This design comes from an exercise in tuning for small area on the open sky130 flow, not from production work.
Where RTL was checked, it was by simulation tests only, not by an equivalence proof against the original.
The series may have gaps, and a smaller design here may also do less where the tests do not look.
No functional check of the RTL was part of runs 2, 3 and 5 to 7.

Fig. 1: run 1, power grid
Pins as bars on the die edge.
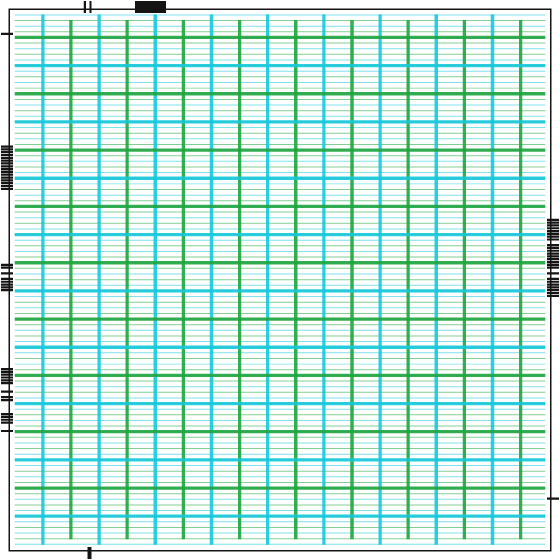
Fig. 2: run 1, placed cells, one colour a class
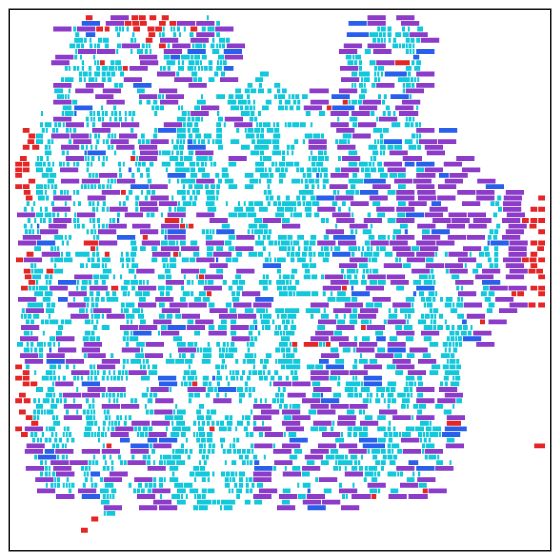
Fig. 3: run 1, clock network drawn from the DEF
Scale bar: 100 um.
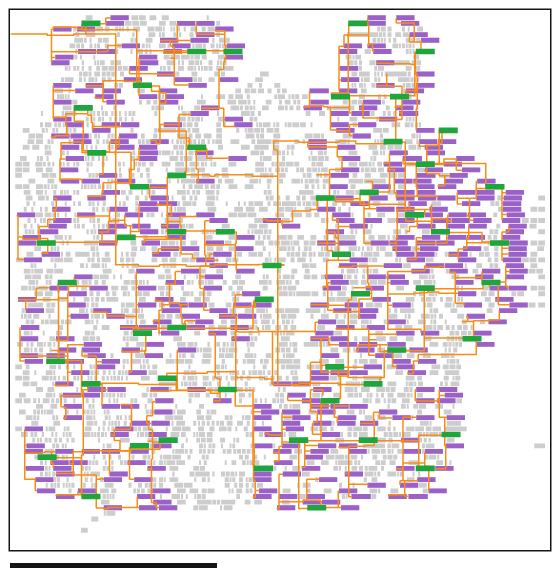
`flow/design.v`:
```
module Demosaic_getBayer#(
	parameter Cols = 512,	
			  Lines = 768
)
(	input wire PCLK,
	input wire RSTN,
	input wire VSYNC,
	input wire HSYNC,
	input wire [7:0] BAYERDATA,
	output wire CAL_EN,
	output wire [7:0] O_DATA  	);
reg [10:0] i;   
reg [10:0] j;   
wire rst;
reg o_vsync;
reg o_hsync;
reg [7:0] o_data;
reg cal_en;
assign CAL_EN = cal_en;
assign rst = !RSTN;
assign O_DATA = o_data;
always @(posedge PCLK or posedge rst) begin
	if(rst) begin
		o_data <= 0;
		i <= 0;
		j <= 0;
		cal_en <= 0;
	end
	else if (VSYNC && HSYNC) begin
		o_data <= BAYERDATA;
		if (j == Cols - 1 && i == 2) begin
			j <= 0;
			cal_en <= 1;
		end
		else if (j == Cols - 1) begin
			j <= 0;
			i <= i + 1;
		end
		else begin
			j <= j + 1;
		end
	end
	else if (!VSYNC) begin
		j <= 0;
		i <= 0;
		cal_en <= 0;
	end
	else begin
		o_data <= 0;
		o_hsync <= HSYNC;		
	end
end
endmodule
module Demosaic_pre_G_RB#(
	parameter Lines = 768 + 20,
			  Cols = 512 + 50 	
)
(	input wire INCLK,
	input wire RSTN,
	input wire DATA_EN,
	input wire HSYNC,
	input wire [7:0] DATA1,   
	input wire [7:0] DATA2,
	input wire [7:0] DATA3,
	input wire [7:0] DATA4,
	input wire [7:0] DATA5,
	output wire [7:0] UU,
	output wire [7:0] UPDATA,
	output wire [7:0] MID,
	output wire [7:0] DOWNDATA,
	output wire [7:0] DD,
	output wire [7:0] LEFTDATA,
	output wire [7:0] LL,
	output wire [7:0] RR,
	output wire [7:0] RIGHTDATA,
	output wire O_EN   );
wire rst;
assign rst = !RSTN;
reg [10:0] cntLine;
reg [10:0] cntCol;
reg [7:0] updata;
reg [7:0] downdata;
reg [7:0] leftdata;
reg [7:0] rightdata;
assign UPDATA = updata;
assign DOWNDATA = downdata;
assign LEFTDATA =leftdata;
assign RIGHTDATA = rightdata;
reg [7:0] uu;
reg [7:0] dd;
reg [7:0] ll;
reg [7:0] rr;
reg [7:0] uur;
reg [7:0] uurr;
reg [7:0] ddr;
reg [7:0] ddrr;
reg [7:0] ur;
reg [7:0] urr;
reg [7:0] dr;
reg [7:0] drr;
assign UU = uu;
assign DD = dd;
assign LL = ll;
assign RR = rr;
reg [7:0] mid;
assign MID = mid;
reg o_en;
reg cntDelay;
assign O_EN = o_en;
reg [1:0] state_1;
reg [1:0] state_2;
reg [1:0] state_3;
reg [1:0] state_4;
reg [1:0] state_5;
always @(posedge INCLK or posedge rst) begin
	if (rst) begin
		cntCol <= 0;
		cntLine <= 0;
	end
	else if (DATA_EN && HSYNC) begin
		if (cntCol == Cols) begin
			cntCol <= 0;
			if(cntLine == Lines) begin
				cntLine <= 0;
			end
			else begin
				cntLine <= cntLine + 1;
			end
		end	
		else begin
			cntCol <= cntCol + 1;
		end
	end
end
always @(posedge INCLK or posedge rst) begin
	if(rst) begin
		uu <= 1'd0;
		uur <= 1'd0;
		uurr <= 1'd0;
		state_1 <= 2'b0;
	end
	else if (DATA_EN && HSYNC) begin
		case (state_1)
			2'b00: begin
				if (cntCol == 0) begin
					uu <= (cntLine == 0 || cntLine == 1) ? DATA5 : DATA1;
					state_1 <= 2'b01;
				end
				else begin
					uu <= uur;
					uur <= uurr;
					uurr <= (cntLine == 0 || cntLine == 1) ? DATA5 : DATA1;
				end
			end
			2'b01: begin
				if (cntCol == 1) begin
					uur <= (cntLine == 0 || cntLine == 1) ? DATA5 : DATA1;
				end
				else begin
					uur <= uurr;
				end
				state_1 <= 2'b10;				
			end
			2'b10: begin
				uurr <= DATA1;
				state_1 <= 2'b0;				
			end
		endcase
	end
	else begin
		uu <= 0;
		uur <= 0;
		uurr <= 0;
	end
end
always @(posedge INCLK or posedge rst) begin
	if(rst) begin
		updata <= 0;
		ur <= 0;
		urr <= 0;
		state_2 <= 2'b0;
	end
	else if (DATA_EN && HSYNC) begin
		case (state_2)
			2'b00: begin
				if (cntCol == 0) begin
					updata <= (cntLine == 0) ? DATA4 : DATA2;
					state_2 <= 2'b01;
				end
				else begin
					updata <= ur;
					ur <= urr;
					urr <= (cntLine == 0) ? DATA4 : DATA2;
				end
			end
			2'b01: begin
				ur <= (cntLine == 0) ? DATA4 : DATA2;
				state_2 <= 2'b10;				
			end
			2'b10: begin
				urr <= DATA2;
				state_2 <= 2'b00;				
			end
		endcase
	end	
	else begin
		updata <= 0;
		ur <= 0;
		urr <= 0;
	end
end
always @(posedge INCLK or posedge rst) begin
	if(rst) begin
		ll <= 0;
		leftdata <= 0;
		mid <= 0;
		rightdata <= 0;
		rr <= 0;
		state_3 <= 2'b00;
		o_en <= 0;
		cntDelay <= 0;
	end
	else if (DATA_EN && HSYNC) begin
		case (state_3)
			2'b00: begin
				if (cntCol == 0) begin
					mid <= DATA3;
					state_3 <= 2'b01;
				end
				else if (cntCol == Cols) begin
					o_en <= 0;
				end
				else begin
					mid <= rightdata;
					rightdata <= rr;
					rr <= DATA3;
					leftdata <= mid;
					if (cntCol == 3) begin
						ll <= DATA3;
					end
					else begin
						ll <= leftdata;					
					end
				end
			end
			2'b01: begin
				if (cntCol == 1) begin
					leftdata <= DATA3;
					rightdata <= DATA3;
				end
				else begin
					rightdata <= rightdata;
				end
				state_3 <= 2'b10;				
			end
			2'b10: begin
				rr <= DATA3;
				if (cntCol == 2) begin
					ll <= rr;
				end
				else begin
					ll <= leftdata;
				end
				o_en <= 1;
				state_3 <= 2'b00;				
			end
		endcase
	end
	else begin
		ll <= 0;
		leftdata <= 0;
		mid <= 0;
		rightdata <= 0;
		rr <= 0;		
	end
end
always @(posedge INCLK or posedge rst) begin
	if(rst) begin
		downdata <= 0;
		dr <= 0;
		drr <= 0;
		state_4 <= 2'b00;
	end
	else if (DATA_EN && HSYNC) begin
		case (state_4)
			2'b00: begin
				if (cntCol == 0) begin
					downdata <= (cntLine == Lines - 1) ? DATA2 : DATA4;
					state_4 <= 2'b01;
				end
				else begin
					downdata <= dr;
					dr <= drr;
					drr <= DATA4;
				end
			end
			2'b01: begin
				if (cntCol == 1) begin
					dr <= (cntLine == Lines - 1) ? DATA2 : DATA4;
				end
				else begin
					dr <= drr;
				end
				state_4 <= 2'b10;				
			end
			2'b10: begin
				drr <= (cntLine == Lines - 1) ? DATA2 : DATA4;
				state_4 <= 2'b00;				
			end
		endcase
	end
	else begin
		downdata <= 0;
		dr <= 0;
		drr <= 0;
	end	
end
always @(posedge INCLK or posedge rst) begin
	if(rst) begin
		dd <= 0;
		ddr <= 0;
		ddrr <= 0;
		state_5 <= 2'b00;
	end
	else if (DATA_EN && HSYNC) begin
		case (state_5)
			2'b00: begin
				if (cntCol == 0) begin
					dd <= (cntLine == Lines - 1 || cntLine == Lines - 2) ? DATA1 : DATA5;
					state_5 <= 2'b01;
				end
				else begin
					dd <= ddr;
					ddr <= ddrr;
					ddrr <= DATA5;
				end
			end
			2'b01: begin
				ddr <= (cntLine == Lines - 1 || cntLine == Lines - 2) ? DATA1 : DATA5;
				state_5 <= 2'b10;		
			end
			2'b10: begin
				ddrr <= (cntLine == Lines - 1 || cntLine == Lines - 2) ? DATA1 : DATA5;
				state_5 <= 2'b00;				
			end
		endcase
	end
	else begin
		dd <= 0;
		ddr <= 0;
		ddrr <= 0;
	end	
end
endmodule
module Demosaic_calG_RB#(
	parameter Cols = 512,
			  Lines = 768			  
)
(	input wire INCLK,
	input wire RSTN,
	input wire IN_EN,   
	input wire [7:0] UU,
	input wire [7:0] UPDATA,
	input wire [7:0] MID,
	input wire [7:0] DOWNDATA,
	input wire [7:0] DD,
	input wire [7:0] LEFTDATA,
	input wire [7:0] LL,
	input wire [7:0] RR,
	input wire [7:0] RIGHTDATA,	
	output wire O_EN,
	output wire [23:0] O_DATA	);
wire rst;
assign rst = !RSTN;
reg [1:0] BGR;
reg [1:0] RGB1;
reg [1:0] RGB2;
reg [1:0] RGB3;
reg [1:0] RGB4;
reg is_even;
reg layer1_en;
reg layer2_en;
reg layer3_en;
reg layer4_en;
reg [10:0] cntCol;
reg [10:0] cntLine;
reg o_en;
reg [7:0] updata;
reg [7:0] downdata;
reg [7:0] leftdata;
reg [7:0] rightdata;
reg [7:0] mid;
reg [7:0] uu;
reg [7:0] dd;
reg [7:0] ll;
reg [7:0] rr;
reg [7:0] resultG;
reg [10:0] dH;
reg [10:0] dV;
reg [23:0] o_data;
assign O_DATA = o_data;
reg [7:0] tempA1;
reg [7:0] tempB1;
reg [7:0] tempC1;
reg [7:0] tempD1;
reg [7:0] tempE1;
reg [7:0] tempF1;
reg [7:0] tempG1;
reg [7:0] tempH1;
reg [7:0] tempA2;
reg [7:0] tempB2;
reg [7:0] tempC2;
reg [7:0] tempD2;
reg [7:0] tempE2;
reg [7:0] tempF2;
reg [7:0] tempG2;
reg [7:0] tempH2;
reg [7:0] tempA3;
reg [7:0] tempB3;
reg [7:0] tempC3;
reg [7:0] tempE3;
reg [7:0] tempF3;
reg [7:0] tempG3;
reg [7:0] tempH3;
reg [7:0] G_temp;
reg [7:0] G0;
reg [7:0] G1;
reg [7:0] G2;
reg [7:0] G3;
reg G_Ostatus;
reg G_Ostatus0;
reg G_Ostatus1;
reg G_Ostatus2;
reg G_Ostatus3;
assign O_EN = o_en;
parameter is_B = 2'b00,
		  is_G = 2'b01,
		  is_R = 2'b10;
always @(posedge INCLK or posedge rst) begin
	if (rst) begin
		layer1_en <= 0;
		is_even <= 0;
		BGR <= is_R;
		RGB1 <= 1;
		G_Ostatus <= 0;
		cntCol <= 0;
		cntLine <= 0;
		G_temp <= 0;
		updata <= 0;
		downdata <= 0;
		leftdata <= 0;
		rightdata <= 0;
		uu <= 0;
		dd <= 0;
		ll <= 0;
		rr <= 0;
		mid <= 0;
	end
	else if (IN_EN) begin
		uu <= UU;
		dd <= DD;
		ll <= LL;
		rr <= RR;
		mid <= MID;
		updata <= UPDATA;
		downdata <= DOWNDATA;
		leftdata <= LEFTDATA;
		rightdata <= RIGHTDATA;
		layer1_en <= 1;
		case (BGR)
			is_R: begin
				RGB1 <= 1;
				G_Ostatus <= 0;				
				BGR <= is_G;
			end
			is_B: begin
				RGB1 <= 0;
				G_Ostatus <= 0;				
				BGR <= (cntCol == Cols - 1) ? is_R : is_G;
			end
			is_G: begin
				G_temp <= mid;
				G_Ostatus <= 1;
				BGR <= is_even ? is_B : is_R;
			end
		endcase
		if (cntCol == Cols - 1) begin
			cntCol <= 0;
			if(cntLine == Lines - 1) begin
				cntLine <= 0;
				is_even <= 0;
			end
			else begin
				cntLine <= cntLine + 1;
				is_even <= 1;
			end
		end	
		else begin
			cntCol <= cntCol + 1;
		end		
	end
	else begin
		layer1_en <= 0;
	end
end
always @(posedge INCLK or posedge rst) begin
	if (rst) begin
		tempA1 <= 0;
		layer2_en <= 0;
		RGB2 <= 1;
	end
	else if (layer1_en) begin
		layer2_en <= 1;
		RGB2 <= RGB1;
		tempA1 <= abs(LEFTDATA, RIGHTDATA);
	end
	else begin
		layer2_en <= 0;	
	end
end
always @(posedge INCLK or posedge rst) begin
	if (rst) begin
		tempB1 <= 0;
	end
	else if (layer1_en) begin
		tempB1 <= abs(MID, LL);
	end
	else begin
		tempB1 <= tempB1;
	end
end	
always @(posedge INCLK or posedge rst) begin
	if (rst) begin
		tempC1 <= 0;	
	end
	else if (layer1_en) begin
		tempC1 <= abs(MID, RR);
	end
	else begin
		tempC1 <= tempC1;
	end	
end
always @(posedge INCLK or posedge rst) begin
	if (rst) begin
		tempD1 <= 0;
	end
	else if (layer1_en) begin
		tempD1 <= abs(UPDATA, DOWNDATA);
	end
	else begin
		tempD1 <= tempD1;
	end	
end
always @(posedge INCLK or posedge rst) begin
	if (rst) begin
		tempE1 <= 0;
	end
	else if (layer1_en) begin
		tempE1 <= abs(MID, UU);
	end
	else begin
		tempE1 <= tempE1;
	end	
end
always @(posedge INCLK or posedge rst) begin
	if (rst) begin
		tempF1 <= 0;
	end
	else if (layer1_en) begin
		tempF1 <= abs(MID, DD);
	end
	else begin
		tempF1 <= tempC1;
	end	
end
always @(posedge INCLK or posedge rst) begin
	if(rst) begin
		tempG1 <= 0;
	end
	else if (layer1_en) begin
		tempG1 <= UPDATA + DOWNDATA;
	end
	else begin
		tempG1 <= tempG1;
	end
end
always @(posedge INCLK or posedge rst) begin
	if(rst) begin
		tempH1 <= 0;
	end
	else if (layer1_en) begin
		tempH1 <= LEFTDATA + RIGHTDATA;
	end
	else begin
		tempH1 <= tempH1;
	end
end
always @(posedge INCLK or posedge rst) begin
	if(rst) begin
		tempB2 <= 0;
		RGB3 <= 1;
		layer3_en <= 0;
	end
	else if (layer2_en) begin
		layer3_en <= 1;
		RGB3 <= RGB2;
		tempB2 <= tempB1 + tempC1;
	end
	else begin
		layer3_en <= 0;
	end	
end	
always @(posedge INCLK or posedge rst) begin
	if(rst) begin
		tempE2 <= 0;
	end
	else if (layer2_en) begin
		tempE2 <= tempE1 + tempF1;
	end
	else begin
		tempE2 <= tempE2;
	end
end
always @(posedge INCLK or posedge rst) begin
	if(rst) begin
		tempA2 <= 0;
		tempD2 <= 0;
	end
	else if (layer2_en) begin
		tempA2 <= tempA1;
		tempD2 <= tempD1;
	end
	else begin
		tempA2 <= tempA2;
	end
end
always @(posedge INCLK or posedge rst) begin
	if(rst) begin
		tempG2 <= 0;
		tempH2 <= 0;
	end
	else if (layer2_en) begin
		tempH2 <= tempH1 >> 1;
		tempG2 <= tempG1 >> 1;
	end
	else begin
		tempG2 <= tempG2;
	end
end
always @(posedge INCLK or posedge rst) begin
	if(rst) begin
		dH <= 0;
		dV <= 0;
		RGB4 <= 1;
		layer4_en <= 0;
	end
	else if (layer3_en) begin
		dH <= tempA2 + tempB2;
		dV <= tempD2 + tempE2;
		RGB4 <= RGB3;
		layer4_en <= 1;
	end
	else begin
		layer4_en <= 0;
	end
end
always @(posedge INCLK or posedge rst) begin
	if(rst) begin
		tempG3 <= 0;
		tempH3 <= 0;
	end
	else if (layer3_en) begin
		tempG3 <= tempG2;
		tempH3 <= tempH2;
	end
	else begin
		tempG3 <= tempG3;
	end
end
always @(posedge INCLK or posedge rst) begin
	if(rst) begin
		tempB3 <= 0;
		tempE3 <= 0;
	end
	else if (layer3_en) begin
		tempB3 <= tempB2 >> 2;
		tempE3 <= tempE2 >> 2;
	end
	else begin
		tempB3 <= tempB3;
	end
end 
always @(posedge INCLK or posedge rst) begin
	if(rst) begin
		resultG <= 0;
		o_en <= 0;
	end
	else if (layer4_en) begin
		o_en <= 1;
		if (dH > dV) begin
			resultG <= tempE3 + tempH3;
		end
		else begin
			resultG <= tempB3 + tempG3;
		end
	end
	else begin
		o_en <= 0;
	end
end
always @(posedge INCLK or posedge rst) begin
	if(rst) begin
		G0 <= 0;
		G1 <= 0;
		G2 <= 0;
		G3 <= 0;	
		G_Ostatus0 <= 0;
		G_Ostatus1 <= 0;
		G_Ostatus2 <= 0;
		G_Ostatus3 <= 0;		
	end
	else begin
		G0 <= G_temp;
		G1 <= G0;
		G2 <= G1;
		G3 <= G2;
		G_Ostatus0 <= G_Ostatus;
		G_Ostatus1 <= G_Ostatus0;
		G_Ostatus2 <= G_Ostatus1;
		G_Ostatus3 <= G_Ostatus2;
	end
end
always @(posedge INCLK or posedge rst) begin
	if (rst) begin
		o_data <= 24'b000000000000000000000000;
	end
	else if (RGB4 == 1 && o_en) begin
		o_data [23:16] <= 8'b00000000;
		o_data [15:8] <= resultG;
		o_data [7:0] <= G3;
	end
	else if (G_Ostatus3 == 1) begin
		o_data [23:16] <= 8'b00000000;
		o_data [15:8] <= G3;
		o_data [7:0] <= 8'b00000000;
	end
	else if (RGB4 == 0 && o_en) begin
		o_data [23:16] <= G3;
		o_data [15:8] <= resultG;
		o_data [7:0] <= 8'b00000000;
	end	
	else begin
		o_data <= 0;
	end
end
function [7:0] abs;
input [7:0] a;
input [7:0] b;
reg [7:0] dout;
begin
	if (a > b) begin
		dout = a-b;
	end
	else begin
		dout = b-a;
	end
	abs = dout;
end
endfunction
endmodule
module demosaic_g_rb_top (
	input  wire        clk,
	input  wire        rstn,
	input  wire        vsync,
	input  wire        hsync,
	input  wire [7:0]  bayer_data,
	output wire [7:0]  lb_wdata,
	input  wire [7:0]  lb_tap1,
	input  wire [7:0]  lb_tap2,
	input  wire [7:0]  lb_tap3,
	input  wire [7:0]  lb_tap4,
	input  wire [7:0]  lb_tap5,
	output wire        o_en,
	output wire [23:0] o_data
);
wire cal_en;
wire [7:0] uu, updata, mid, downdata, dd, leftdata, ll, rr, rightdata;
wire pre_en;
Demosaic_getBayer #(.Cols(512), .Lines(768)) getBayer (
	.PCLK(clk),
	.RSTN(rstn),
	.VSYNC(vsync),
	.HSYNC(hsync),
	.BAYERDATA(bayer_data),
	.CAL_EN(cal_en),
	.O_DATA(lb_wdata)
);
Demosaic_pre_G_RB #(.Lines(788), .Cols(532)) pre (
	.INCLK(clk),
	.RSTN(rstn),
	.DATA_EN(cal_en),
	.HSYNC(hsync),
	.DATA1(lb_tap1),
	.DATA2(lb_tap2),
	.DATA3(lb_tap3),
	.DATA4(lb_tap4),
	.DATA5(lb_tap5),
	.UU(uu),
	.UPDATA(updata),
	.MID(mid),
	.DOWNDATA(downdata),
	.DD(dd),
	.LEFTDATA(leftdata),
	.LL(ll),
	.RR(rr),
	.RIGHTDATA(rightdata),
	.O_EN(pre_en)
);
Demosaic_calG_RB #(.Cols(512), .Lines(768)) calG (
	.INCLK(clk),
	.RSTN(rstn),
	.IN_EN(pre_en),
	.UU(uu),
	.UPDATA(updata),
	.MID(mid),
	.DOWNDATA(downdata),
	.DD(dd),
	.LEFTDATA(leftdata),
	.LL(ll),
	.RR(rr),
	.RIGHTDATA(rightdata),
	.O_EN(o_en),
	.O_DATA(o_data)
);
endmodule
```
`flow/run.sh`:
```
#!/bin/bash
# synth_recipe.tcl (not shown) runs the flow's synth.tcl, then flattens the netlist and writes it again
# the make line also repeats each setting of config.mk as NAME=value (left out here)
make -C /OpenROAD-flow-scripts/flow DESIGN_CONFIG=/design/flow/config.mk WORK_HOME=/design/flow/orfs CLKGATE_MAP_FILE= SYNTH_SCRIPT=/design/flow/synth_recipe.tcl finish
```
`flow/config.mk`:
```
export PLATFORM = sky130hd
export DESIGN_NAME = demosaic_g_rb_top
export DESIGN_NICKNAME = demosaic_g_rb_top
export VERILOG_FILES = /design/flow/design.v
export SDC_FILE = /design/flow/constraint.sdc
export NUM_CORES = 4
export LEC_CHECK = 0
export CAP_MARGIN = 20
export CORE_MARGIN = 2
export CORE_UTILIZATION = 40
export PLACE_DENSITY = 0.6
export SLEW_MARGIN = 20
```
`flow/constraint.sdc`:
```
create_clock -name core_clock -period 4.5 [get_ports {clk}]
set_input_delay 0.9000 -clock core_clock [delete_from_list [all_inputs] [get_ports {clk}]]
set_output_delay 0.9000 -clock core_clock [all_outputs]
set_load 0.01 [all_outputs]
```
==> results.env, run 1 <==
SYN2LAYOUT_AREA_GROWTH_PCT=14.2
HP-START='calG.G0[4]$_DFF_PN0_'
CLK_LATENCY_PS=620
YS_FF_LATCH=471
DRC=0
H-TREE-DEPTH=2
NFILLCELLS=6033
DESIGN.PORTCOUNT=85
SYNTH-EDFF-COUNT=0
ASYNC_RESET_FF_SHARE_PCT=100
POST-ROUTE-PERIOD-UTIL_PCT=69.2
FINAL_STD_CELLS_W_O_FILL=3655
CAP_VIOL_MAX_COUNT=0
POST-ROUTE-MIN-PERIOD_PS=3110
LAYOUT_COMMONEST_CELL='dfrtp_1'
VIA_PER_INST=5.45
WORST_ENDPOINT_REQUIRED_TIME_PS=5040
MAXSLEWVIOLCOUNT=0
CRITICAL_PATH.STARTPOINT='pre.rr[5]$_DFFE_PN0P_'
FINAL_CELL_MIX='463 x dfrtp_1, 263 x o21ai_0, 242 x nand2_1'
TIMING.CRITICAL_PATH.FROM_TYPE='register'
SYNTHESIS.AREA_PER_INSTANCE_UM2=9.84
MAXSLEWHEADROOM_PCT=29.6
DETAIL_ROUTE.WIRELENGTH_UM=65200
DETAILROUTE.VIA_COUNT=19900
ANT_NETS=0
SYNTHESIS.AREA_UM2=26400
SYNTH_CELLS=2681
WORST_CLOCK_SKEW_PS=23.3
DPL.CELL_COUNT=3556
CRITICAL_PATH_AT_PS=3650
TRACK_USAGE_PCT=19.5
CLOCK_PATH_BUFFERS=3
TIMING.FINAL.HOLD_VIOLATIONS=0
QUANTITY_OF_I_O_BUFFERS_INSERTED_ON_PORTS=84
CTS-BUFFERS-INSERTED=54
CTSHOLDBUFFERS=0
DP.FINAL_HPWL_UM=47700
DRT_FIRST_ITER_VIOLATIONS=1395
FINAL_NET_COUNT=3008
GRT_MAX_DEGREE=103
CRITICALPATHCATEGORY='register to register'
TIGHTEST_SLEW_PS=1050
CRITICAL_PATH.REG2REG.STARTPOINT='pre.rr[5]$_DFFE_PN0P_'
INITIAL_CORE_UTIL_PCT=40.3
TIMING.REG2REG.SETUP_SLACK_PS=1390
PLACE.GP.CONGESTION=0.869
SYNTH_CELL_TYPES=84
CTS_SINKS=471
NUMBER_OF_GLOBAL_ROUTE_VIAS_BEFORE_REPAIR=19700
YOSYSSEQAREASHARE_PCT=44.7
SYNTH.NET_COUNT=2941
DIODES=0
GRT_SETUP_UNREPAIRED='false'
CLKTRANSATPATHREGS_PS=60
FRACTION_OF_FINAL_LAYOUT_CELLS_SIZED_BEYOND_DRIVE_STRENGTH_1_PCT=9.24
WORST_HOLD_PATH_TYPE='register to register'
CP-END-KIND='register'
SETUP_VIOL_COUNT_FINAL=0
OVERFLOW=0
CTS_TREE='done'
CTS_RESIZED=0
DRT_FIRST_PASS_ITERS=5
RUN_STATUS='no timing/DRC/antenna violations'
ROUTEDWLPERCELL_UM=17.8
CLOCK.FMAX_MHz=321
NUMBER_OF_ANTENNA_VIOLATIONS_AT_THE_FIRST_CHECK_IN_GLOBAL_ROUTING=1
SYNTH_FF_TYPE='dfrtp_1'
POSTCTSSETUPREPAIRBUFS=0
CRIT_PATH_MAX_FANOUT=8
GRT_PASS1_WL_UM=108000
FINAL_WORST_HOLD_SLACK_PS=343
DIE-AREA_UM2=68000
SETUP_TNS_PS=0
NUMBER_OF_WARNINGS_REPORTED_IN_THE_YOSYS_SYNTHESIS_LOG=3
CTS.ROOT.BUFFER_CELL='clkbuf_16'
About Fig. 1:
legend:
  cyan:
    net: VSS
  green:
    net: VDD
met1 rails: 95
rows: 94
met5 straps: 18
met4 straps: 18
floorplan core area: 65500 um2
die outline width: 261 um
Die Ht: 261 um

About Fig. 2:
legend:
  cyan:
    class: remaining logic cells
    cells: 2106
  blue:
    class: clock drivers and dummy loads
    cells: 99
  purple:
    class: registers
    cells: 471
  red:
    class: remaining buffers and delay cells
    cells: 115
final standard cell area without fillers: 30100 um2
register fraction of the total cell area: 39.2%
number of rows in the core area: 94

About Fig. 3:
legend:
  green:
    item: clock-net drivers
    count: 54
  orange:
    item: clock wires
    length: 6420 um
  purple:
    item: flip-flops
    count: 471
flops lie: widely spread
routed clock nets: 55

[run 1: worst max-delay path: stages (launching register included)]
cell and delay (ps):
dfrtp_1 480, inv_1 90, ha_1 400, a211oi_1 360, o21ai_0 240, o21ai_2 480
mux2_2 420, or4_1 460, nand3_1 100
[run 1: cells in the mapped netlist (all sizes together), types with 31 or more instances]
| master | count | area, um2 |
|---|---|---|
| clkbuf | 81 | 304 |
| nand3 | 48 | 245 |
| nor2b | 36 | 225 |
| inv | 156 | 586 |
| mux2 | 101 | 1140 |
| nand4 | 38 | 265 |
| or3 | 55 | 344 |
| nand2 | 243 | 912 |
| mux2i | 89 | 891 |
| and3 | 31 | 194 |
| xnor2 | 54 | 473 |
| nor3 | 32 | 176 |
| dfrtp | 466 | 11700 |
| o21ai | 265 | 1330 |
| nor2 | 202 | 790 |
| a21oi | 170 | 855 |
| ha | 188 | 2350 |
[run 1: kinds of logic after synthesis]
family                   Yosys count  synth area share, %
adder cells (fa/ha/maj)          208                 10.4
flip-flops                       471                 44.7
multiplexers                     190                 7.69
AND/OR/NAND/NOR                  808                 15.3
AO/OA/AOI/OAI                    665                 15.5
XOR/XNOR                          79                 2.62
buffers and inverters            260                 3.82
[run 1: layer usage]
| metal | vias up | global-route usage (%) | share of wire [%] |
|---|---|---|---|
| met5 | - | 0 | 0.021 |
| met4 | 2 | 5.14 | 2.2 |
| met3 | 104 | 2.93 | 4.5 |
| met2 | 475 | 30.4 | 45 |
| met1 | 9717 | 28.2 | 49 |
| li1 | 9614 | - | - |
[run 1: final cells by class]
type,count,area (um2),share of cell area [%]
Inverter,156,586,1.94
Multi-Input combinational cell,1950,13600,45.1
Timing Repair Buffer,115,1140,3.79
Sequential cell,471,11800,39.2
Clock inverter,17,272,0.901
Tap cell,864,1080,3.59
Clock buffer,82,1660,5.51
[run 1: flip-flops by register name, indices dropped and copies added (netlist names), 9 cells and up]
register      cells
getBayer.i       11
calG.dH           9
getBayer.j       11
pre.cntCol       11
pre.cntLine      11
calG.cntLine     11
calG.cntCol      11
calG.dV           9
calG.o_data      24
[run 1: final timing paths]
check | to | depth (start not counted)
min reg2reg | calG.G1[4]$_DFF_PN0_ | 0
min in group asynchronous | calG.tempB3[3]$_DFFE_PN0P_ | 1
max | calG.tempC1[6]$_DFFE_PN0P_ | 8
min | calG.G1[4]$_DFF_PN0_ | 0
max in group asynchronous | pre.urr[5]$_DFFE_PN0P_ | 2
max reg2reg | calG.tempC1[6]$_DFFE_PN0P_ | 8
[run 1: metrics by stage]
stage                     setup WS, ps  area [um2]  utilization (%)
after floorplan                   1760       26400                -
after global placement            1130       28200             43.0
after detailed placement          1000       28200             43.0
after CTS                         1420       30100             46.0
after global routing              1260       30100             46.0
final                             1390       30100             46.0
--- run 2 (changed files replaced; the others as in run 1) ---
==> flow/design.v <==
module Demosaic_getBayer (
	input  wire       PCLK,
	input  wire       RSTN,
	input  wire       VSYNC,
	input  wire       HSYNC,
	input  wire [7:0] BAYERDATA,
	output wire       CAL_EN,
	output wire [7:0] O_DATA );
reg [8:0] j;
reg [1:0] st;
reg [7:0] o_data;
assign CAL_EN = &st;
assign O_DATA = o_data;
always @(posedge PCLK or negedge RSTN) begin
	if (!RSTN) begin
		o_data <= 0;
		j <= 0;
		st <= 0;
	end
	else if (VSYNC && HSYNC) begin
		o_data <= BAYERDATA;
		j <= j + 1'b1;
		if ((&j) && !(&st))
			st <= st + 1'b1;
	end
	else if (!VSYNC) begin
		j <= 0;
		st <= 0;
	end
	else begin
		o_data <= 0;
	end
end
endmodule
module Demosaic_pre_G_RB (
	input  wire       INCLK,
	input  wire       RSTN,
	input  wire       DATA_EN,
	input  wire       HSYNC,
	input  wire [7:0] DATA1,
	input  wire [7:0] DATA2,
	input  wire [7:0] DATA3,
	input  wire [7:0] DATA4,
	input  wire [7:0] DATA5,
	output wire [8:0] DV,       
	output wire [5:0] E2Q,      
	output wire [6:0] GS,       
	output wire [7:0] LL,
	output wire [7:0] LEFTDATA,
	output wire [7:0] MID,
	output wire [7:0] RIGHTDATA,
	output wire [7:0] RR,
	output wire       O_EN );
wire en = DATA_EN & HSYNC;
reg [9:0] cntCol;
reg [9:0] cntLine;
reg o_en;
assign O_EN = o_en;
wire c0   = (cntCol == 10'd0);
wire c1   = (cntCol == 10'd1);
wire c2   = (cntCol == 10'd2);
wire c3   = (cntCol == 10'd3);
wire cend = (cntCol == 10'd532);
always @(posedge INCLK or negedge RSTN) begin
	if (!RSTN) begin
		cntCol <= 0;
		cntLine <= 0;
		o_en <= 0;
	end
	else if (en) begin
		if (cend) begin
			cntCol <= 0;
			cntLine <= (cntLine == 10'd788) ? 10'd0 : cntLine + 1'b1;
			o_en <= 0;
		end
		else begin
			cntCol <= cntCol + 1'b1;
			if (c2) o_en <= 1;
		end
	end
end
wire l01  = (cntLine == 10'd0) || (cntLine == 10'd1);
wire l0   = (cntLine == 10'd0);
wire l787 = (cntLine == 10'd787);
wire l786 = (cntLine == 10'd786);
wire [7:0] s1 = l01 ? DATA5 : DATA1;
wire [7:0] s2 = l0 ? DATA4 : DATA2;
wire [7:0] s4 = l787 ? DATA2 : DATA4;
wire [7:0] s5 = (l787 || l786) ? DATA1 : DATA5;
reg [7:0] uur, uurr, ur, urr, dr, drr, ddr, ddrr;
reg [7:0] ll, left, mid, right, rr;
reg [8:0] dv;
reg [5:0] e2q;
reg [6:0] gs;
assign DV = dv;
assign E2Q = e2q;
assign GS = gs;
assign LL = ll;
assign LEFTDATA = left;
assign MID = mid;
assign RIGHTDATA = right;
assign RR = rr;
always @(posedge INCLK) begin
	if (!en) begin
		uur <= 0; uurr <= 0; ur <= 0; urr <= 0;
		dr <= 0; drr <= 0; ddr <= 0; ddrr <= 0;
	end
	else if (c1) begin
		uur <= s1; ur <= s2; dr <= s4; ddr <= s5;
	end
	else if (c2) begin
		uurr <= DATA1; urr <= DATA2; drr <= s4; ddrr <= s5;
	end
	else if (!c0) begin
		uur <= uurr; ur <= urr; dr <= drr; ddr <= ddrr;
		uurr <= s1; urr <= s2; drr <= DATA4; ddrr <= DATA5;
	end
end
always @(posedge INCLK) begin
	if (!en) begin
		ll <= 0; left <= 0; mid <= 0; right <= 0; rr <= 0;
	end
	else if (c0) begin
		mid <= DATA3;
	end
	else if (c1) begin
		left <= DATA3;
		right <= DATA3;
	end
	else if (c2) begin
		rr <= DATA3;
		ll <= rr;
	end
	else if (!cend) begin
		mid <= right;
		right <= rr;
		rr <= DATA3;
		left <= mid;
		ll <= c3 ? DATA3 : left;
	end
end
wire [7:0] vm  = c0 ? DATA3 : (cend ? mid : right);
wire [7:0] vuu = c0 ? s1 : uur;
wire [7:0] vup = c0 ? s2 : ur;
wire [7:0] vdn = c0 ? s4 : dr;
wire [7:0] vdd = c0 ? s5 : ddr;
wire [7:0] e2  = absd(vm, vuu) + absd(vm, vdd);
wire [7:0] ud  = absd(vup, vdn);
wire [7:0] gsum = vup + vdn;
always @(posedge INCLK) begin
	if (!en) begin
		dv <= 0; e2q <= 0; gs <= 0;
	end
	else if (!(c1 || c2)) begin
		dv <= {1'b0, ud} + {1'b0, e2};
		e2q <= e2[7:2];
		gs <= gsum[7:1];
	end
end
function [7:0] absd;
	input [7:0] a;
	input [7:0] b;
	begin
		absd = (a > b) ? a - b : b - a;
	end
endfunction
endmodule
module Demosaic_calG_RB (
	input  wire        INCLK,
	input  wire        RSTN,
	input  wire        IN_EN,
	input  wire [8:0]  DV,
	input  wire [5:0]  E2Q,
	input  wire [6:0]  GS,
	input  wire [7:0]  LL,
	input  wire [7:0]  LEFTDATA,
	input  wire [7:0]  MID,
	input  wire [7:0]  RIGHTDATA,
	input  wire [7:0]  RR,
	output wire        O_EN,
	output wire [23:0] O_DATA );
localparam is_B = 2'b00, is_G = 2'b01, is_R = 2'b10;
reg [1:0] BGR;
reg [8:0] cntCol;
reg [9:0] cntLine;
wire is_even = |cntLine;
reg [7:0] mid;
reg [7:0] G_temp;
reg G_Ostatus;
reg RGB1;
always @(posedge INCLK or negedge RSTN) begin
	if (!RSTN) begin
		BGR <= is_R;
		cntCol <= 0;
		cntLine <= 0;
		G_temp <= 0;
		G_Ostatus <= 0;
	end
	else if (IN_EN) begin
		case (BGR)
			is_R: begin
				G_Ostatus <= 0;
				BGR <= is_G;
			end
			is_B: begin
				G_Ostatus <= 0;
				BGR <= (&cntCol) ? is_R : is_G;
			end
			default: begin
				G_temp <= mid;
				G_Ostatus <= 1;
				BGR <= is_even ? is_B : is_R;
			end
		endcase
		cntCol <= cntCol + 1'b1;
		if (&cntCol)
			cntLine <= (cntLine == 10'd767) ? 10'd0 : cntLine + 1'b1;
	end
end
always @(posedge INCLK) begin
	if (IN_EN) begin
		mid <= MID;
		if (BGR == is_R) RGB1 <= 1'b1;
		else if (BGR == is_B) RGB1 <= 1'b0;
	end
end
wire [7:0] a1 = absd(LEFTDATA, RIGHTDATA);
wire [7:0] b2 = absd(MID, LL) + absd(MID, RR);
wire [8:0] dH = {1'b0, a1} + {1'b0, b2};
wire [7:0] hsum = LEFTDATA + RIGHTDATA;
wire hsel = dH > DV;
wire [7:0] resG = hsel ? ({2'b0, E2Q} + {1'b0, hsum[7:1]}) : ({2'b0, b2[7:2]} + {1'b0, GS});
reg [7:0] R1, R2, R3, R4;
reg [7:0] G0, G1, G2, G3, Gd;
reg r1, r2, r3;
always @(posedge INCLK) begin
	R1 <= resG; R2 <= R1; R3 <= R2; R4 <= R3;
	G0 <= G_temp; G1 <= G0; G2 <= G1; G3 <= G2; Gd <= G3;
	r1 <= RGB1; r2 <= r1; r3 <= r2;
end
reg l1, l2, l3, l4, o_en;
reg GO0, GO1, GO2, GO3;
reg m2, m0;
reg [7:0] lane1;
always @(posedge INCLK or negedge RSTN) begin
	if (!RSTN) begin
		l1 <= 0; l2 <= 0; l3 <= 0; l4 <= 0; o_en <= 0;
		GO0 <= 0; GO1 <= 0; GO2 <= 0; GO3 <= 0;
		m2 <= 0; m0 <= 0; lane1 <= 0;
	end
	else begin
		l1 <= IN_EN; l2 <= l1; l3 <= l2; l4 <= l3; o_en <= l4;
		GO0 <= G_Ostatus; GO1 <= GO0; GO2 <= GO1; GO3 <= GO2;
		m0 <= r3 & o_en;
		m2 <= o_en & !r3 & !GO3;
		lane1 <= (o_en & (r3 | !GO3)) ? R4 : (GO3 ? G3 : 8'd0);
	end
end
assign O_EN = o_en;
assign O_DATA = {Gd & {8{m2}}, lane1, Gd & {8{m0}}};
function [7:0] absd;
	input [7:0] a;
	input [7:0] b;
	begin
		absd = (a > b) ? a - b : b - a;
	end
endfunction
endmodule
module demosaic_g_rb_top (
	input  wire        clk,
	input  wire        rstn,
	input  wire        vsync,
	input  wire        hsync,
	input  wire [7:0]  bayer_data,
	output wire [7:0]  lb_wdata,
	input  wire [7:0]  lb_tap1,
	input  wire [7:0]  lb_tap2,
	input  wire [7:0]  lb_tap3,
	input  wire [7:0]  lb_tap4,
	input  wire [7:0]  lb_tap5,
	output wire        o_en,
	output wire [23:0] o_data
);
wire cal_en;
wire pre_en;
wire [8:0] dv;
wire [5:0] e2q;
wire [6:0] gs;
wire [7:0] ll, leftdata, mid, rightdata, rr;
Demosaic_getBayer getBayer (
	.PCLK(clk), .RSTN(rstn), .VSYNC(vsync), .HSYNC(hsync),
	.BAYERDATA(bayer_data), .CAL_EN(cal_en), .O_DATA(lb_wdata));
Demosaic_pre_G_RB pre (
	.INCLK(clk), .RSTN(rstn), .DATA_EN(cal_en), .HSYNC(hsync),
	.DATA1(lb_tap1), .DATA2(lb_tap2), .DATA3(lb_tap3), .DATA4(lb_tap4), .DATA5(lb_tap5),
	.DV(dv), .E2Q(e2q), .GS(gs),
	.LL(ll), .LEFTDATA(leftdata), .MID(mid), .RIGHTDATA(rightdata), .RR(rr),
	.O_EN(pre_en));
Demosaic_calG_RB calG (
	.INCLK(clk), .RSTN(rstn), .IN_EN(pre_en),
	.DV(dv), .E2Q(e2q), .GS(gs),
	.LL(ll), .LEFTDATA(leftdata), .MID(mid), .RIGHTDATA(rightdata), .RR(rr),
	.O_EN(o_en), .O_DATA(o_data));
endmodule
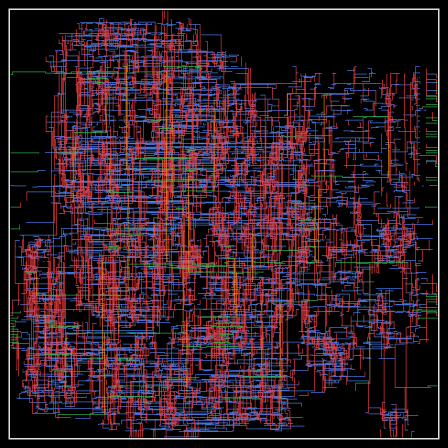
Fig. 4. Signal wires by layer (run 2).
legend:
  green:
    layer: M3
    wire_length: 1750 um
  orange:
    layer: M4
    wire_length: 1120 um
  red:
    layer: M2
    wire_length: 23.3 mm
  blue:
    layer: M1
    wire_length: 22.5 mm
routed via count: 15500
post-detailed-routing wire length: 48700 um
routed wirelength normalized by instance count: 16.0 um
all-layer global routing usage: 20.8%

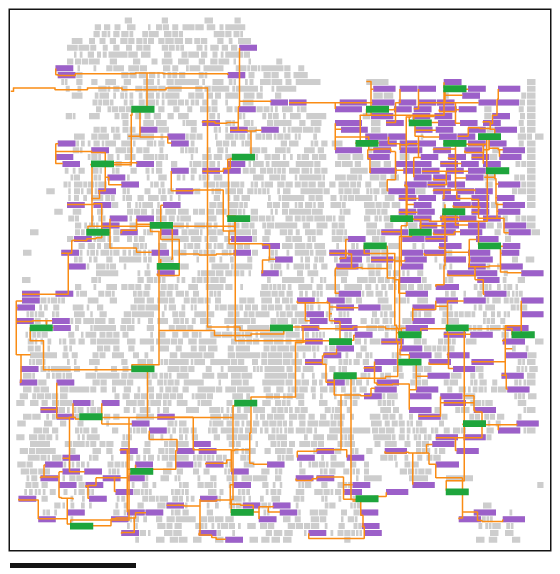
Fig. 5. Clock network drawn from the DEF (run 2).
Scale bar: 50 um.
legend:
  purple:
    item: flip-flops
    count: 299
  orange:
    item: clock wires
    length: 4280 um
  green:
    item: clock-net drivers
    count: 36
routed clock nets: 37
flops lie: widely spread

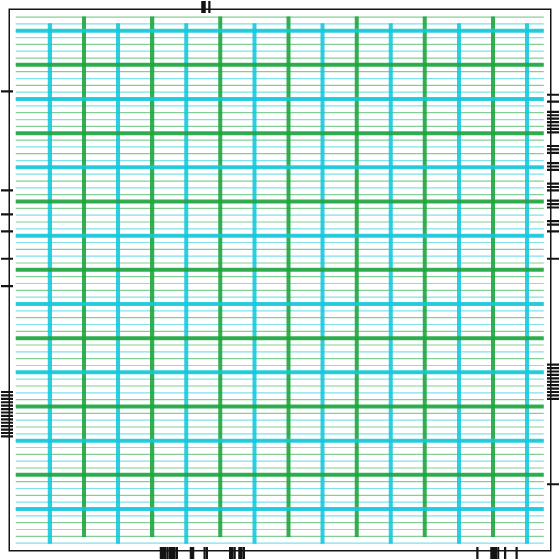
Fig. 6. Power grid (run 2).
Pins as bars on the die edge.
legend:
  cyan:
    net: VSS
  green:
    net: VDD
met1 rails: 78
met5 straps: 15
rows: 77
met4 straps: 15

==> run 2 against run 1 <==
Against the previous run: core utilization grew 9.0 points; first-iteration DRC count shrank 37%; non-clock buffer count grew 366; area after synthesis shrank 32%; largest cell class unchanged; the layout now fails its checks (negative setup slack).
==> results.env, run 2 <==
FINAL_CELL_MIX='380 x buf_4, 208 x nor2_1, 200 x dfxtp_1'
CRIT_PATH_MAX_FANOUT=7
SYNTH.NET_COUNT=2246
DESIGN.PORTCOUNT=85
NUMBER_OF_GLOBAL_ROUTE_VIAS_BEFORE_REPAIR=15500
VIA_PER_INST=5.10
RUN_STATUS='complete, but fails checks'
H-TREE-DEPTH=2
WORST_HOLD_PATH_TYPE='register to register'
POST-ROUTE-UTIL_PCT=55.0
CP-END-KIND='register'
SYNTH_CELL_TYPES=64
SYNTHESIS.AREA_UM2=17800
CTSHOLDBUFFERS=0
DRT_FIRST_PASS_ITERS=6
PLACE.GP.CONGESTION=0.916
POST-ROUTE-PERIOD-UTIL_PCT=122
NUMBER_OF_ANTENNA_VIOLATIONS_AT_THE_FIRST_CHECK_IN_GLOBAL_ROUTING=0
CLOCK.FMAX_MHz=182
ANT_NETS=0
CAP_VIOL_MAX_COUNT=0
DRC=0
POST_SYNTH_MOST_FREQUENT_CELLS='212 x nor2_1, 201 x dfxtp_1, 189 x a21oi_1, 170 x ha_1, 150 x nand2_1'
FINAL_NET_COUNT=2670
ASYNC_RESET_FF_SHARE_PCT=29.8
QUANTITY_OF_I_O_BUFFERS_INSERTED_ON_PORTS=84
CRITICAL_PATH_AT_PS=5920
CELL_TYPE_OF_THE_SLOWEST_STAGE_ON_THE_WORST_TIMING_PATH='dfrtp_2'
SYN2LAYOUT_AREA_GROWTH_PCT=36.0
CRITICAL_PATH.REG2REG.STARTPOINT='pre.cntLine[5]$_DFFE_PN0P_'
FRACTION_OF_FINAL_LAYOUT_CELLS_SIZED_BEYOND_DRIVE_STRENGTH_1_PCT=25.3
GRT_PASS1_WL_UM=78900
TIMING.CRITICAL_PATH.FROM_TYPE='register'
WORST_CLOCK_SKEW_PS=20.8
TIMING.FINAL.HOLD_VIOLATIONS=0
GRT_SETUP_UNREPAIRED='true'
YS_FF_LATCH=299
FP.COREAREA_UM2=44000
NFILLCELLS=3997
MAXSLEWVIOLCOUNT=0
DIE_W_UM=215
YOSYS.CELL_COUNT.TOP_TYPE='nor2_1'
SYNTHESIS.AREA_PER_INSTANCE_UM2=8.88
LAYOUT_COMMONEST_CELL='buf_4'
OVERFLOW=0
REASONS_FOR_FAILING_LAYOUT_CHECKS='negative setup slack'
DIE-AREA_UM2=46200
NUMBER_OF_WARNINGS_REPORTED_IN_THE_YOSYS_SYNTHESIS_LOG=3
LARGESTREGISTERS='calG.cntLine (10), pre.cntCol (10), pre.cntLine (10)'
POST-ROUTE-MIN-PERIOD_PS=5500
DP.FINAL_HPWL_UM=36000
TIGHTEST_SLEW_PS=1090
SYNTH.TOP_CELLS.BY_AREA='dfxtp_1 23%, dfrtp_1 12%, ha_1 12%, a21oi_1 5.3%, mux2i_1 4.9%'
DRT_FIRST_ITER_VIOLATIONS=878
WORST_SLACK_PS=-999
CTS_SINKS=299
YOSYSSEQAREASHARE_PCT=36.6
SYNTH_FF_TYPE='dfxtp_1'
SETUP_VIOL_COUNT_FINAL=22
MAXSLEWHEADROOM_PCT=26.8
CLOCK_PATH_BUFFERS=3
CLK_LATENCY_PS=550
SYNTH_CELLS=2004
CLKTRANSATPATHREGS_PS=60
PRE_CTS_WS_PS=-1170
NETLIST.TOP_CELL.BY_AREA='dfxtp_1'
CTS.ROOT.BUFFER_CELL='clkbuf_16'
CTS_TREE='done'
INITIAL_CORE_UTIL_PCT=40.4
SYNTH-EDFF-COUNT=9
YOSYS.AREA.TOP_TYPE_SHARE_PCT=22.6
CRITICAL_PATH.STARTPOINT='pre.cntLine[5]$_DFFE_PN0P_'
## run 2: cell types whose count changed in the layout (fill, tap and decap cells not counted), moves of 37 or more
cell | previous run | this run
a211oi_1 | 17 | 83
nand2_1 | 242 | 144
or3_1 | 55 | 6
dfrtp_1 | 463 | 87
ha_1 | 187 | 150
dfxtp_1 | 0 | 200
buf_4 | 26 | 380
mux2_2 | 101 | 24
o21ai_0 | 263 | 67
## run 2: path summary, 6_finish.rpt
path	endpoint	slack, ps	depth (start not counted)
worst max-delay path	pre.dv[8]$_SDFFE_PN0N_	-1000	28
worst min-delay path	calG.R4[2]$_DFF_P_	320	0
worst max register to register	pre.dv[8]$_SDFFE_PN0N_	-1000	28
worst min register to register	calG.R4[2]$_DFF_P_	320	0
max in group asynchronous	calG.G_temp[3]$_DFFE_PN0P_	3150	2
min in group asynchronous	getBayer.o_data[3]$_DFFE_PN0P_	440	1
## run 2: cell families after synthesis
logic type	count (synthesis)	synth area share, %
and+or+nand+nor	540	13.9
AOI/OAI and AO/OA	510	17.9
DFF	299	36.6
buffers and inverters	241	5.29
adders and majority gates	190	14.2
muxes	115	6.66
xor gates and xnor gates	109	5.36
## run 2: final cells by class
class                   count  area, um2  area share [%]
multi-input cells        1465      11200            46.3
flip-flops and latches    299       6530            27.0
repair buffers            481       3930            16.2
clock buffers              50       1050            4.32
well taps                 592        741            3.06
inverters                 145        547            2.26
clock inverters            16        208           0.858
## run 2: worst max-delay path, delay by kind of cell (launching register included)
kind                     cells  cell delay [ps]
AO/OA/AOI/OAI               11             1700
AND/OR/NAND/NOR              6              980
adder cells (fa/ha/maj)      3              850
buffers and inverters        4              550
multiplexers                 2              500
flip-flops                   1              420
XOR/XNOR                     2              360
## run 2: routing by layer
metal	track usage [%]	share of wire, %	vias up
met3	2.86	3.6	71
met2	36.3	48	267
li1	-	-	7777
met5	0	0	-
met1	26.9	46	7427
met4	5.93	2.3	0
## run 2: what timing repair did
action / CTS / global route
pin swaps: 59 / 49
resized for setup: 95 / 40
setup endpoints to repair: 22 / 22
cloned: 1 / 0
setup buffers: 27 / 16
hold endpoints to repair: 0 / 0
## run 2: per-stage QoR
step	hold slack (ps)	cell area, um2	setup TNS (ps)	std cells
final	323	24200	-13990	3048
after global routing	330	24200	-19830	3048
after CTS	323	23900	-12940	3032
after detailed placement	312	21900	-16750	2938
after global placement	310	21900	-14620	2937
after floorplan	310	18000	-6770	2004
--- run 3 (changed files replaced; the others as in run 2) ---
==> flow/design.v <==
module Demosaic_getBayer (
	input  wire       PCLK,
	input  wire       RSTN,
	input  wire       VSYNC,
	input  wire       HSYNC,
	input  wire [7:0] BAYERDATA,
	output wire       CAL_EN,
	output wire [7:0] O_DATA );
reg [8:0] j;
reg [1:0] st;
reg [7:0] o_data;
assign CAL_EN = &st;
assign O_DATA = o_data;
always @(posedge PCLK or negedge RSTN) begin
	if (!RSTN) begin
		o_data <= 0;
		j <= 0;
		st <= 0;
	end
	else if (VSYNC && HSYNC) begin
		o_data <= BAYERDATA;
		j <= j + 1'b1;
		if ((&j) && !(&st))
			st <= st + 1'b1;
	end
	else if (!VSYNC) begin
		j <= 0;
		st <= 0;
	end
	else begin
		o_data <= 0;
	end
end
endmodule
module Demosaic_pre_G_RB (
	input  wire       INCLK,
	input  wire       RSTN,
	input  wire       DATA_EN,
	input  wire       HSYNC,
	input  wire [7:0] DATA1,
	input  wire [7:0] DATA2,
	input  wire [7:0] DATA3,
	input  wire [7:0] DATA4,
	input  wire [7:0] DATA5,
	output wire [8:0] DV,
	output wire [5:0] E2Q,
	output wire [6:0] GS,
	output wire [7:0] HA,
	output wire [7:0] HB,
	output wire [7:0] HC,
	output wire [6:0] H7,
	output wire [7:0] MID,
	output wire       O_EN );
wire en = DATA_EN & HSYNC;
reg [9:0] cntCol;
reg [9:0] cntLine;
reg o_en;
assign O_EN = o_en;
wire c1   = (cntCol == 10'd1);
wire c2   = (cntCol == 10'd2);
wire c3   = (cntCol == 10'd3);
wire c0   = (cntCol == 10'd0);
wire c531 = (cntCol == 10'd531);
wire cend = (cntCol == 10'd532);
always @(posedge INCLK or negedge RSTN) begin
	if (!RSTN) begin
		cntCol <= 0;
		cntLine <= 0;
		o_en <= 0;
	end
	else if (en) begin
		if (cend) begin
			cntCol <= 0;
			cntLine <= (cntLine == 10'd788) ? 10'd0 : cntLine + 1'b1;
			o_en <= 0;
		end
		else begin
			cntCol <= cntCol + 1'b1;
			if (c2) o_en <= 1;
		end
	end
end
wire l01  = (cntLine == 10'd0) || (cntLine == 10'd1);
wire l0   = (cntLine == 10'd0);
wire l787 = (cntLine == 10'd787);
wire l786 = (cntLine == 10'd786);
wire [7:0] s1 = l01 ? DATA5 : DATA1;
wire [7:0] s2 = l0 ? DATA4 : DATA2;
wire [7:0] s4 = l787 ? DATA2 : DATA4;
wire [7:0] s5 = (l787 || l786) ? DATA1 : DATA5;
wire [7:0] tuu = c2 ? DATA1 : s1;
wire [7:0] tup = c2 ? DATA2 : s2;
wire [7:0] tdn = (c1 || c2) ? s4 : DATA4;
wire [7:0] tdd = (c1 || c2) ? s5 : DATA5;
reg [7:0] uu2, up2, dn2, dd2;
reg [7:0] e1_1, e2_1, ud_1;
reg [6:0] gs_1;
reg [8:0] dv_0;
reg [5:0] e2q_0;
reg [6:0] gs_0;
reg [7:0] mid, right, rr;
reg [7:0] ha, hb, hc;
reg [6:0] h7;
wire [7:0] pm = (c2 || c531) ? right : rr;
wire [7:0] gsum = up2 + dn2;
wire [7:0] e2s = e1_1 + e2_1;
wire [7:0] hp = c2 ? mid : right;
wire [7:0] xn = absd(hp, DATA3);
wire [7:0] msum = mid + rr;
always @(posedge INCLK) begin
	if (!en) begin
		uu2 <= 0; up2 <= 0; dn2 <= 0; dd2 <= 0;
		e1_1 <= 0; e2_1 <= 0; ud_1 <= 0; gs_1 <= 0;
		dv_0 <= 0; e2q_0 <= 0; gs_0 <= 0;
		mid <= 0; right <= 0; rr <= 0;
		ha <= 0; hb <= 0; hc <= 0; h7 <= 0;
	end
	else begin
		uu2 <= tuu; up2 <= tup; dn2 <= tdn; dd2 <= tdd;
		e1_1 <= absd(pm, uu2);
		e2_1 <= absd(pm, dd2);
		ud_1 <= absd(up2, dn2);
		gs_1 <= gsum[7:1];
		dv_0 <= {1'b0, ud_1} + {1'b0, e2s};
		e2q_0 <= e2s[7:2];
		gs_0 <= gs_1;
		rr <= DATA3;
		if (c0) mid <= DATA3;
		else if (!(c1 || c2)) mid <= right;
		if (c1) right <= DATA3;
		else if (!c2) right <= rr;
		if (!cend) begin
			ha <= hc;
			hb <= c3 ? xn : ha;
			hc <= xn;
			h7 <= msum[7:1];
		end
	end
end
assign DV = dv_0;
assign E2Q = e2q_0;
assign GS = gs_0;
assign HA = ha;
assign HB = hb;
assign HC = hc;
assign H7 = h7;
assign MID = mid;
function [7:0] absd;
	input [7:0] a;
	input [7:0] b;
	begin
		absd = (a > b) ? a - b : b - a;
	end
endfunction
endmodule
module Demosaic_calG_RB (
	input  wire        INCLK,
	input  wire        RSTN,
	input  wire        IN_EN,
	input  wire [8:0]  DV,
	input  wire [5:0]  E2Q,
	input  wire [6:0]  GS,
	input  wire [7:0]  HA,
	input  wire [7:0]  HB,
	input  wire [7:0]  HC,
	input  wire [6:0]  H7,
	input  wire [7:0]  MID,
	output wire        O_EN,
	output wire [23:0] O_DATA );
localparam is_B = 2'b00, is_G = 2'b01, is_R = 2'b10;
reg [1:0] BGR;
reg [8:0] cntCol;
reg [9:0] cntLine;
wire is_even = |cntLine;
reg [7:0] mid;
reg [7:0] G_temp;
reg G_Ostatus;
reg RGB1;
always @(posedge INCLK or negedge RSTN) begin
	if (!RSTN) begin
		BGR <= is_R;
		cntCol <= 0;
		cntLine <= 0;
		G_temp <= 0;
		G_Ostatus <= 0;
	end
	else if (IN_EN) begin
		case (BGR)
			is_R: begin
				G_Ostatus <= 0;
				BGR <= is_G;
			end
			is_B: begin
				G_Ostatus <= 0;
				BGR <= (&cntCol) ? is_R : is_G;
			end
			default: begin
				G_temp <= mid;
				G_Ostatus <= 1;
				BGR <= is_even ? is_B : is_R;
			end
		endcase
		cntCol <= cntCol + 1'b1;
		if (&cntCol)
			cntLine <= (cntLine == 10'd767) ? 10'd0 : cntLine + 1'b1;
	end
end
always @(posedge INCLK) begin
	if (IN_EN) begin
		mid <= MID;
		if (BGR == is_R) RGB1 <= 1'b1;
		else if (BGR == is_B) RGB1 <= 1'b0;
	end
end
wire [7:0] b2 = HB + HC;
wire [8:0] dH = {1'b0, HA} + {1'b0, b2};
wire hsel = dH > DV;
wire [5:0] opA = hsel ? E2Q : b2[7:2];
wire [6:0] opB = hsel ? H7 : GS;
reg [5:0] A1;
reg [6:0] B1;
reg [7:0] R2, R3, R4;
reg [7:0] G0, G1, G2, G3, Gd;
reg r1, r2, r3;
always @(posedge INCLK) begin
	A1 <= opA; B1 <= opB; R2 <= {2'b0, A1} + {1'b0, B1}; R3 <= R2; R4 <= R3;
	G0 <= G_temp; G1 <= G0; G2 <= G1; G3 <= G2; Gd <= G3;
	r1 <= RGB1; r2 <= r1; r3 <= r2;
end
reg l1, l2, l3, l4, o_en;
reg GO0, GO1, GO2, GO3;
reg m2, m0;
reg [7:0] lane1;
always @(posedge INCLK or negedge RSTN) begin
	if (!RSTN) begin
		l1 <= 0; l2 <= 0; l3 <= 0; l4 <= 0; o_en <= 0;
		GO0 <= 0; GO1 <= 0; GO2 <= 0; GO3 <= 0;
		m2 <= 0; m0 <= 0; lane1 <= 0;
	end
	else begin
		l1 <= IN_EN; l2 <= l1; l3 <= l2; l4 <= l3; o_en <= l4;
		GO0 <= G_Ostatus; GO1 <= GO0; GO2 <= GO1; GO3 <= GO2;
		m0 <= r3 & o_en;
		m2 <= o_en & !r3 & !GO3;
		lane1 <= (o_en & (r3 | !GO3)) ? R4 : (GO3 ? G3 : 8'd0);
	end
end
assign O_EN = o_en;
assign O_DATA = {Gd & {8{m2}}, lane1, Gd & {8{m0}}};
function [7:0] absd;
	input [7:0] a;
	input [7:0] b;
	begin
		absd = (a > b) ? a - b : b - a;
	end
endfunction
endmodule
module demosaic_g_rb_top (
	input  wire        clk,
	input  wire        rstn,
	input  wire        vsync,
	input  wire        hsync,
	input  wire [7:0]  bayer_data,
	output wire [7:0]  lb_wdata,
	input  wire [7:0]  lb_tap1,
	input  wire [7:0]  lb_tap2,
	input  wire [7:0]  lb_tap3,
	input  wire [7:0]  lb_tap4,
	input  wire [7:0]  lb_tap5,
	output wire        o_en,
	output wire [23:0] o_data
);
wire cal_en;
wire pre_en;
wire [8:0] dv;
wire [5:0] e2q;
wire [6:0] gs;
wire [7:0] ha, hb, hc, mid;
wire [6:0] h7;
Demosaic_getBayer getBayer (
	.PCLK(clk), .RSTN(rstn), .VSYNC(vsync), .HSYNC(hsync),
	.BAYERDATA(bayer_data), .CAL_EN(cal_en), .O_DATA(lb_wdata));
Demosaic_pre_G_RB pre (
	.INCLK(clk), .RSTN(rstn), .DATA_EN(cal_en), .HSYNC(hsync),
	.DATA1(lb_tap1), .DATA2(lb_tap2), .DATA3(lb_tap3), .DATA4(lb_tap4), .DATA5(lb_tap5),
	.DV(dv), .E2Q(e2q), .GS(gs),
	.HA(ha), .HB(hb), .HC(hc), .H7(h7), .MID(mid),
	.O_EN(pre_en));
Demosaic_calG_RB calG (
	.INCLK(clk), .RSTN(rstn), .IN_EN(pre_en),
	.DV(dv), .E2Q(e2q), .GS(gs),
	.HA(ha), .HB(hb), .HC(hc), .H7(h7), .MID(mid),
	.O_EN(o_en), .O_DATA(o_data));
endmodule
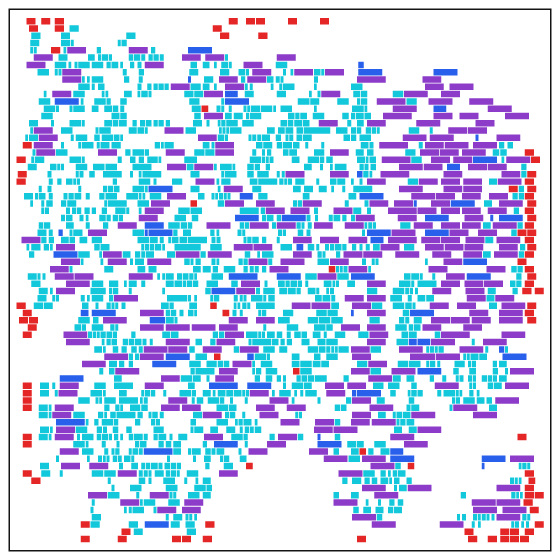
Fig. 7. Placed cells, one colour a class (run 3).
legend:
  red:
    class: remaining buffers and delay cells
    cells: 94
  purple:
    class: registers
    cells: 318
  cyan:
    class: remaining logic cells
    cells: 1208
  blue:
    class: clock drivers and dummy loads
    cells: 66

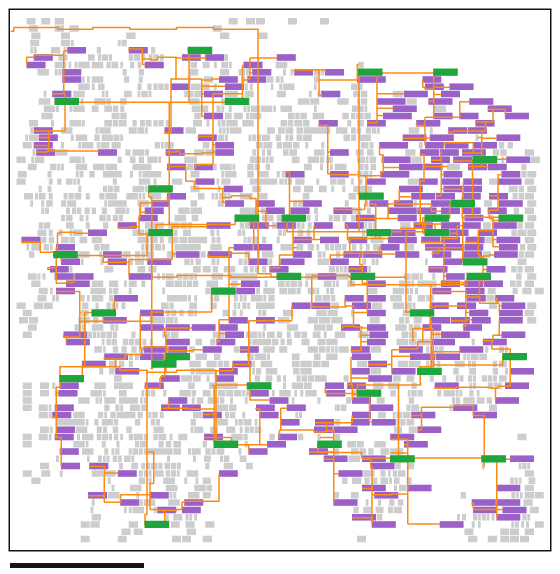
Fig. 8. Clock network drawn from the DEF (run 3).
Scale bar: 50 um.
legend:
  orange:
    item: clock wires
    length: 4120 um
  purple:
    item: flip-flops
    count: 318
  green:
    item: clock-net drivers
    count: 36
routed clock nets: 37
flops lie: widely spread

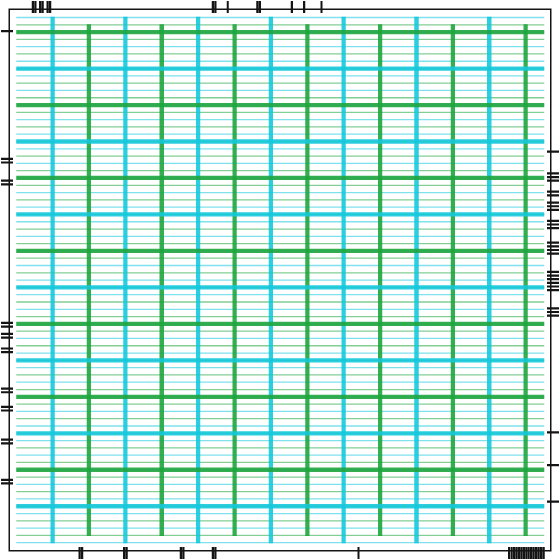
Fig. 9. Power grid (run 3).
Pins as bars on the die edge.
legend:
  cyan:
    net: VSS
  green:
    net: VDD
signal pins: 85
met5 straps: 14
rows: 72
floorplan core area: 38600 um2
die outline width: 201 um

==> run 3 against run 2 <==
Against the previous run: the run now finishes clean; sequential cell count increased by 19; core utilization decreased by 7.9 points; design area decreased by 25%; register-to-register slack improved by 1500 ps; cell count decreased by 28%; critical path type unchanged.
==> results.env, run 3 <==
DIE-AREA_UM2=40500
YOSYS.AREA.TOP_TYPE_SHARE_PCT=28.3
CTS.ROOT.BUFFER_CELL='clkbuf_16'
WORST_CLOCK_SKEW_PS=9.08
CP-END-KIND='register'
SYNTH.TOP_CELLS.BY_AREA='dfxtp_1 28%, dfrtp_1 14%, ha_1 11%, mux2i_1 4.7%, xnor2_1 3.0%'
TIMING.FINAL.HOLD_VIOLATIONS=0
DETAILROUTE.VIA_COUNT=11200
SLOWEST_DELAY_PS=470
SYNTH_CELL_TYPES=69
FINAL_STD_CELLS_W_O_FILL=2204
CLK_LATENCY_PS=530
GRT_SETUP_UNREPAIRED='false'
CELL_TYPE_OF_THE_SLOWEST_STAGE_ON_THE_WORST_TIMING_PATH='and3_1'
TIGHTEST_SLEW_PS=1050
CLOCK.FMAX_MHz=248
FINAL_NET_COUNT=1859
INITIAL_CORE_UTIL_PCT=40.4
GRT_PASS1_WL_UM=56200
SETUP_TNS_PS=0
SYNTHESIS.AREA_UM2=15600
LARGESTREGISTERS='calG.cntLine (10), pre.cntCol (10), pre.cntLine (10)'
FINAL_WORST_HOLD_SLACK_PS=321
POST_SYNTH_MOST_FREQUENT_CELLS='220 x dfxtp_1, 134 x ha_1, 120 x inv_1, 119 x nor2_1, 98 x nand2_1'
POST-ROUTE-PERIOD-UTIL_PCT=89.6
NETLIST.TOP_CELL.BY_AREA='dfxtp_1'
PRE_CTS_WS_PS=365
SYNTH.NET_COUNT=1779
CLKTRANSATPATHREGS_PS=60
CRIT_PATH_MAX_FANOUT=8
YOSYSSEQAREASHARE_PCT=44.3
DRT_FIRST_ITER_VIOLATIONS=576
NUMBER_OF_WARNINGS_REPORTED_IN_THE_YOSYS_SYNTHESIS_LOG=3
DPL.CELL_COUNT=2138
H-TREE-DEPTH=2
QUANTITY_OF_I_O_BUFFERS_INSERTED_ON_PORTS=84
ANT_NETS=0
CAP_VIOL_MAX_COUNT=0
RUN_STATUS='no timing/DRC/antenna violations'
SYNTH_FF_TYPE='dfxtp_1'
ROWS=72
CRITICALPATHCATEGORY='register to register'
DRT_FIRST_PASS_ITERS=5
DESIGN.PORTCOUNT=85
NUMBER_OF_GLOBAL_ROUTE_VIAS_BEFORE_REPAIR=10900
NFILLCELLS=3609
DIODES=0
SETUP_VIOL_COUNT_FINAL=0
ROUTEDWLPERCELL_UM=15.5
MAXSLEWHEADROOM_PCT=30.3
DP.FINAL_HPWL_UM=25700
GRT_MAX_DEGREE=69
FINAL_CELL_MIX='220 x dfxtp_1, 134 x ha_1, 120 x inv_1'
ASYNC_RESET_FF_SHARE_PCT=28.0
YOSYS.CELL_COUNT.TOP_TYPE='dfxtp_1'
CTSHOLDBUFFERS=0
DETAIL_ROUTE.WIRELENGTH_UM=34100
LAYOUT_COMMONEST_CELL='dfxtp_1'
OVERFLOW=0
WORST_HOLD_PATH_TYPE='register to register'
TIMING.CRITICAL_PATH.FROM_TYPE='register'
SYNTHESIS.AREA_PER_INSTANCE_UM2=9.87
CRITICAL_PATH_AT_PS=4490
CLOCK_PATH_BUFFERS=3
WORST_ENDPOINT_REQUIRED_TIME_PS=4950
SYN2LAYOUT_AREA_GROWTH_PCT=16.6
MAXSLEWVIOLCOUNT=0
WORST_SLACK_PS=468
FRACTION_OF_FINAL_LAYOUT_CELLS_SIZED_BEYOND_DRIVE_STRENGTH_1_PCT=7.00
TRACK_USAGE_PCT=17.0
YS_FF_LATCH=318
DRC=0
VIA_PER_INST=5.07
PATH_CELLS='nor4_4 -> and3_1 -> a32oi_4 -> mux2_2 -> inv_1 -> ha_1 -> fa_1 -> nor2b_1 -> o21ai_1 -> o211ai_1 -> nand2_1 -> a31oi_1 -> mux2i_1'
NUMBER_OF_ANTENNA_VIOLATIONS_AT_THE_FIRST_CHECK_IN_GLOBAL_ROUTING=0
CTS_TREE='done'
PLACE.GP.CONGESTION=0.870
CTS_SINKS=318
SYNTH_CELLS=1578
SYNTH-EDFF-COUNT=9
POST-ROUTE-MIN-PERIOD_PS=4030
CTS-BUFFERS-INSERTED=36
-- run 3: cell count changes in the layout (fill, tap and decap cells not counted), sizes merged, moves of 13 or more --
cell	change
buf	-387
a21oi	-100
nor2	-93
a211oi	-64
nand2	-52
ha	-36
xnor2	-27
inv	-21
dfxtp	+19
a21o	-18
o21ai	-17
mux2i	-15
a22o	-14
nor3	+13
-- run 3: worst paths after layout --
check | slack [ps] | start | cells past startpoint | end
setup / recovery | 470 | pre.cntCol[5]$_DFFE_PN0P_ | 13 | pre.e1_1[6]$_SDFF_PN0_
hold / removal | 320 | calG.G1[4]$_DFF_P_ | 0 | calG.G2[4]$_DFF_P_
setup reg to reg | 470 | pre.cntCol[5]$_DFFE_PN0P_ | 13 | pre.e1_1[6]$_SDFF_PN0_
hold reg to reg | 320 | calG.G1[4]$_DFF_P_ | 0 | calG.G2[4]$_DFF_P_
max in group asynchronous | 3140 | rstn | 2 | calG.cntCol[2]$_DFFE_PN0P_
min in group asynchronous | 490 | rstn | 1 | getBayer.o_data[7]$_DFFE_PN0P_
-- run 3: cells by family (layout without fill, tap and decap cells) --
family,count (synthesis),after routing,synth area share [%]
AOI/OAI and AO/OA,311,311,12.9
muxes,106,106,7.08
buffers and inverters,172,280,4.45
adders and majority gates,149,149,12.7
DFF,318,318,44.3
xor gates and xnor gates,75,75,4.22
and+or+nand+nor,447,447,14.3
-- run 3: critical path, delay by kind of cell (launching register included) --
| family | cells | cell delay [ps] |
|---|---|---|
| buf+inv | 1 | 60 |
| simple gates | 4 | 1310 |
| fa+ha+maj | 2 | 590 |
| mux | 2 | 520 |
| flops | 1 | 450 |
| compound gates | 4 | 1030 |
-- run 3: layout make-up --
class	instances	area, um2	area share, %
multi-input cells	1088	8010	44.1
repair buffers	94	913	5.03
inverters	120	450	2.48
flip-flops and latches	318	6900	38.0
clock buffers	51	1030	5.65
well taps	518	648	3.57
clock inverters	15	218	1.20
-- run 3: layer usage --
metal / vias to the layer above / wire (um) / GRT usage [%] / part of all wire (%)
met3: 60 / 1730 / 3.01 / 5.1
met4: 0 / 903 / 5.44 / 2.6
met2: 247 / 16200 / 28.8 / 47
li1: 5623 / - / - / -
met5: - / 0 / 0 / 0
met1: 5238 / 15300 / 22.1 / 45
-- run 3: stage by stage --
stage               cell area [um2]  utilization, %
finish                        18200            47.1
detailed placement            16900            43.9
global route                  18200            47.1
CTS                           18200            47.1
global placement              16900            43.9
floorplan                     15600               -
-- run 3: timing repair --
action | 4_1_cts | 5_1_grt
buffers inserted | 0 | 0
gates resized for setup | 0 | 2
setup endpoints to repair | 0 | 4
hold endpoints to repair | 0 | 0
## Run 4: what changed since run 3
--- a/flow/design.v
+++ b/flow/design.v
@@ -249,9 +249,2 @@
 assign O_DATA = {Gd & {8{m2}}, lane1, Gd & {8{m0}}};
-function [7:0] absd;
-	input [7:0] a;
-	input [7:0] b;
-	begin
-		absd = (a > b) ? a - b : b - a;
-	end
-endfunction
 endmodule
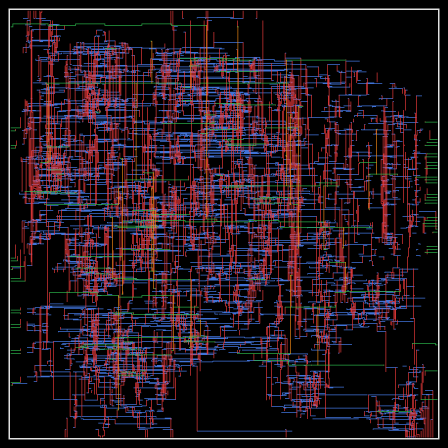
Fig. 10. Signal wires by layer (run 4).
legend:
  orange:
    layer: M4
    wire_length: 904 um
  blue:
    layer: M1
    wire_length: 15300 um
  red:
    layer: M2
    wire_length: 16200 um
  green:
    layer: M3
    wire_length: 1730 um
all-layer global routing usage: 17.0%
routed via count: 11200
routed wirelength normalized by instance count: 15.5 um
post-detailed-routing wire length: 34100 um

==> run 4 against run 3 <==
Against the previous run: still clean on timing, DRC and antenna; count of clock-buffer cells in the layout unchanged; critical path depth unchanged; area after synthesis unchanged; routed wire length unchanged; synthesized cell count unchanged; design area unchanged; core utilization unchanged; sequential cell count unchanged; die area unchanged; critical endpoint unchanged.
==> results.env, run 4 <==
SETUP_VIOL_COUNT_FINAL=0
MAXSLEWVIOLCOUNT=0
FRACTION_OF_FINAL_LAYOUT_CELLS_SIZED_BEYOND_DRIVE_STRENGTH_1_PCT=7.00
SYNTH-EDFF-COUNT=9
DIODES=0
PATH_CELLS='nor4_4 -> and3_1 -> a32oi_4 -> mux2_2 -> inv_1 -> ha_1 -> fa_1 -> nor2b_1 -> o21ai_1 -> o211ai_1 -> nand2_1 -> a31oi_1 -> mux2i_1'
CTS_TREE='done'
WORST_CLOCK_SKEW_PS=9.08
DRT_FIRST_ITER_VIOLATIONS=576
SYNTHESIS.AREA_UM2=15600
SYNTH.NET_COUNT=1779
FINAL_CELL_MIX='220 x dfxtp_1, 134 x ha_1, 120 x inv_1'
MULTI_INPUT_AREA_UM2=8010
FP.COREAREA_UM2=38600
MAXSLEWHEADROOM_PCT=30.3
YS_FF_LATCH=318
SYNTH_FF_TYPE='dfxtp_1'
DPL.CELL_COUNT=2138
DESIGN.PORTCOUNT=85
POST_SYNTH_MOST_FREQUENT_CELLS='220 x dfxtp_1, 134 x ha_1, 120 x inv_1, 119 x nor2_1, 98 x nand2_1'
SYNTH.TOP_CELLS.BY_AREA='dfxtp_1 28%, dfrtp_1 14%, ha_1 11%, mux2i_1 4.7%, xnor2_1 3.0%'
DIE-AREA_UM2=40500
H-TREE-DEPTH=2
SYNTH_CELLS=1578
DIE_Y_UM=201
SYNTHESIS.AREA_PER_INSTANCE_UM2=9.87
FINAL_WORST_HOLD_SLACK_PS=321
CAP_VIOL_MAX_COUNT=0
OVERFLOW=0
DRC=0
FINAL_NET_COUNT=1859
TIMING.FINAL.HOLD_VIOLATIONS=0
CLOCK_PATH_BUFFERS=3
YOSYS.AREA.TOP_TYPE_SHARE_PCT=28.3
CLOCK.FMAX_MHz=248
GRT_MAX_DEGREE=69
WORST_HOLD_PATH_TYPE='register to register'
LAYOUT_COMMONEST_CELL='dfxtp_1'
ROWS=72
NETLIST.TOP_CELL.BY_AREA='dfxtp_1'
POST-ROUTE-MIN-PERIOD_PS=4030
ASYNC_RESET_FF_SHARE_PCT=28.0
WORST_ENDPOINT_REQUIRED_TIME_PS=4950
CELL_TYPE_OF_THE_SLOWEST_STAGE_ON_THE_WORST_TIMING_PATH='and3_1'
DP.FINAL_HPWL_UM=25700
CLK_LATENCY_PS=530
WORST_SLACK_PS=468
ANT_NETS=0
SYNTH_CELL_TYPES=69
SLOWEST_DELAY_PS=470
TIMING.CRITICAL_PATH.FROM_TYPE='register'
LARGESTREGISTERS='calG.cntLine (10), pre.cntCol (10), pre.cntLine (10)'
INITIAL_CORE_UTIL_PCT=40.4
NUMBER_OF_GLOBAL_ROUTE_VIAS_BEFORE_REPAIR=10900
VIA_PER_INST=5.07
CTS.ROOT.BUFFER_CELL='clkbuf_16'
POST-ROUTE-UTIL_PCT=47.1
FINAL_STD_CELLS_W_O_FILL=2204
NFILLCELLS=3609
CRIT_PATH_MAX_FANOUT=8
QUANTITY_OF_I_O_BUFFERS_INSERTED_ON_PORTS=84
NUMBER_OF_ANTENNA_VIOLATIONS_AT_THE_FIRST_CHECK_IN_GLOBAL_ROUTING=0
DRT_FIRST_PASS_ITERS=5
GRT_SETUP_UNREPAIRED='false'
CTSHOLDBUFFERS=0
POSTCTSSETUPREPAIRBUFS=0
DIE_W_UM=201
CRITICAL_PATH_AT_PS=4490
PLACE.GP.CONGESTION=0.870
RUN_STATUS='no timing/DRC/antenna violations'
CRITICALPATHCATEGORY='register to register'
PRE_CTS_WS_PS=365
TIGHTEST_SLEW_PS=1050
CTS-BUFFERS-INSERTED=36
NUMBER_OF_WARNINGS_REPORTED_IN_THE_YOSYS_SYNTHESIS_LOG=3
CP-END-KIND='register'
CTS_SINKS=318
POST-ROUTE-PERIOD-UTIL_PCT=89.6
YOSYS.CELL_COUNT.TOP_TYPE='dfxtp_1'
SYN2LAYOUT_AREA_GROWTH_PCT=16.6
SETUP_TNS_PS=0
CLKTRANSATPATHREGS_PS=60
YOSYSSEQAREASHARE_PCT=44.3
REGAREA_UM2=6900
GRT_PASS1_WL_UM=56200
-- run 4: cell counts in the layout (fill, tap and decap cells not counted) --
No cell type changed its count.
-- run 4: path summary, 6_finish.rpt --
kind                                                 from                              to  slack, ps  cells after the start
worst max-delay path            pre.cntCol[5]$_DFFE_PN0P_          pre.e1_1[6]$_SDFF_PN0_        470                     13
worst min-delay path                   calG.G1[4]$_DFF_P_              calG.G2[4]$_DFF_P_        320                      0
worst max register to register  pre.cntCol[5]$_DFFE_PN0P_          pre.e1_1[6]$_SDFF_PN0_        470                     13
max in group asynchronous                            rstn      calG.cntCol[2]$_DFFE_PN0P_       3140                      2
min in group asynchronous                            rstn  getBayer.o_data[7]$_DFFE_PN0P_        490                      1
worst min register to register         calG.G1[4]$_DFF_P_              calG.G2[4]$_DFF_P_        320                      0
-- run 4: logic make-up after synthesis --
| family | share of synthesized area [%] |
|---|---|
| flops | 44.3 |
| mux | 7.08 |
| xor+xnor | 4.22 |
| fa+ha+maj | 12.7 |
| compound gates | 12.9 |
| simple gates | 14.3 |
| buf+inv | 4.45 |
-- run 4: what timing repair did --
action,CTS,global route
gates resized for setup,0,2
hold endpoints to repair,0,0
setup endpoints to repair,0,4
-- run 4: cell type report --
cell class	count	area share (%)
repair buffers	94	5.03
inverters	120	2.48
clock buffers	51	5.65
multi-input cells	1088	44.1
flip-flops and latches	318	38.0
well taps	518	3.57
clock inverters	15	1.20
-- run 4: layer usage --
layer | track usage, % | vias up | share of wire [%]
met2 | 28.8 | 247 | 47
met4 | 5.44 | 0 | 2.6
met1 | 22.1 | 5238 | 45
li1 | - | 5623 | -
met3 | 3.01 | 60 | 5.1
met5 | 0 | - | 0
-- run 4: worst max-delay path, delay by kind of cell (launching register included) --
family | cells | cell delay, ps
compound gates | 4 | 1030
fa+ha+maj | 2 | 590
buf+inv | 1 | 60
flops | 1 | 450
mux | 2 | 520
simple gates | 4 | 1310
-- run 4: stage by stage --
step / instance area, um2
6_report: 18200
5_1_grt: 18200
4_1_cts: 18200
3_5_place_dp: 16900
3_3_place_gp: 16900
2_1_floorplan: 15600
--- run 5 (changed files replaced; the others as in run 4) ---
==> flow/design.v <==
module Demosaic_getBayer (
	input  wire       PCLK,
	input  wire       RSTN,
	input  wire       VSYNC,
	input  wire       HSYNC,
	input  wire [7:0] BAYERDATA,
	output wire       CAL_EN,
	output wire [7:0] O_DATA );
reg [8:0] j;
reg [1:0] st;
reg [7:0] o_data;
wire act = VSYNC & HSYNC;
wire [9:0] jn = rinc9(j, act);
assign CAL_EN = &st;
assign O_DATA = o_data;
always @(posedge PCLK or negedge RSTN) begin
	if (!RSTN) begin
		o_data <= 0;
		j <= 0;
		st <= 0;
	end
	else begin
		j <= VSYNC ? jn[8:0] : 9'd0;
		if (!VSYNC)
			st <= 0;
		else if (jn[9] && !(&st))
			st <= st + 1'b1;
		if (act)
			o_data <= BAYERDATA;
		else if (VSYNC)
			o_data <= 0;
	end
end
function [9:0] rinc9;
	input [8:0] a;
	input ci;
	reg c;
	integer i;
	begin
		c = ci;
		for (i = 0; i < 9; i = i + 1) begin
			rinc9[i] = a[i] ^ c;
			c = a[i] & c;
		end
		rinc9[9] = c;
	end
endfunction
endmodule
module Demosaic_pre_G_RB (
	input  wire       INCLK,
	input  wire       RSTN,
	input  wire       DATA_EN,
	input  wire       HSYNC,
	input  wire [7:0] DATA1,
	input  wire [7:0] DATA2,
	input  wire [7:0] DATA3,
	input  wire [7:0] DATA4,
	input  wire [7:0] DATA5,
	output wire [8:0] DV,
	output wire [5:0] E2Q,
	output wire [6:0] GS,
	output wire [7:0] HA,
	output wire [8:0] HB,
	output wire [8:0] HC,
	output wire [6:0] H7,
	output wire [7:0] MID,
	output wire       O_EN );
wire en = DATA_EN & HSYNC;
reg [9:0] cntCol;
reg [9:0] cntLine;
reg o_en;
assign O_EN = o_en;
reg c0, c1, c2, c3, cend, cpm;
wire wrap = en & cend;
wire [9:0] colInc  = rinc10(cntCol, en);
wire [9:0] colNext = wrap ? 10'd0 : colInc;
always @(posedge INCLK) begin
	c0   <= (colNext == 10'd0);
	c1   <= (colNext == 10'd1);
	c2   <= (colNext == 10'd2);
	c3   <= (colNext == 10'd3);
	cpm  <= (colNext == 10'd2) || (colNext == 10'd531);
	cend <= (colNext == 10'd532);
end
wire [9:0] lineInc = rinc10(cntLine, wrap);
always @(posedge INCLK or negedge RSTN) begin
	if (!RSTN) begin
		cntCol <= 0;
		cntLine <= 0;
		o_en <= 0;
	end
	else begin
		cntCol <= colNext;
		cntLine <= (wrap && cntLine == 10'd788) ? 10'd0 : lineInc;
		if (wrap) o_en <= 0;
		else if (en && c2) o_en <= 1;
	end
end
wire l01  = (cntLine == 10'd0) || (cntLine == 10'd1);
wire l0   = (cntLine == 10'd0);
wire l787 = (cntLine == 10'd787);
wire l786 = (cntLine == 10'd786);
wire [7:0] s1 = l01 ? DATA5 : DATA1;
wire [7:0] s2 = l0 ? DATA4 : DATA2;
wire [7:0] s4 = l787 ? DATA2 : DATA4;
wire [7:0] s5 = (l787 || l786) ? DATA1 : DATA5;
wire [7:0] tuu = c2 ? DATA1 : s1;
wire [7:0] tup = c2 ? DATA2 : s2;
wire [7:0] tdn = (c1 || c2) ? s4 : DATA4;
wire [7:0] tdd = (c1 || c2) ? s5 : DATA5;
reg [7:0] uu2, up2, dn2, dd2;
reg [8:0] e1_1, e2_1, ud_1;   
reg [6:0] gs_1;
reg [8:0] dv_0;
reg [5:0] e2q_0;
reg [6:0] gs_0;
reg [7:0] mid, right, rr;
reg [7:0] ha;
reg [8:0] hb, hc;   
reg [6:0] h7;
wire [7:0] pm = cpm ? right : rr;
wire [8:0] gsum = radd(up2, dn2, 1'b0);
wire [7:0] e2s = e1_1[7:0] + e2_1[7:0] + e1_1[8] + e2_1[8];
wire [8:0] dvs = {1'b0, ud_1[7:0]} + {1'b0, e2s} + ud_1[8];
wire [7:0] hp = c2 ? mid : right;
wire [8:0] xn = absf(hp, DATA3);
wire [7:0] hcx = rinc8(hc[7:0], hc[8]);
wire [8:0] msum = radd(mid, rr, 1'b0);
always @(posedge INCLK) begin
	if (!en) begin
		uu2 <= 0; up2 <= 0; dn2 <= 0; dd2 <= 0;
		e1_1 <= 0; e2_1 <= 0; ud_1 <= 0; gs_1 <= 0;
		dv_0 <= 0; e2q_0 <= 0; gs_0 <= 0;
		mid <= 0; right <= 0; rr <= 0;
		ha <= 0; hb <= 0; hc <= 0; h7 <= 0;
	end
	else begin
		uu2 <= tuu; up2 <= tup; dn2 <= tdn; dd2 <= tdd;
		e1_1 <= absf(pm, uu2);
		e2_1 <= absf(pm, dd2);
		ud_1 <= absc(up2, dn2);
		gs_1 <= gsum[7:1];
		dv_0 <= dvs;
		e2q_0 <= e2s[7:2];
		gs_0 <= gs_1;
		rr <= DATA3;
		if (c0) mid <= DATA3;
		else if (!(c1 || c2)) mid <= right;
		if (c1) right <= DATA3;
		else if (!c2) right <= rr;
		if (!cend) begin
			ha <= hcx;
			hb <= c3 ? xn : {1'b0, ha};
			hc <= xn;
			h7 <= msum[7:1];
		end
	end
end
assign DV = dv_0;
assign E2Q = e2q_0;
assign GS = gs_0;
assign HA = ha;
assign HB = hb;
assign HC = hc;
assign H7 = h7;
assign MID = mid;
function [8:0] radd;
	input [7:0] a;
	input [7:0] b;
	input ci;
	reg c;
	integer i;
	begin
		c = ci;
		for (i = 0; i < 8; i = i + 1) begin
			radd[i] = a[i] ^ b[i] ^ c;
			c = (a[i] & b[i]) | (a[i] & c) | (b[i] & c);
		end
		radd[8] = c;
	end
endfunction
function [7:0] rinc8;
	input [7:0] a;
	input ci;
	reg c;
	integer i;
	begin
		c = ci;
		for (i = 0; i < 8; i = i + 1) begin
			rinc8[i] = a[i] ^ c;
			c = a[i] & c;
		end
	end
endfunction
function [9:0] rinc10;
	input [9:0] a;
	input ci;
	reg c;
	integer i;
	begin
		c = ci;
		for (i = 0; i < 10; i = i + 1) begin
			rinc10[i] = a[i] ^ c;
			c = a[i] & c;
		end
	end
endfunction
function [8:0] absc;
	input [7:0] a;
	input [7:0] b;
	reg [8:0] d;
	begin
		d = radd(a, ~b, 1'b1);
		absc = {~d[8], d[7:0] ^ {8{~d[8]}}};
	end
endfunction
function [8:0] absf;
	input [7:0] a;
	input [7:0] b;
	reg [8:0] d;
	begin
		d = {1'b0, a} - {1'b0, b};
		absf = {d[8], d[7:0] ^ {8{d[8]}}};
	end
endfunction
function [7:0] absx;
	input [7:0] a;
	input [7:0] b;
	reg [8:0] d;
	reg [8:0] e;
	begin
		d = radd(a, ~b, 1'b1);
		e = radd(b, ~a, 1'b1);
		absx = d[8] ? d[7:0] : e[7:0];
	end
endfunction
endmodule
module Demosaic_calG_RB (
	input  wire        INCLK,
	input  wire        RSTN,
	input  wire        IN_EN,
	input  wire [8:0]  DV,
	input  wire [5:0]  E2Q,
	input  wire [6:0]  GS,
	input  wire [7:0]  HA,
	input  wire [8:0]  HB,
	input  wire [8:0]  HC,
	input  wire [6:0]  H7,
	input  wire [7:0]  MID,
	output wire        O_EN,
	output wire [23:0] O_DATA );
localparam is_B = 2'b00, is_G = 2'b01, is_R = 2'b10;
reg [1:0] BGR;
reg [8:0] cntCol;
reg [9:0] cntLine;
wire is_even = |cntLine;
wire [9:0] colInc = rinc9(cntCol, 1'b1);
reg [7:0] mid;
reg [7:0] G_temp;
reg G_Ostatus;
reg RGB1;
always @(posedge INCLK or negedge RSTN) begin
	if (!RSTN) begin
		BGR <= is_R;
		cntCol <= 0;
		cntLine <= 0;
		G_temp <= 0;
		G_Ostatus <= 0;
	end
	else if (IN_EN) begin
		case (BGR)
			is_R: begin
				G_Ostatus <= 0;
				BGR <= is_G;
			end
			is_B: begin
				G_Ostatus <= 0;
				BGR <= colInc[9] ? is_R : is_G;
			end
			default: begin
				G_temp <= mid;
				G_Ostatus <= 1;
				BGR <= is_even ? is_B : is_R;
			end
		endcase
		cntCol <= colInc[8:0];
		if (colInc[9])
			cntLine <= (cntLine == 10'd767) ? 10'd0 : cntLine + 1'b1;
	end
end
always @(posedge INCLK) begin
	if (IN_EN) begin
		mid <= MID;
		if (BGR == is_R) RGB1 <= 1'b1;
		else if (BGR == is_B) RGB1 <= 1'b0;
	end
end
wire [7:0] b2 = HB[7:0] + HC[7:0] + HB[8] + HC[8];
wire [9:0] kd = {1'b0, DV} - {2'b0, HA};
wire hsel = kd[9] | (~kd[8] & (b2 > kd[7:0]));
wire [5:0] opA = hsel ? E2Q : b2[7:2];
wire [6:0] opB = hsel ? H7 : GS;
reg [5:0] A1;
reg [6:0] B1;
reg [7:0] R2, R3, R4;
wire [8:0] rsum = radd({2'b0, A1}, {1'b0, B1}, 1'b0);
reg [7:0] G0, G1, G2, G3, Gd;
reg r1, r2, r3;
always @(posedge INCLK) begin
	A1 <= opA; B1 <= opB; R2 <= rsum; R3 <= R2; R4 <= R3;
	G0 <= G_temp; G1 <= G0; G2 <= G1; G3 <= G2; Gd <= G3;
	r1 <= RGB1; r2 <= r1; r3 <= r2;
end
reg l1, l2, l3, l4, o_en;
reg GO0, GO1, GO2, GO3;
reg m2, m0;
reg [7:0] lane1;
always @(posedge INCLK or negedge RSTN) begin
	if (!RSTN) begin
		l1 <= 0; l2 <= 0; l3 <= 0; l4 <= 0; o_en <= 0;
		GO0 <= 0; GO1 <= 0; GO2 <= 0; GO3 <= 0;
		m2 <= 0; m0 <= 0; lane1 <= 0;
	end
	else begin
		l1 <= IN_EN; l2 <= l1; l3 <= l2; l4 <= l3; o_en <= l4;
		GO0 <= G_Ostatus; GO1 <= GO0; GO2 <= GO1; GO3 <= GO2;
		m0 <= r3 & o_en;
		m2 <= o_en & !r3 & !GO3;
		lane1 <= (o_en & (r3 | !GO3)) ? R4 : (GO3 ? G3 : 8'd0);
	end
end
assign O_EN = o_en;
assign O_DATA = {Gd & {8{m2}}, lane1, Gd & {8{m0}}};
function [8:0] radd;
	input [7:0] a;
	input [7:0] b;
	input ci;
	reg c;
	integer i;
	begin
		c = ci;
		for (i = 0; i < 8; i = i + 1) begin
			radd[i] = a[i] ^ b[i] ^ c;
			c = (a[i] & b[i]) | (a[i] & c) | (b[i] & c);
		end
		radd[8] = c;
	end
endfunction
function [9:0] rinc9;
	input [8:0] a;
	input ci;
	reg c;
	integer i;
	begin
		c = ci;
		for (i = 0; i < 9; i = i + 1) begin
			rinc9[i] = a[i] ^ c;
			c = a[i] & c;
		end
		rinc9[9] = c;
	end
endfunction
function gt9;
	input [8:0] a;
	input [8:0] b;
	reg c;
	integer i;
	begin
		c = 1'b0;
		for (i = 0; i < 9; i = i + 1)
			c = (a[i] & ~b[i]) | (a[i] & c) | (~b[i] & c);
		gt9 = c;
	end
endfunction
endmodule
module demosaic_g_rb_top (
	input  wire        clk,
	input  wire        rstn,
	input  wire        vsync,
	input  wire        hsync,
	input  wire [7:0]  bayer_data,
	output wire [7:0]  lb_wdata,
	input  wire [7:0]  lb_tap1,
	input  wire [7:0]  lb_tap2,
	input  wire [7:0]  lb_tap3,
	input  wire [7:0]  lb_tap4,
	input  wire [7:0]  lb_tap5,
	output wire        o_en,
	output wire [23:0] o_data
);
wire cal_en;
wire pre_en;
wire [8:0] dv;
wire [5:0] e2q;
wire [6:0] gs;
wire [7:0] ha, mid;
wire [8:0] hb, hc;
wire [6:0] h7;
Demosaic_getBayer getBayer (
	.PCLK(clk), .RSTN(rstn), .VSYNC(vsync), .HSYNC(hsync),
	.BAYERDATA(bayer_data), .CAL_EN(cal_en), .O_DATA(lb_wdata));
Demosaic_pre_G_RB pre (
	.INCLK(clk), .RSTN(rstn), .DATA_EN(cal_en), .HSYNC(hsync),
	.DATA1(lb_tap1), .DATA2(lb_tap2), .DATA3(lb_tap3), .DATA4(lb_tap4), .DATA5(lb_tap5),
	.DV(dv), .E2Q(e2q), .GS(gs),
	.HA(ha), .HB(hb), .HC(hc), .H7(h7), .MID(mid),
	.O_EN(pre_en));
Demosaic_calG_RB calG (
	.INCLK(clk), .RSTN(rstn), .IN_EN(pre_en),
	.DV(dv), .E2Q(e2q), .GS(gs),
	.HA(ha), .HB(hb), .HC(hc), .H7(h7), .MID(mid),
	.O_EN(o_en), .O_DATA(o_data));
endmodule
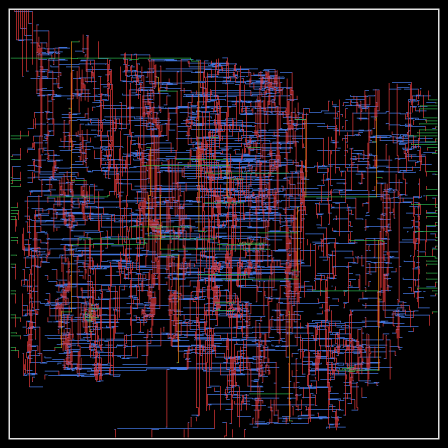
Fig. 11. Signal wires by layer (run 5).
legend:
  green:
    layer: M3
    wire_length: 1040 um
  orange:
    layer: M4
    wire_length: 550 um
  red:
    layer: M2
    wire_length: 13200 um
  blue:
    layer: M1
    wire_length: 13000 um
all-layer global routing usage: 14.9%
routed via count: 9226

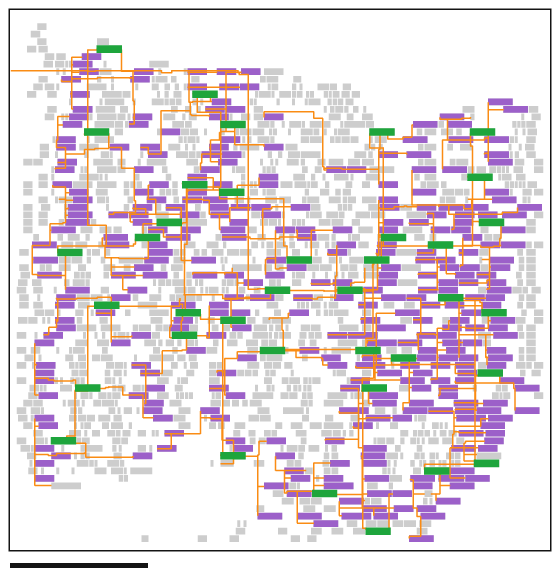
Fig. 12. Clock network drawn from the DEF (run 5).
Scale bar: 50 um.
legend:
  purple:
    item: flip-flops
    count: 329
  green:
    item: clock-net drivers
    count: 37
  orange:
    item: clock wires
    length: 3960 um
routed clock nets: 38

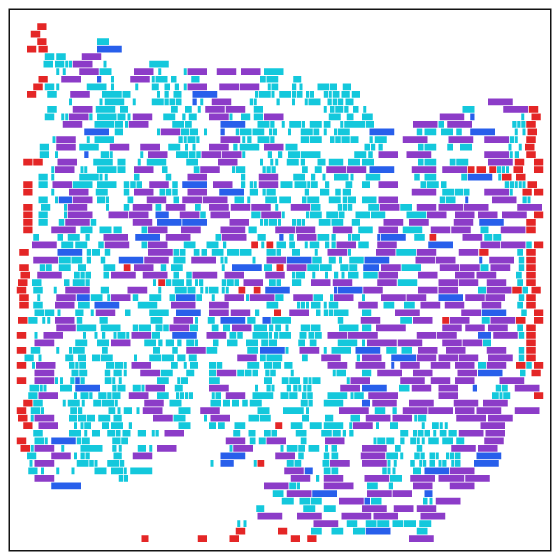
Fig. 13. Placed cells, one colour a class (run 5).
legend:
  blue:
    class: clock drivers and dummy loads
    cells: 68
  purple:
    class: registers
    cells: 329
  red:
    class: remaining buffers and delay cells
    cells: 98
  cyan:
    class: remaining logic cells
    cells: 933

==> run 5 against run 4 <==
Against the previous run: global-route usage decreased by 2.1 points; routed wire length decreased by 19%.
==> results.env, run 5 <==
LARGESTREGISTERS='calG.cntLine (10), pre.cntCol (10), pre.cntLine (10)'
NETLIST.TOP_CELL.BY_AREA='dfxtp_1'
SETUP_TNS_PS=0
OVERFLOW=0
TIMING.CRITICAL_PATH.FROM_TYPE='register'
LAYOUT_COMMONEST_CELL='dfxtp_1'
WORST_SLACK_PS=566
DRT_FIRST_ITER_VIOLATIONS=357
DIODES=0
SYNTH_FF_TYPE='dfxtp_1'
CRITICAL_PATH_AT_PS=4330
DRC=0
SETUP_VIOL_COUNT_FINAL=0
FINAL_CELL_MIX='231 x dfxtp_1, 127 x nor2_1, 123 x ha_1'
ROWS=69
CRITICALPATHCATEGORY='register to register'
CLOCK.FMAX_MHz=254
INITIAL_CORE_UTIL_PCT=40.8
CTS_TREE='done'
SYNTH_CELLS=1308
YOSYSSEQAREASHARE_PCT=48.8
CTS-BUFFERS-INSERTED=37
SYNTH.NET_COUNT=1517
NUMBER_OF_ANTENNA_VIOLATIONS_AT_THE_FIRST_CHECK_IN_GLOBAL_ROUTING=0
WORST_HOLD_PATH_TYPE='register to register'
TIGHTEST_SLEW_PS=864
FRACTION_OF_FINAL_LAYOUT_CELLS_SIZED_BEYOND_DRIVE_STRENGTH_1_PCT=9.59
SYNTHESIS.AREA_UM2=14600
H-TREE-DEPTH=2
POST-ROUTE-UTIL_PCT=48.2
CTS_RESIZED=0
DRT_FIRST_PASS_ITERS=5
TIMING.REG2REG.WORST_PATH_DEPTH=12
NFILLCELLS=3343
QUANTITY_OF_I_O_BUFFERS_INSERTED_ON_PORTS=84
FP.COREAREA_UM2=35700
MAXSLEWVIOLCOUNT=0
REG2REG_TO='pre.ud_1[7]$_SDFF_PN0_'
YS_FF_LATCH=329
NUMBER_OF_WARNINGS_REPORTED_IN_THE_YOSYS_SYNTHESIS_LOG=3
MAXSLEWHEADROOM_PCT=42.4
DIE_Y_UM=195
DESIGN.PORTCOUNT=85
CLKTRANSATPATHREGS_PS=60
CRITICAL_PATH.STARTPOINT='pre.dn2[0]$_SDFF_PN0_'
ANT_NETS=0
DETAIL_ROUTE.WIRELENGTH_UM=27800
DIE-AREA_UM2=38000
CTS.ROOT.BUFFER_CELL='clkbuf_16'
GRT_MAX_DEGREE=65
TIMING.REG2REG.SETUP_SLACK_PS=570
GRT_PASS1_WL_UM=45900
SYNTH_CELL_TYPES=69
YOSYS.CELL_COUNT.TOP_TYPE='dfxtp_1'
PLACE.GP.CONGESTION=0.783
POSTCTSSETUPREPAIRBUFS=0
POST-ROUTE-PERIOD-UTIL_PCT=87.4
POST-ROUTE-MIN-PERIOD_PS=3930
CAP_VIOL_MAX_COUNT=0
CTS_SINKS=329
WORST_ENDPOINT_REQUIRED_TIME_PS=4900
CP-END-KIND='register'
CRIT_PATH_MAX_FANOUT=9
ASYNC_RESET_FF_SHARE_PCT=27.1
WORSTHOLDENDPOINT='calG.R3[5]$_DFF_P_'
POST_SYNTH_MOST_FREQUENT_CELLS='231 x dfxtp_1, 127 x nor2_1, 123 x ha_1, 88 x dfrtp_1, 73 x inv_1'
SYN2LAYOUT_AREA_GROWTH_PCT=18.0
GRT_SETUP_UNREPAIRED='false'
NUMBER_OF_GLOBAL_ROUTE_VIAS_BEFORE_REPAIR=9174
CLOCK_PATH_BUFFERS=3
ROUTEDWLPERCELL_UM=14.7
DIE_W_UM=195
WORST_CLOCK_SKEW_PS=29.9
CTSHOLDBUFFERS=0
YOSYS.AREA.TOP_TYPE_SHARE_PCT=31.7
TIMING.FINAL.HOLD_VIOLATIONS=0
SYNTH.TOP_CELLS.BY_AREA='dfxtp_1 32%, dfrtp_1 15%, ha_1 11%, fa_1 4.7%, mux2i_1 3.8%'
CRITICAL_PATH.REG2REG.STARTPOINT='pre.dn2[0]$_SDFF_PN0_'
FINAL_NET_COUNT=1608
SYNTHESIS.AREA_PER_INSTANCE_UM2=11.2
SYNTH-EDFF-COUNT=9
CLK_LATENCY_PS=530
PRE_CTS_WS_PS=149
HP-START='calG.R2[5]$_DFF_P_'
DP.FINAL_HPWL_UM=20800
RUN_STATUS='no timing/DRC/antenna violations'
VIA_PER_INST=4.88
MIN_DELAY_PATH_DEPTH=0
## run 5: final cells by class
class	count	area (um2)	share of cell area (%)
tap	461	577	3.35
timing repair buffer	98	943	5.48
inverter	74	278	1.61
multi-input combinational	859	7000	40.7
sequential	329	7120	41.4
clock buffer	51	1110	6.47
clock inverter	17	178	1.03
## run 5: per-stage QoR
| stage | area, um2 | cells | hold WS [ps] |
|---|---|---|---|
| 2_1_floorplan | 14600 | 1308 | 310 |
| 3_3_place_gp | 15900 | 1821 | 312 |
| 3_5_place_dp | 15900 | 1821 | 312 |
| 4_1_cts | 17200 | 1889 | 304 |
| 5_1_grt | 17200 | 1889 | 308 |
| 6_report | 17200 | 1889 | 305 |
## run 5: critical path: stages, from the launching register on
cell,delay (ps)
dfxtp_1,340
ha_1,140
inv_1,50
fa_1,440
fa_1,460
fa_1,460
fa_1,470
fa_1,420
inv_1,90
fa_1,200
fa_1,470
xor2_1,190
nor2_1,50
## run 5: worst max-delay path by stage
stage,end,slack [ps]
6_report,pre.ud_1[7]$_SDFF_PN0_,570
5_1_grt,pre.cpm$_DFF_P_,300
4_1_cts,pre.ud_1[7]$_SDFF_PN0_,510
3_5_place_dp,pre.cend$_DFF_P_,150
3_3_place_gp,pre.cpm$_DFF_P_,200
2_1_floorplan,pre.ud_1[0]$_SDFF_PN0_,630
## run 5: kinds of logic (layout without fill, tap and decap cells)
logic type                 after synthesis  in the layout  share of synthesized area, %
and+or+nand+nor                        348            348                          11.8
DFF                                    329            329                          48.8
AOI/OAI and AO/OA                      176            176                          8.53
adders and majority gates              157            157                          15.2
buffers and inverters                  120            240                          3.27
muxes                                   98             98                          7.35
xor gates and xnor gates                80             80                          4.99
## run 5: per-layer routing
metal | wire [um] | GRT usage, % | vias up
met1 | 13000 | 19.1 | 4379
li1 | - | - | 4641
met2 | 13200 | 25.8 | 166
met4 | 550 | 4.16 | 0
met3 | 1040 | 2.59 | 40
met5 | 0 | 0 | -
## Run 6: what changed since run 5
--- a/flow/config.mk
+++ b/flow/config.mk
@@ -10,2 +10,3 @@
 export CORE_UTILIZATION = 40
+export CTS_BUF_LIST = sky130_fd_sc_hd__clkbuf_4
 export PLACE_DENSITY = 0.6
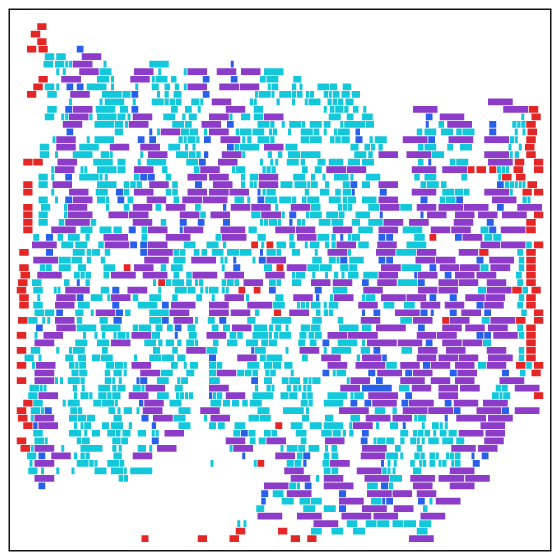
Fig. 14. Placed cells, one colour a class (run 6).
legend:
  blue:
    class: clock drivers and dummy loads
    cells: 159
  red:
    class: remaining buffers and delay cells
    cells: 98
  cyan:
    class: remaining logic cells
    cells: 933
  purple:
    class: registers
    cells: 329

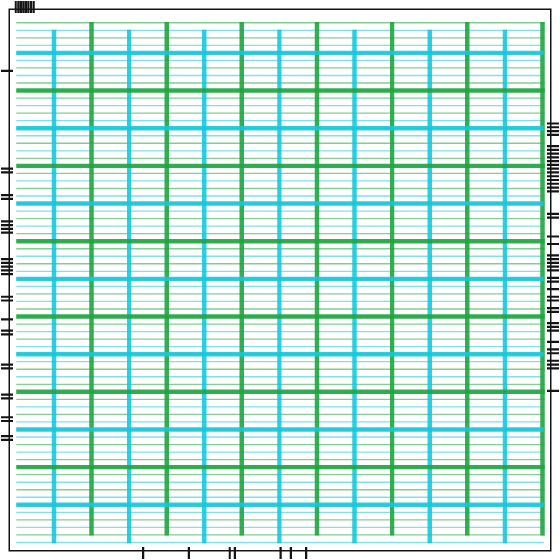
Fig. 15. Power grid (run 6).
Pins as bars on the die edge.
legend:
  cyan:
    net: VSS
  green:
    net: VDD
rows: 69
signal pins: 85
Die Ht: 195 um
die outline width: 195 um
floorplan core area: 35700 um2

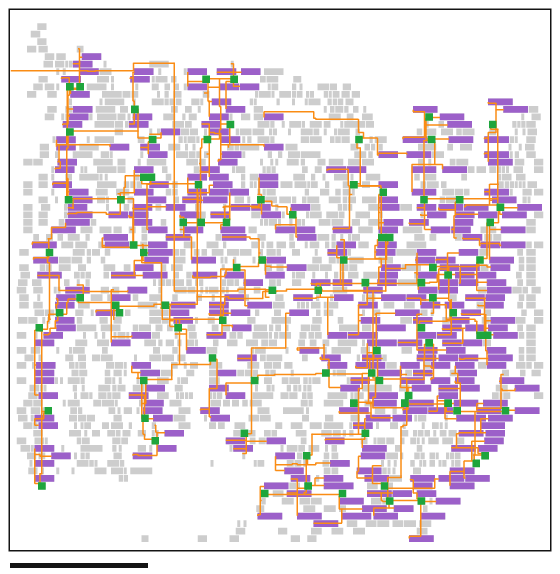
Fig. 16. Clock network drawn from the DEF (run 6).
Scale bar: 50 um.
legend:
  purple:
    item: flip-flops
    count: 329
  orange:
    item: clock wires
    length: 4100 um
  green:
    item: clock-net drivers
    count: 86
routed clock nets: 87
clock latency on the worst-skew pair: 700 ps

==> run 6 against run 5 <==
Against the previous run: critical path type unchanged; sequential cell count is the same; maximum frequency grew 0.24%; highest routed layer unchanged; count of clock-buffer cells in the layout grew 65; first-iteration DRC count grew 2.8%; clock skew grew 11 ps.
==> results.env, run 6 <==
NETLIST.TOP_CELL.BY_AREA='dfxtp_1'
YOSYS.AREA.TOP_TYPE_SHARE_PCT=31.7
OVERFLOW=0
POST-ROUTE-MIN-PERIOD_PS=3920
SYNTH_FF_TYPE='dfxtp_1'
CRIT_TOP_CELL='fa_1'
ROUTEDWLPERCELL_UM=14.1
GRT_MAX_DEGREE=65
H-TREE-DEPTH=3
CELL_TYPE_OF_THE_SLOWEST_STAGE_ON_THE_WORST_TIMING_PATH='fa_1'
GATE_FAMILY_RESPONSIBLE_FOR_THE_MOST_DELAY_ALONG_THE_WORST_PATH='adder cells'
USE_MET3_PCT=3.45
POST-ROUTE-PERIOD-UTIL_PCT=87.2
LARGESTREGISTERS='calG.cntLine (10), pre.cntCol (10), pre.cntLine (10)'
PATH_CELLS='inv_1 -> ha_1 -> inv_1 -> fa_1 -> fa_1 -> fa_1 -> fa_1 -> fa_1 -> inv_1 -> fa_1 -> fa_1 -> xor2_1 -> nor2_1'
DETAILROUTE.VIA_COUNT=9538
CTSHOLDBUFFERS=0
CTS-BUFFERS-INSERTED=86
WORST_CLOCK_SKEW_PS=41.3
DRC=0
CAP_VIOL_MAX_COUNT=0
CRITICALPATHCATEGORY='register to register'
POST_SYNTH_MOST_FREQUENT_CELLS='231 x dfxtp_1, 127 x nor2_1, 123 x ha_1, 88 x dfrtp_1, 73 x inv_1'
VIA_PER_INST=4.81
TIMING.CRITICAL_PATH.FROM_TYPE='register'
NUMBER_OF_ANTENNA_VIOLATIONS_AT_THE_FIRST_CHECK_IN_GLOBAL_ROUTING=1
DP.FINAL_HPWL_UM=20800
CRITICAL_PATH_AT_PS=4460
RUN_STATUS='no timing/DRC/antenna violations'
CRITICAL_PATH.REG2REG.STARTPOINT='pre.up2[0]$_SDFF_PN0_'
FINAL_WORST_HOLD_SLACK_PS=274
FINAL_CELL_MIX='231 x dfxtp_1, 127 x nor2_1, 123 x ha_1'
ASYNC_RESET_FF_SHARE_PCT=27.1
CTS.ROOT.BUFFER_CELL='clkbuf_4'
ROWS=69
NUMBER_OF_WARNINGS_REPORTED_IN_THE_YOSYS_SYNTHESIS_LOG=3
TRACK_USAGE_PCT=15.1
TIGHTEST_SLEW_PS=897
CLOCK.FMAX_MHz=255
DIE-AREA_UM2=38000
SETUP_TNS_PS=0
ANT_NETS=0
PRE_CTS_WS_PS=149
SYNTH.TOP_CELLS.BY_AREA='dfxtp_1 32%, dfrtp_1 15%, ha_1 11%, fa_1 4.7%, mux2i_1 3.8%'
TIMING.FINAL.HOLD_VIOLATIONS=0
SETUP_VIOL_COUNT_FINAL=0
GR-MAX-USAGE-LAYER='met2'
NUMBER_OF_GLOBAL_ROUTE_VIAS_BEFORE_REPAIR=9570
SYNTH_CELLS=1308
FINAL_NET_COUNT=1657
SYN2LAYOUT_AREA_GROWTH_PCT=16.6
PLACE.GP.CONGESTION=0.783
SYNTH.NET_COUNT=1517
MAXSLEWHEADROOM_PCT=40.1
SYNTH_CELL_TYPES=69
SYNTH-EDFF-COUNT=9
POSTCTSSETUPREPAIRBUFS=0
CRIT_PATH_BUFFERS_INVERTERS=3
YS_FF_LATCH=329
WORST_HOLD_PATH_TYPE='primary input to async pin'
GLOBAL_ROUTE.USAGE.MET1_PCT=18.7
GROUTE.LAYER.MET2.USAGE_PCT=26.2
CLOCK_PATH_BUFFERS=3
CTS_RESIZED=0
PLACEMENT.CELL_AREA_UM2=15900
CRITICAL_PATH.STARTPOINT='pre.up2[0]$_SDFF_PN0_'
LAYOUT_COMMONEST_CELL='dfxtp_1'
GRT_SETUP_UNREPAIRED='false'
DRT_FIRST_PASS_ITERS=6
DETAIL_ROUTE.WIRELENGTH_UM=28000
WORST_SLACK_PS=575
SLOWEST_DELAY_PS=470
DESIGN.PORTCOUNT=85
YOSYSSEQAREASHARE_PCT=48.8
CRIT_PATH_MAX_FANOUT=9
CTS_TREE='done'
FINISH.INSTANCE_AREA_UM2=17000
YOSYS.CELL_COUNT.TOP_TYPE='dfxtp_1'
WORST_ENDPOINT_REQUIRED_TIME_PS=5040
QUANTITY_OF_I_O_BUFFERS_INSERTED_ON_PORTS=84
INITIAL_CORE_UTIL_PCT=40.8
MAXSLEWVIOLCOUNT=0
==> run 6: layer usage <==
layer	vias to the layer above	share of wire, %
li1	4797	-
met1	4508	46
met2	192	48
met5	-	0
met3	41	4.9
met4	0	1.6
==> run 6: area by class of cell <==
| cell class | instances | area [um2] | share of cell area (%) |
|---|---|---|---|
| inverters | 74 | 278 | 1.63 |
| repair buffers | 98 | 943 | 5.55 |
| clock inverters | 43 | 216 | 1.27 |
| diodes | 1 | 2.50 | 0.0147 |
| well taps | 461 | 577 | 3.39 |
| clock buffers | 116 | 871 | 5.12 |
| flip-flops and latches | 329 | 7120 | 41.9 |
| multi-input cells | 859 | 7000 | 41.2 |
==> run 6: final timing paths <==
path                                              end  slack (ps)  depth (start not counted)
setup / recovery               pre.ud_1[7]$_SDFF_PN0_         580                         13
hold / removal             calG.cntCol[2]$_DFFE_PN0P_         270                          1
setup reg to reg               pre.ud_1[7]$_SDFF_PN0_         580                         13
hold reg to reg                    calG.R4[3]$_DFF_P_         300                          0
max in group asynchronous           calG.l1$_DFF_PN0_        3270                          2
min in group core_clock            calG.R4[3]$_DFF_P_         300                          0
==> run 6: stage by stage <==
step           util [%]  cells
6_report           47.6   1981
5_1_grt            47.6   1981
4_1_cts            47.6   1980
3_5_place_dp       44.5   1821
3_3_place_gp       44.5   1821
2_1_floorplan         -   1308
==> run 6: logic make-up after synthesis <==
logic type	share of synthesized area, %
and+or+nand+nor	11.8
DFF	48.8
AOI/OAI and AO/OA	8.53
adders and majority gates	15.2
buffers and inverters	3.27
muxes	7.35
xor gates and xnor gates	4.99
==> run 6: worst reg2reg max path, cell delays in order (launching register included) <==
cell and delay, ps:
dfxtp_1 310, inv_1 50, ha_1 120, inv_1 50
fa_1 440, fa_1 460, fa_1 460, fa_1 470
fa_1 420, inv_1 90, fa_1 200, fa_1 460
xor2_1 190, nor2_1 50
## Run 7: what changed since run 6
--- a/flow/config.mk
+++ b/flow/config.mk
@@ -10,3 +10,5 @@
 export CORE_UTILIZATION = 40
-export CTS_BUF_LIST = sky130_fd_sc_hd__clkbuf_4
+export CTS_BUF_LIST = sky130_fd_sc_hd__clkbuf_16
+export CTS_CLUSTER_DIAMETER = 100
+export CTS_CLUSTER_SIZE = 30
 export PLACE_DENSITY = 0.6
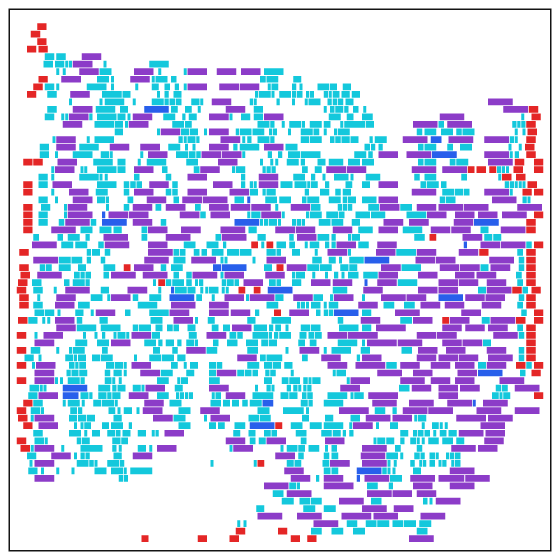
Fig. 17. Placed cells, one colour a class (run 7).
legend:
  blue:
    class: clock drivers and dummy loads
    cells: 26
  red:
    class: remaining buffers and delay cells
    cells: 98
  cyan:
    class: remaining logic cells
    cells: 933
  purple:
    class: registers
    cells: 329

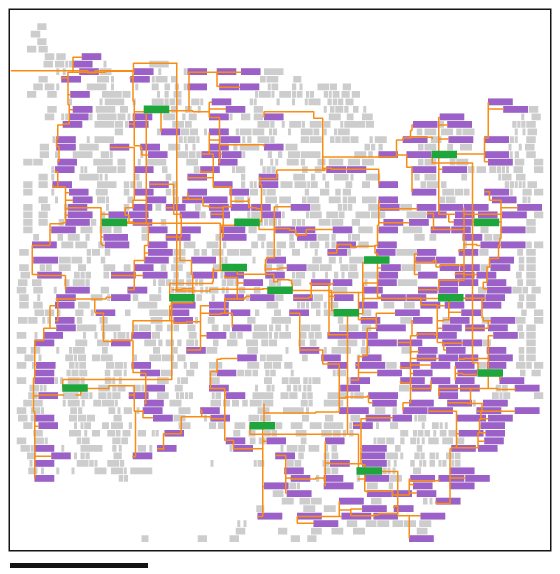
Fig. 18. Clock network drawn from the DEF (run 7).
Scale bar: 50 um.
legend:
  orange:
    item: clock wires
    length: 3400 um
  purple:
    item: flip-flops
    count: 329
  green:
    item: clock-net drivers
    count: 15
routed clock nets: 16
clock latency on the worst-skew pair: 510 ps
worst clock skew: 22.5 ps

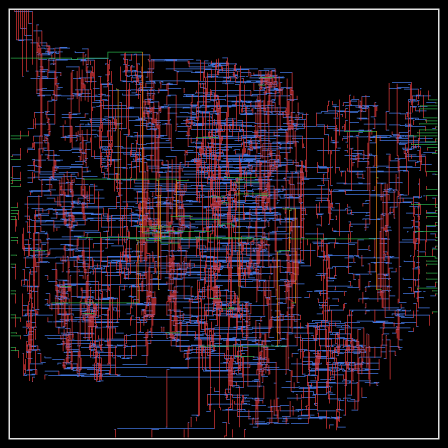
Fig. 19. Signal wires by layer (run 7).
legend:
  green:
    layer: M3
    wire_length: 895 um
  blue:
    layer: M1
    wire_length: 12900 um
  orange:
    layer: M4
    wire_length: 470 um
  red:
    layer: M2
    wire_length: 12900 um

==> run 7 against run 6 <==
Against the previous run: still clean; hold slack improved by 60 ps; synthesized cell count stayed put; sequential cell count is the same.
==> results.env, run 7 <==
MAXSLEWHEADROOM_PCT=42.9
DIODES=0
CRITICAL_PATH.REG2REG.STARTPOINT='pre.up2[0]$_SDFF_PN0_'
NUMBER_OF_ANTENNA_VIOLATIONS_AT_THE_FIRST_CHECK_IN_GLOBAL_ROUTING=0
RUN_STATUS='no timing/DRC/antenna violations'
DRC=0
VIA_PER_INST=4.90
FINAL_CELL_MIX='231 x dfxtp_1, 127 x nor2_1, 123 x ha_1'
PLACEMENT.CELL_AREA_UM2=15900
YOSYSSEQAREASHARE_PCT=48.8
GRT_SETUP_UNREPAIRED='false'
WORST_HOLD_PATH_TYPE='register to register'
SYNTH.TOP_CELLS.BY_AREA='dfxtp_1 32%, dfrtp_1 15%, ha_1 11%, fa_1 4.7%, mux2i_1 3.8%'
FINAL_STD_CELLS_W_O_FILL=1847
DRT_FIRST_PASS_ITERS=5
CTS-BUFFERS-INSERTED=15
NUMBER_OF_GLOBAL_ROUTE_VIAS_BEFORE_REPAIR=8954
SYNTH-EDFF-COUNT=9
GR-MAX-USAGE-LAYER='met2'
GRT_MAX_DEGREE=65
DIE_W_UM=195
SYNTH.NET_COUNT=1517
QUANTITY_OF_I_O_BUFFERS_INSERTED_ON_PORTS=84
ANT_NETS=0
OVERFLOW=0
FINISH.INSTANCE_AREA_UM2=16400
CTS.ROOT.BUFFER_CELL='clkbuf_16'
YOSYS.AREA.TOP_TYPE_SHARE_PCT=31.7
CLOCK_PATH_BUFFERS=3
PLACE.GP.CONGESTION=0.783
CRITICALPATHCATEGORY='register to register'
NUMBER_OF_WARNINGS_REPORTED_IN_THE_YOSYS_SYNTHESIS_LOG=3
CRITICAL_PATH.STARTPOINT='pre.up2[0]$_SDFF_PN0_'
CTS_TREE='done'
SETUP_TNS_PS=0
YS_FF_LATCH=329
CRITICAL_PATH_AT_PS=4320
TIMING.REG2REG.SETUP_SLACK_PS=560
HP-START='calG.G0[1]$_DFF_P_'
NETLIST.TOP_CELL.BY_AREA='dfxtp_1'
SYN2LAYOUT_AREA_GROWTH_PCT=12.2
POST-ROUTE-MIN-PERIOD_PS=3940
POST-ROUTE-PERIOD-UTIL_PCT=87.5
DPL.CELL_COUNT=1821
YOSYS.CELL_COUNT.TOP_TYPE='dfxtp_1'
INITIAL_CORE_UTIL_PCT=40.8
LARGESTREGISTERS='calG.cntLine (10), pre.cntCol (10), pre.cntLine (10)'
CLKTRANSATPATHREGS_PS=110
FINAL_NET_COUNT=1586
PRE_CTS_WS_PS=149
SYNTHESIS.AREA_PER_INSTANCE_UM2=11.2
CAP_VIOL_MAX_COUNT=0
DRT_FIRST_ITER_VIOLATIONS=330
GROUTE.LAYER.MET2.USAGE_PCT=25.4
ROWS=69
POST_SYNTH_MOST_FREQUENT_CELLS='231 x dfxtp_1, 127 x nor2_1, 123 x ha_1, 88 x dfrtp_1, 73 x inv_1'
SYNTHESIS.AREA_UM2=14600
MAXSLEWVIOLCOUNT=0
DIE_Y_UM=195
GLOBAL_ROUTE.USAGE.MET1_PCT=18.9
WORST_SLACK_PS=561
CLOCK.FMAX_MHz=254
SYNTH_FF_TYPE='dfxtp_1'
FP.COREAREA_UM2=35700
WORST_ENDPOINT_REQUIRED_TIME_PS=4880
DESIGN.PORTCOUNT=85
FRACTION_OF_FINAL_LAYOUT_CELLS_SIZED_BEYOND_DRIVE_STRENGTH_1_PCT=6.71
DETAIL_ROUTE.WIRELENGTH_UM=27100
TRACK_USAGE_PCT=14.4
ROUTEDWLPERCELL_UM=14.7
GRT_PASS1_WL_UM=44900
SYNTH_CELLS=1308
CTS_SINKS=329
USE_MET3_PCT=2.07
CTSHOLDBUFFERS=0
ASYNC_RESET_FF_SHARE_PCT=27.1
TIMING.CRITICAL_PATH.FROM_TYPE='register'
DETAILROUTE.VIA_COUNT=9042
SYNTH_CELL_TYPES=69
H-TREE-DEPTH=1
TIGHTEST_SLEW_PS=856
LAYOUT_COMMONEST_CELL='dfxtp_1'
CP-END-KIND='register'
TIMING.FINAL.HOLD_VIOLATIONS=0
CRIT_PATH_MAX_FANOUT=9
CTS_RESIZED=0
DP.FINAL_HPWL_UM=20800
SETUP_VIOL_COUNT_FINAL=0
POSTCTSSETUPREPAIRBUFS=0
DIE-AREA_UM2=38000
## run 7: worst paths after layout
path,to,cells past startpoint
min,calG.G1[1]$_DFF_P_,0
min reg2reg,calG.G1[1]$_DFF_P_,0
max reg2reg,pre.ud_1[7]$_SDFF_PN0_,13
max,pre.ud_1[7]$_SDFF_PN0_,13
max in group asynchronous,getBayer.j[3]$_DFF_PN0_,2
min in group asynchronous,calG.cntCol[2]$_DFFE_PN0P_,1
## run 7: per-stage QoR
stage / utilization (%) / hold slack, ps
3_5_place_dp: 44.5 / 312
5_1_grt: 45.8 / 338
4_1_cts: 45.8 / 334
2_1_floorplan: - / 310
3_3_place_gp: 44.5 / 312
6_report: 45.8 / 334
## run 7: routing by layer
metal / up-vias / wire, um
li1: 4569 / -
met2: 139 / 12900
met1: 4309 / 12900
met3: 25 / 895
met4: 0 / 469
met5: - / 0
## run 7: layout make-up
type                       instances  area, um2
timing repair buffer              98        943
tap                              461        577
fill                            3416      19400
sequential                       329       7120
clock buffer                      15        375
clock inverter                    11       73.8
inverter                          74        278
multi-input combinational        859       7000
## run 7: cells by family (layout without fill, tap and decap cells)
| group | after synthesis | after routing | synth area share (%) |
|---|---|---|---|
| buf+inv | 120 | 198 | 3.27 |
| flops | 329 | 329 | 48.8 |
| compound gates | 176 | 176 | 8.53 |
| mux | 98 | 98 | 7.35 |
| fa+ha+maj | 157 | 157 | 15.2 |
| xor+xnor | 80 | 80 | 4.99 |
| simple gates | 348 | 348 | 11.8 |
## run 7: worst max-delay path: stages, from the launching register on
cell and delay, ps:
dfxtp_1 330, inv_1 50, ha_1 120, inv_1 50, fa_1 440, fa_1 460
fa_1 460, fa_1 470, fa_1 420, inv_1 90, fa_1 200, fa_1 470
xor2_1 190, nor2_1 50

re-timing with driven ports:
The flow's constraints put no driver on any port. The routed layouts listed below were extracted and timed again, unchanged, in two steps.
Step 1 sets driving cells, clkbuf_16 on the clock port and buf_2 on the other inputs (assumed; they add their load-dependent delay and slew).
Step 2 times the ports against the registers' clock, not the clock port: input delays grow and output delays shrink by t, the midpoint of the rising clock arrivals with the driver on.
Three values: ideal ports, drivers, drivers and shift; two values: the first two.
| run | shift t [ns] | setup WS [ns] | worst hold slack (ns) | worst register clock-pin slew, ns |
|---|---|---|---|---|
| run 1 | 0.667 | 1.387 / 1.387 / 0.935 | 0.343 / 0.343 / 0.343 | 0.06 / 0.06 |
| run 2 | 0.595 | -0.999 / -0.999 / -1.058 | 0.323 / 0.323 / 0.323 | 0.06 / 0.06 |
| run 3 | 0.579 | 0.468 / 0.468 / 0.468 | 0.321 / 0.321 / 0.321 | 0.06 / 0.06 |
| run 4 | 0.579 | 0.468 / 0.468 / 0.468 | 0.321 / 0.321 / 0.321 | 0.06 / 0.06 |
| run 5 | 0.571 | 0.566 / 0.566 / 0.108 | 0.305 / 0.305 / 0.305 | 0.06 / 0.06 |
| run 6 | 0.726 | 0.575 / 0.575 / 0.126 | 0.274 / 0.248 / 0.301 | 0.08 / 0.08 |
| run 7 | 0.550 | 0.561 / 0.561 / 0.103 | 0.334 / 0.334 / 0.334 | 0.12 / 0.12 |
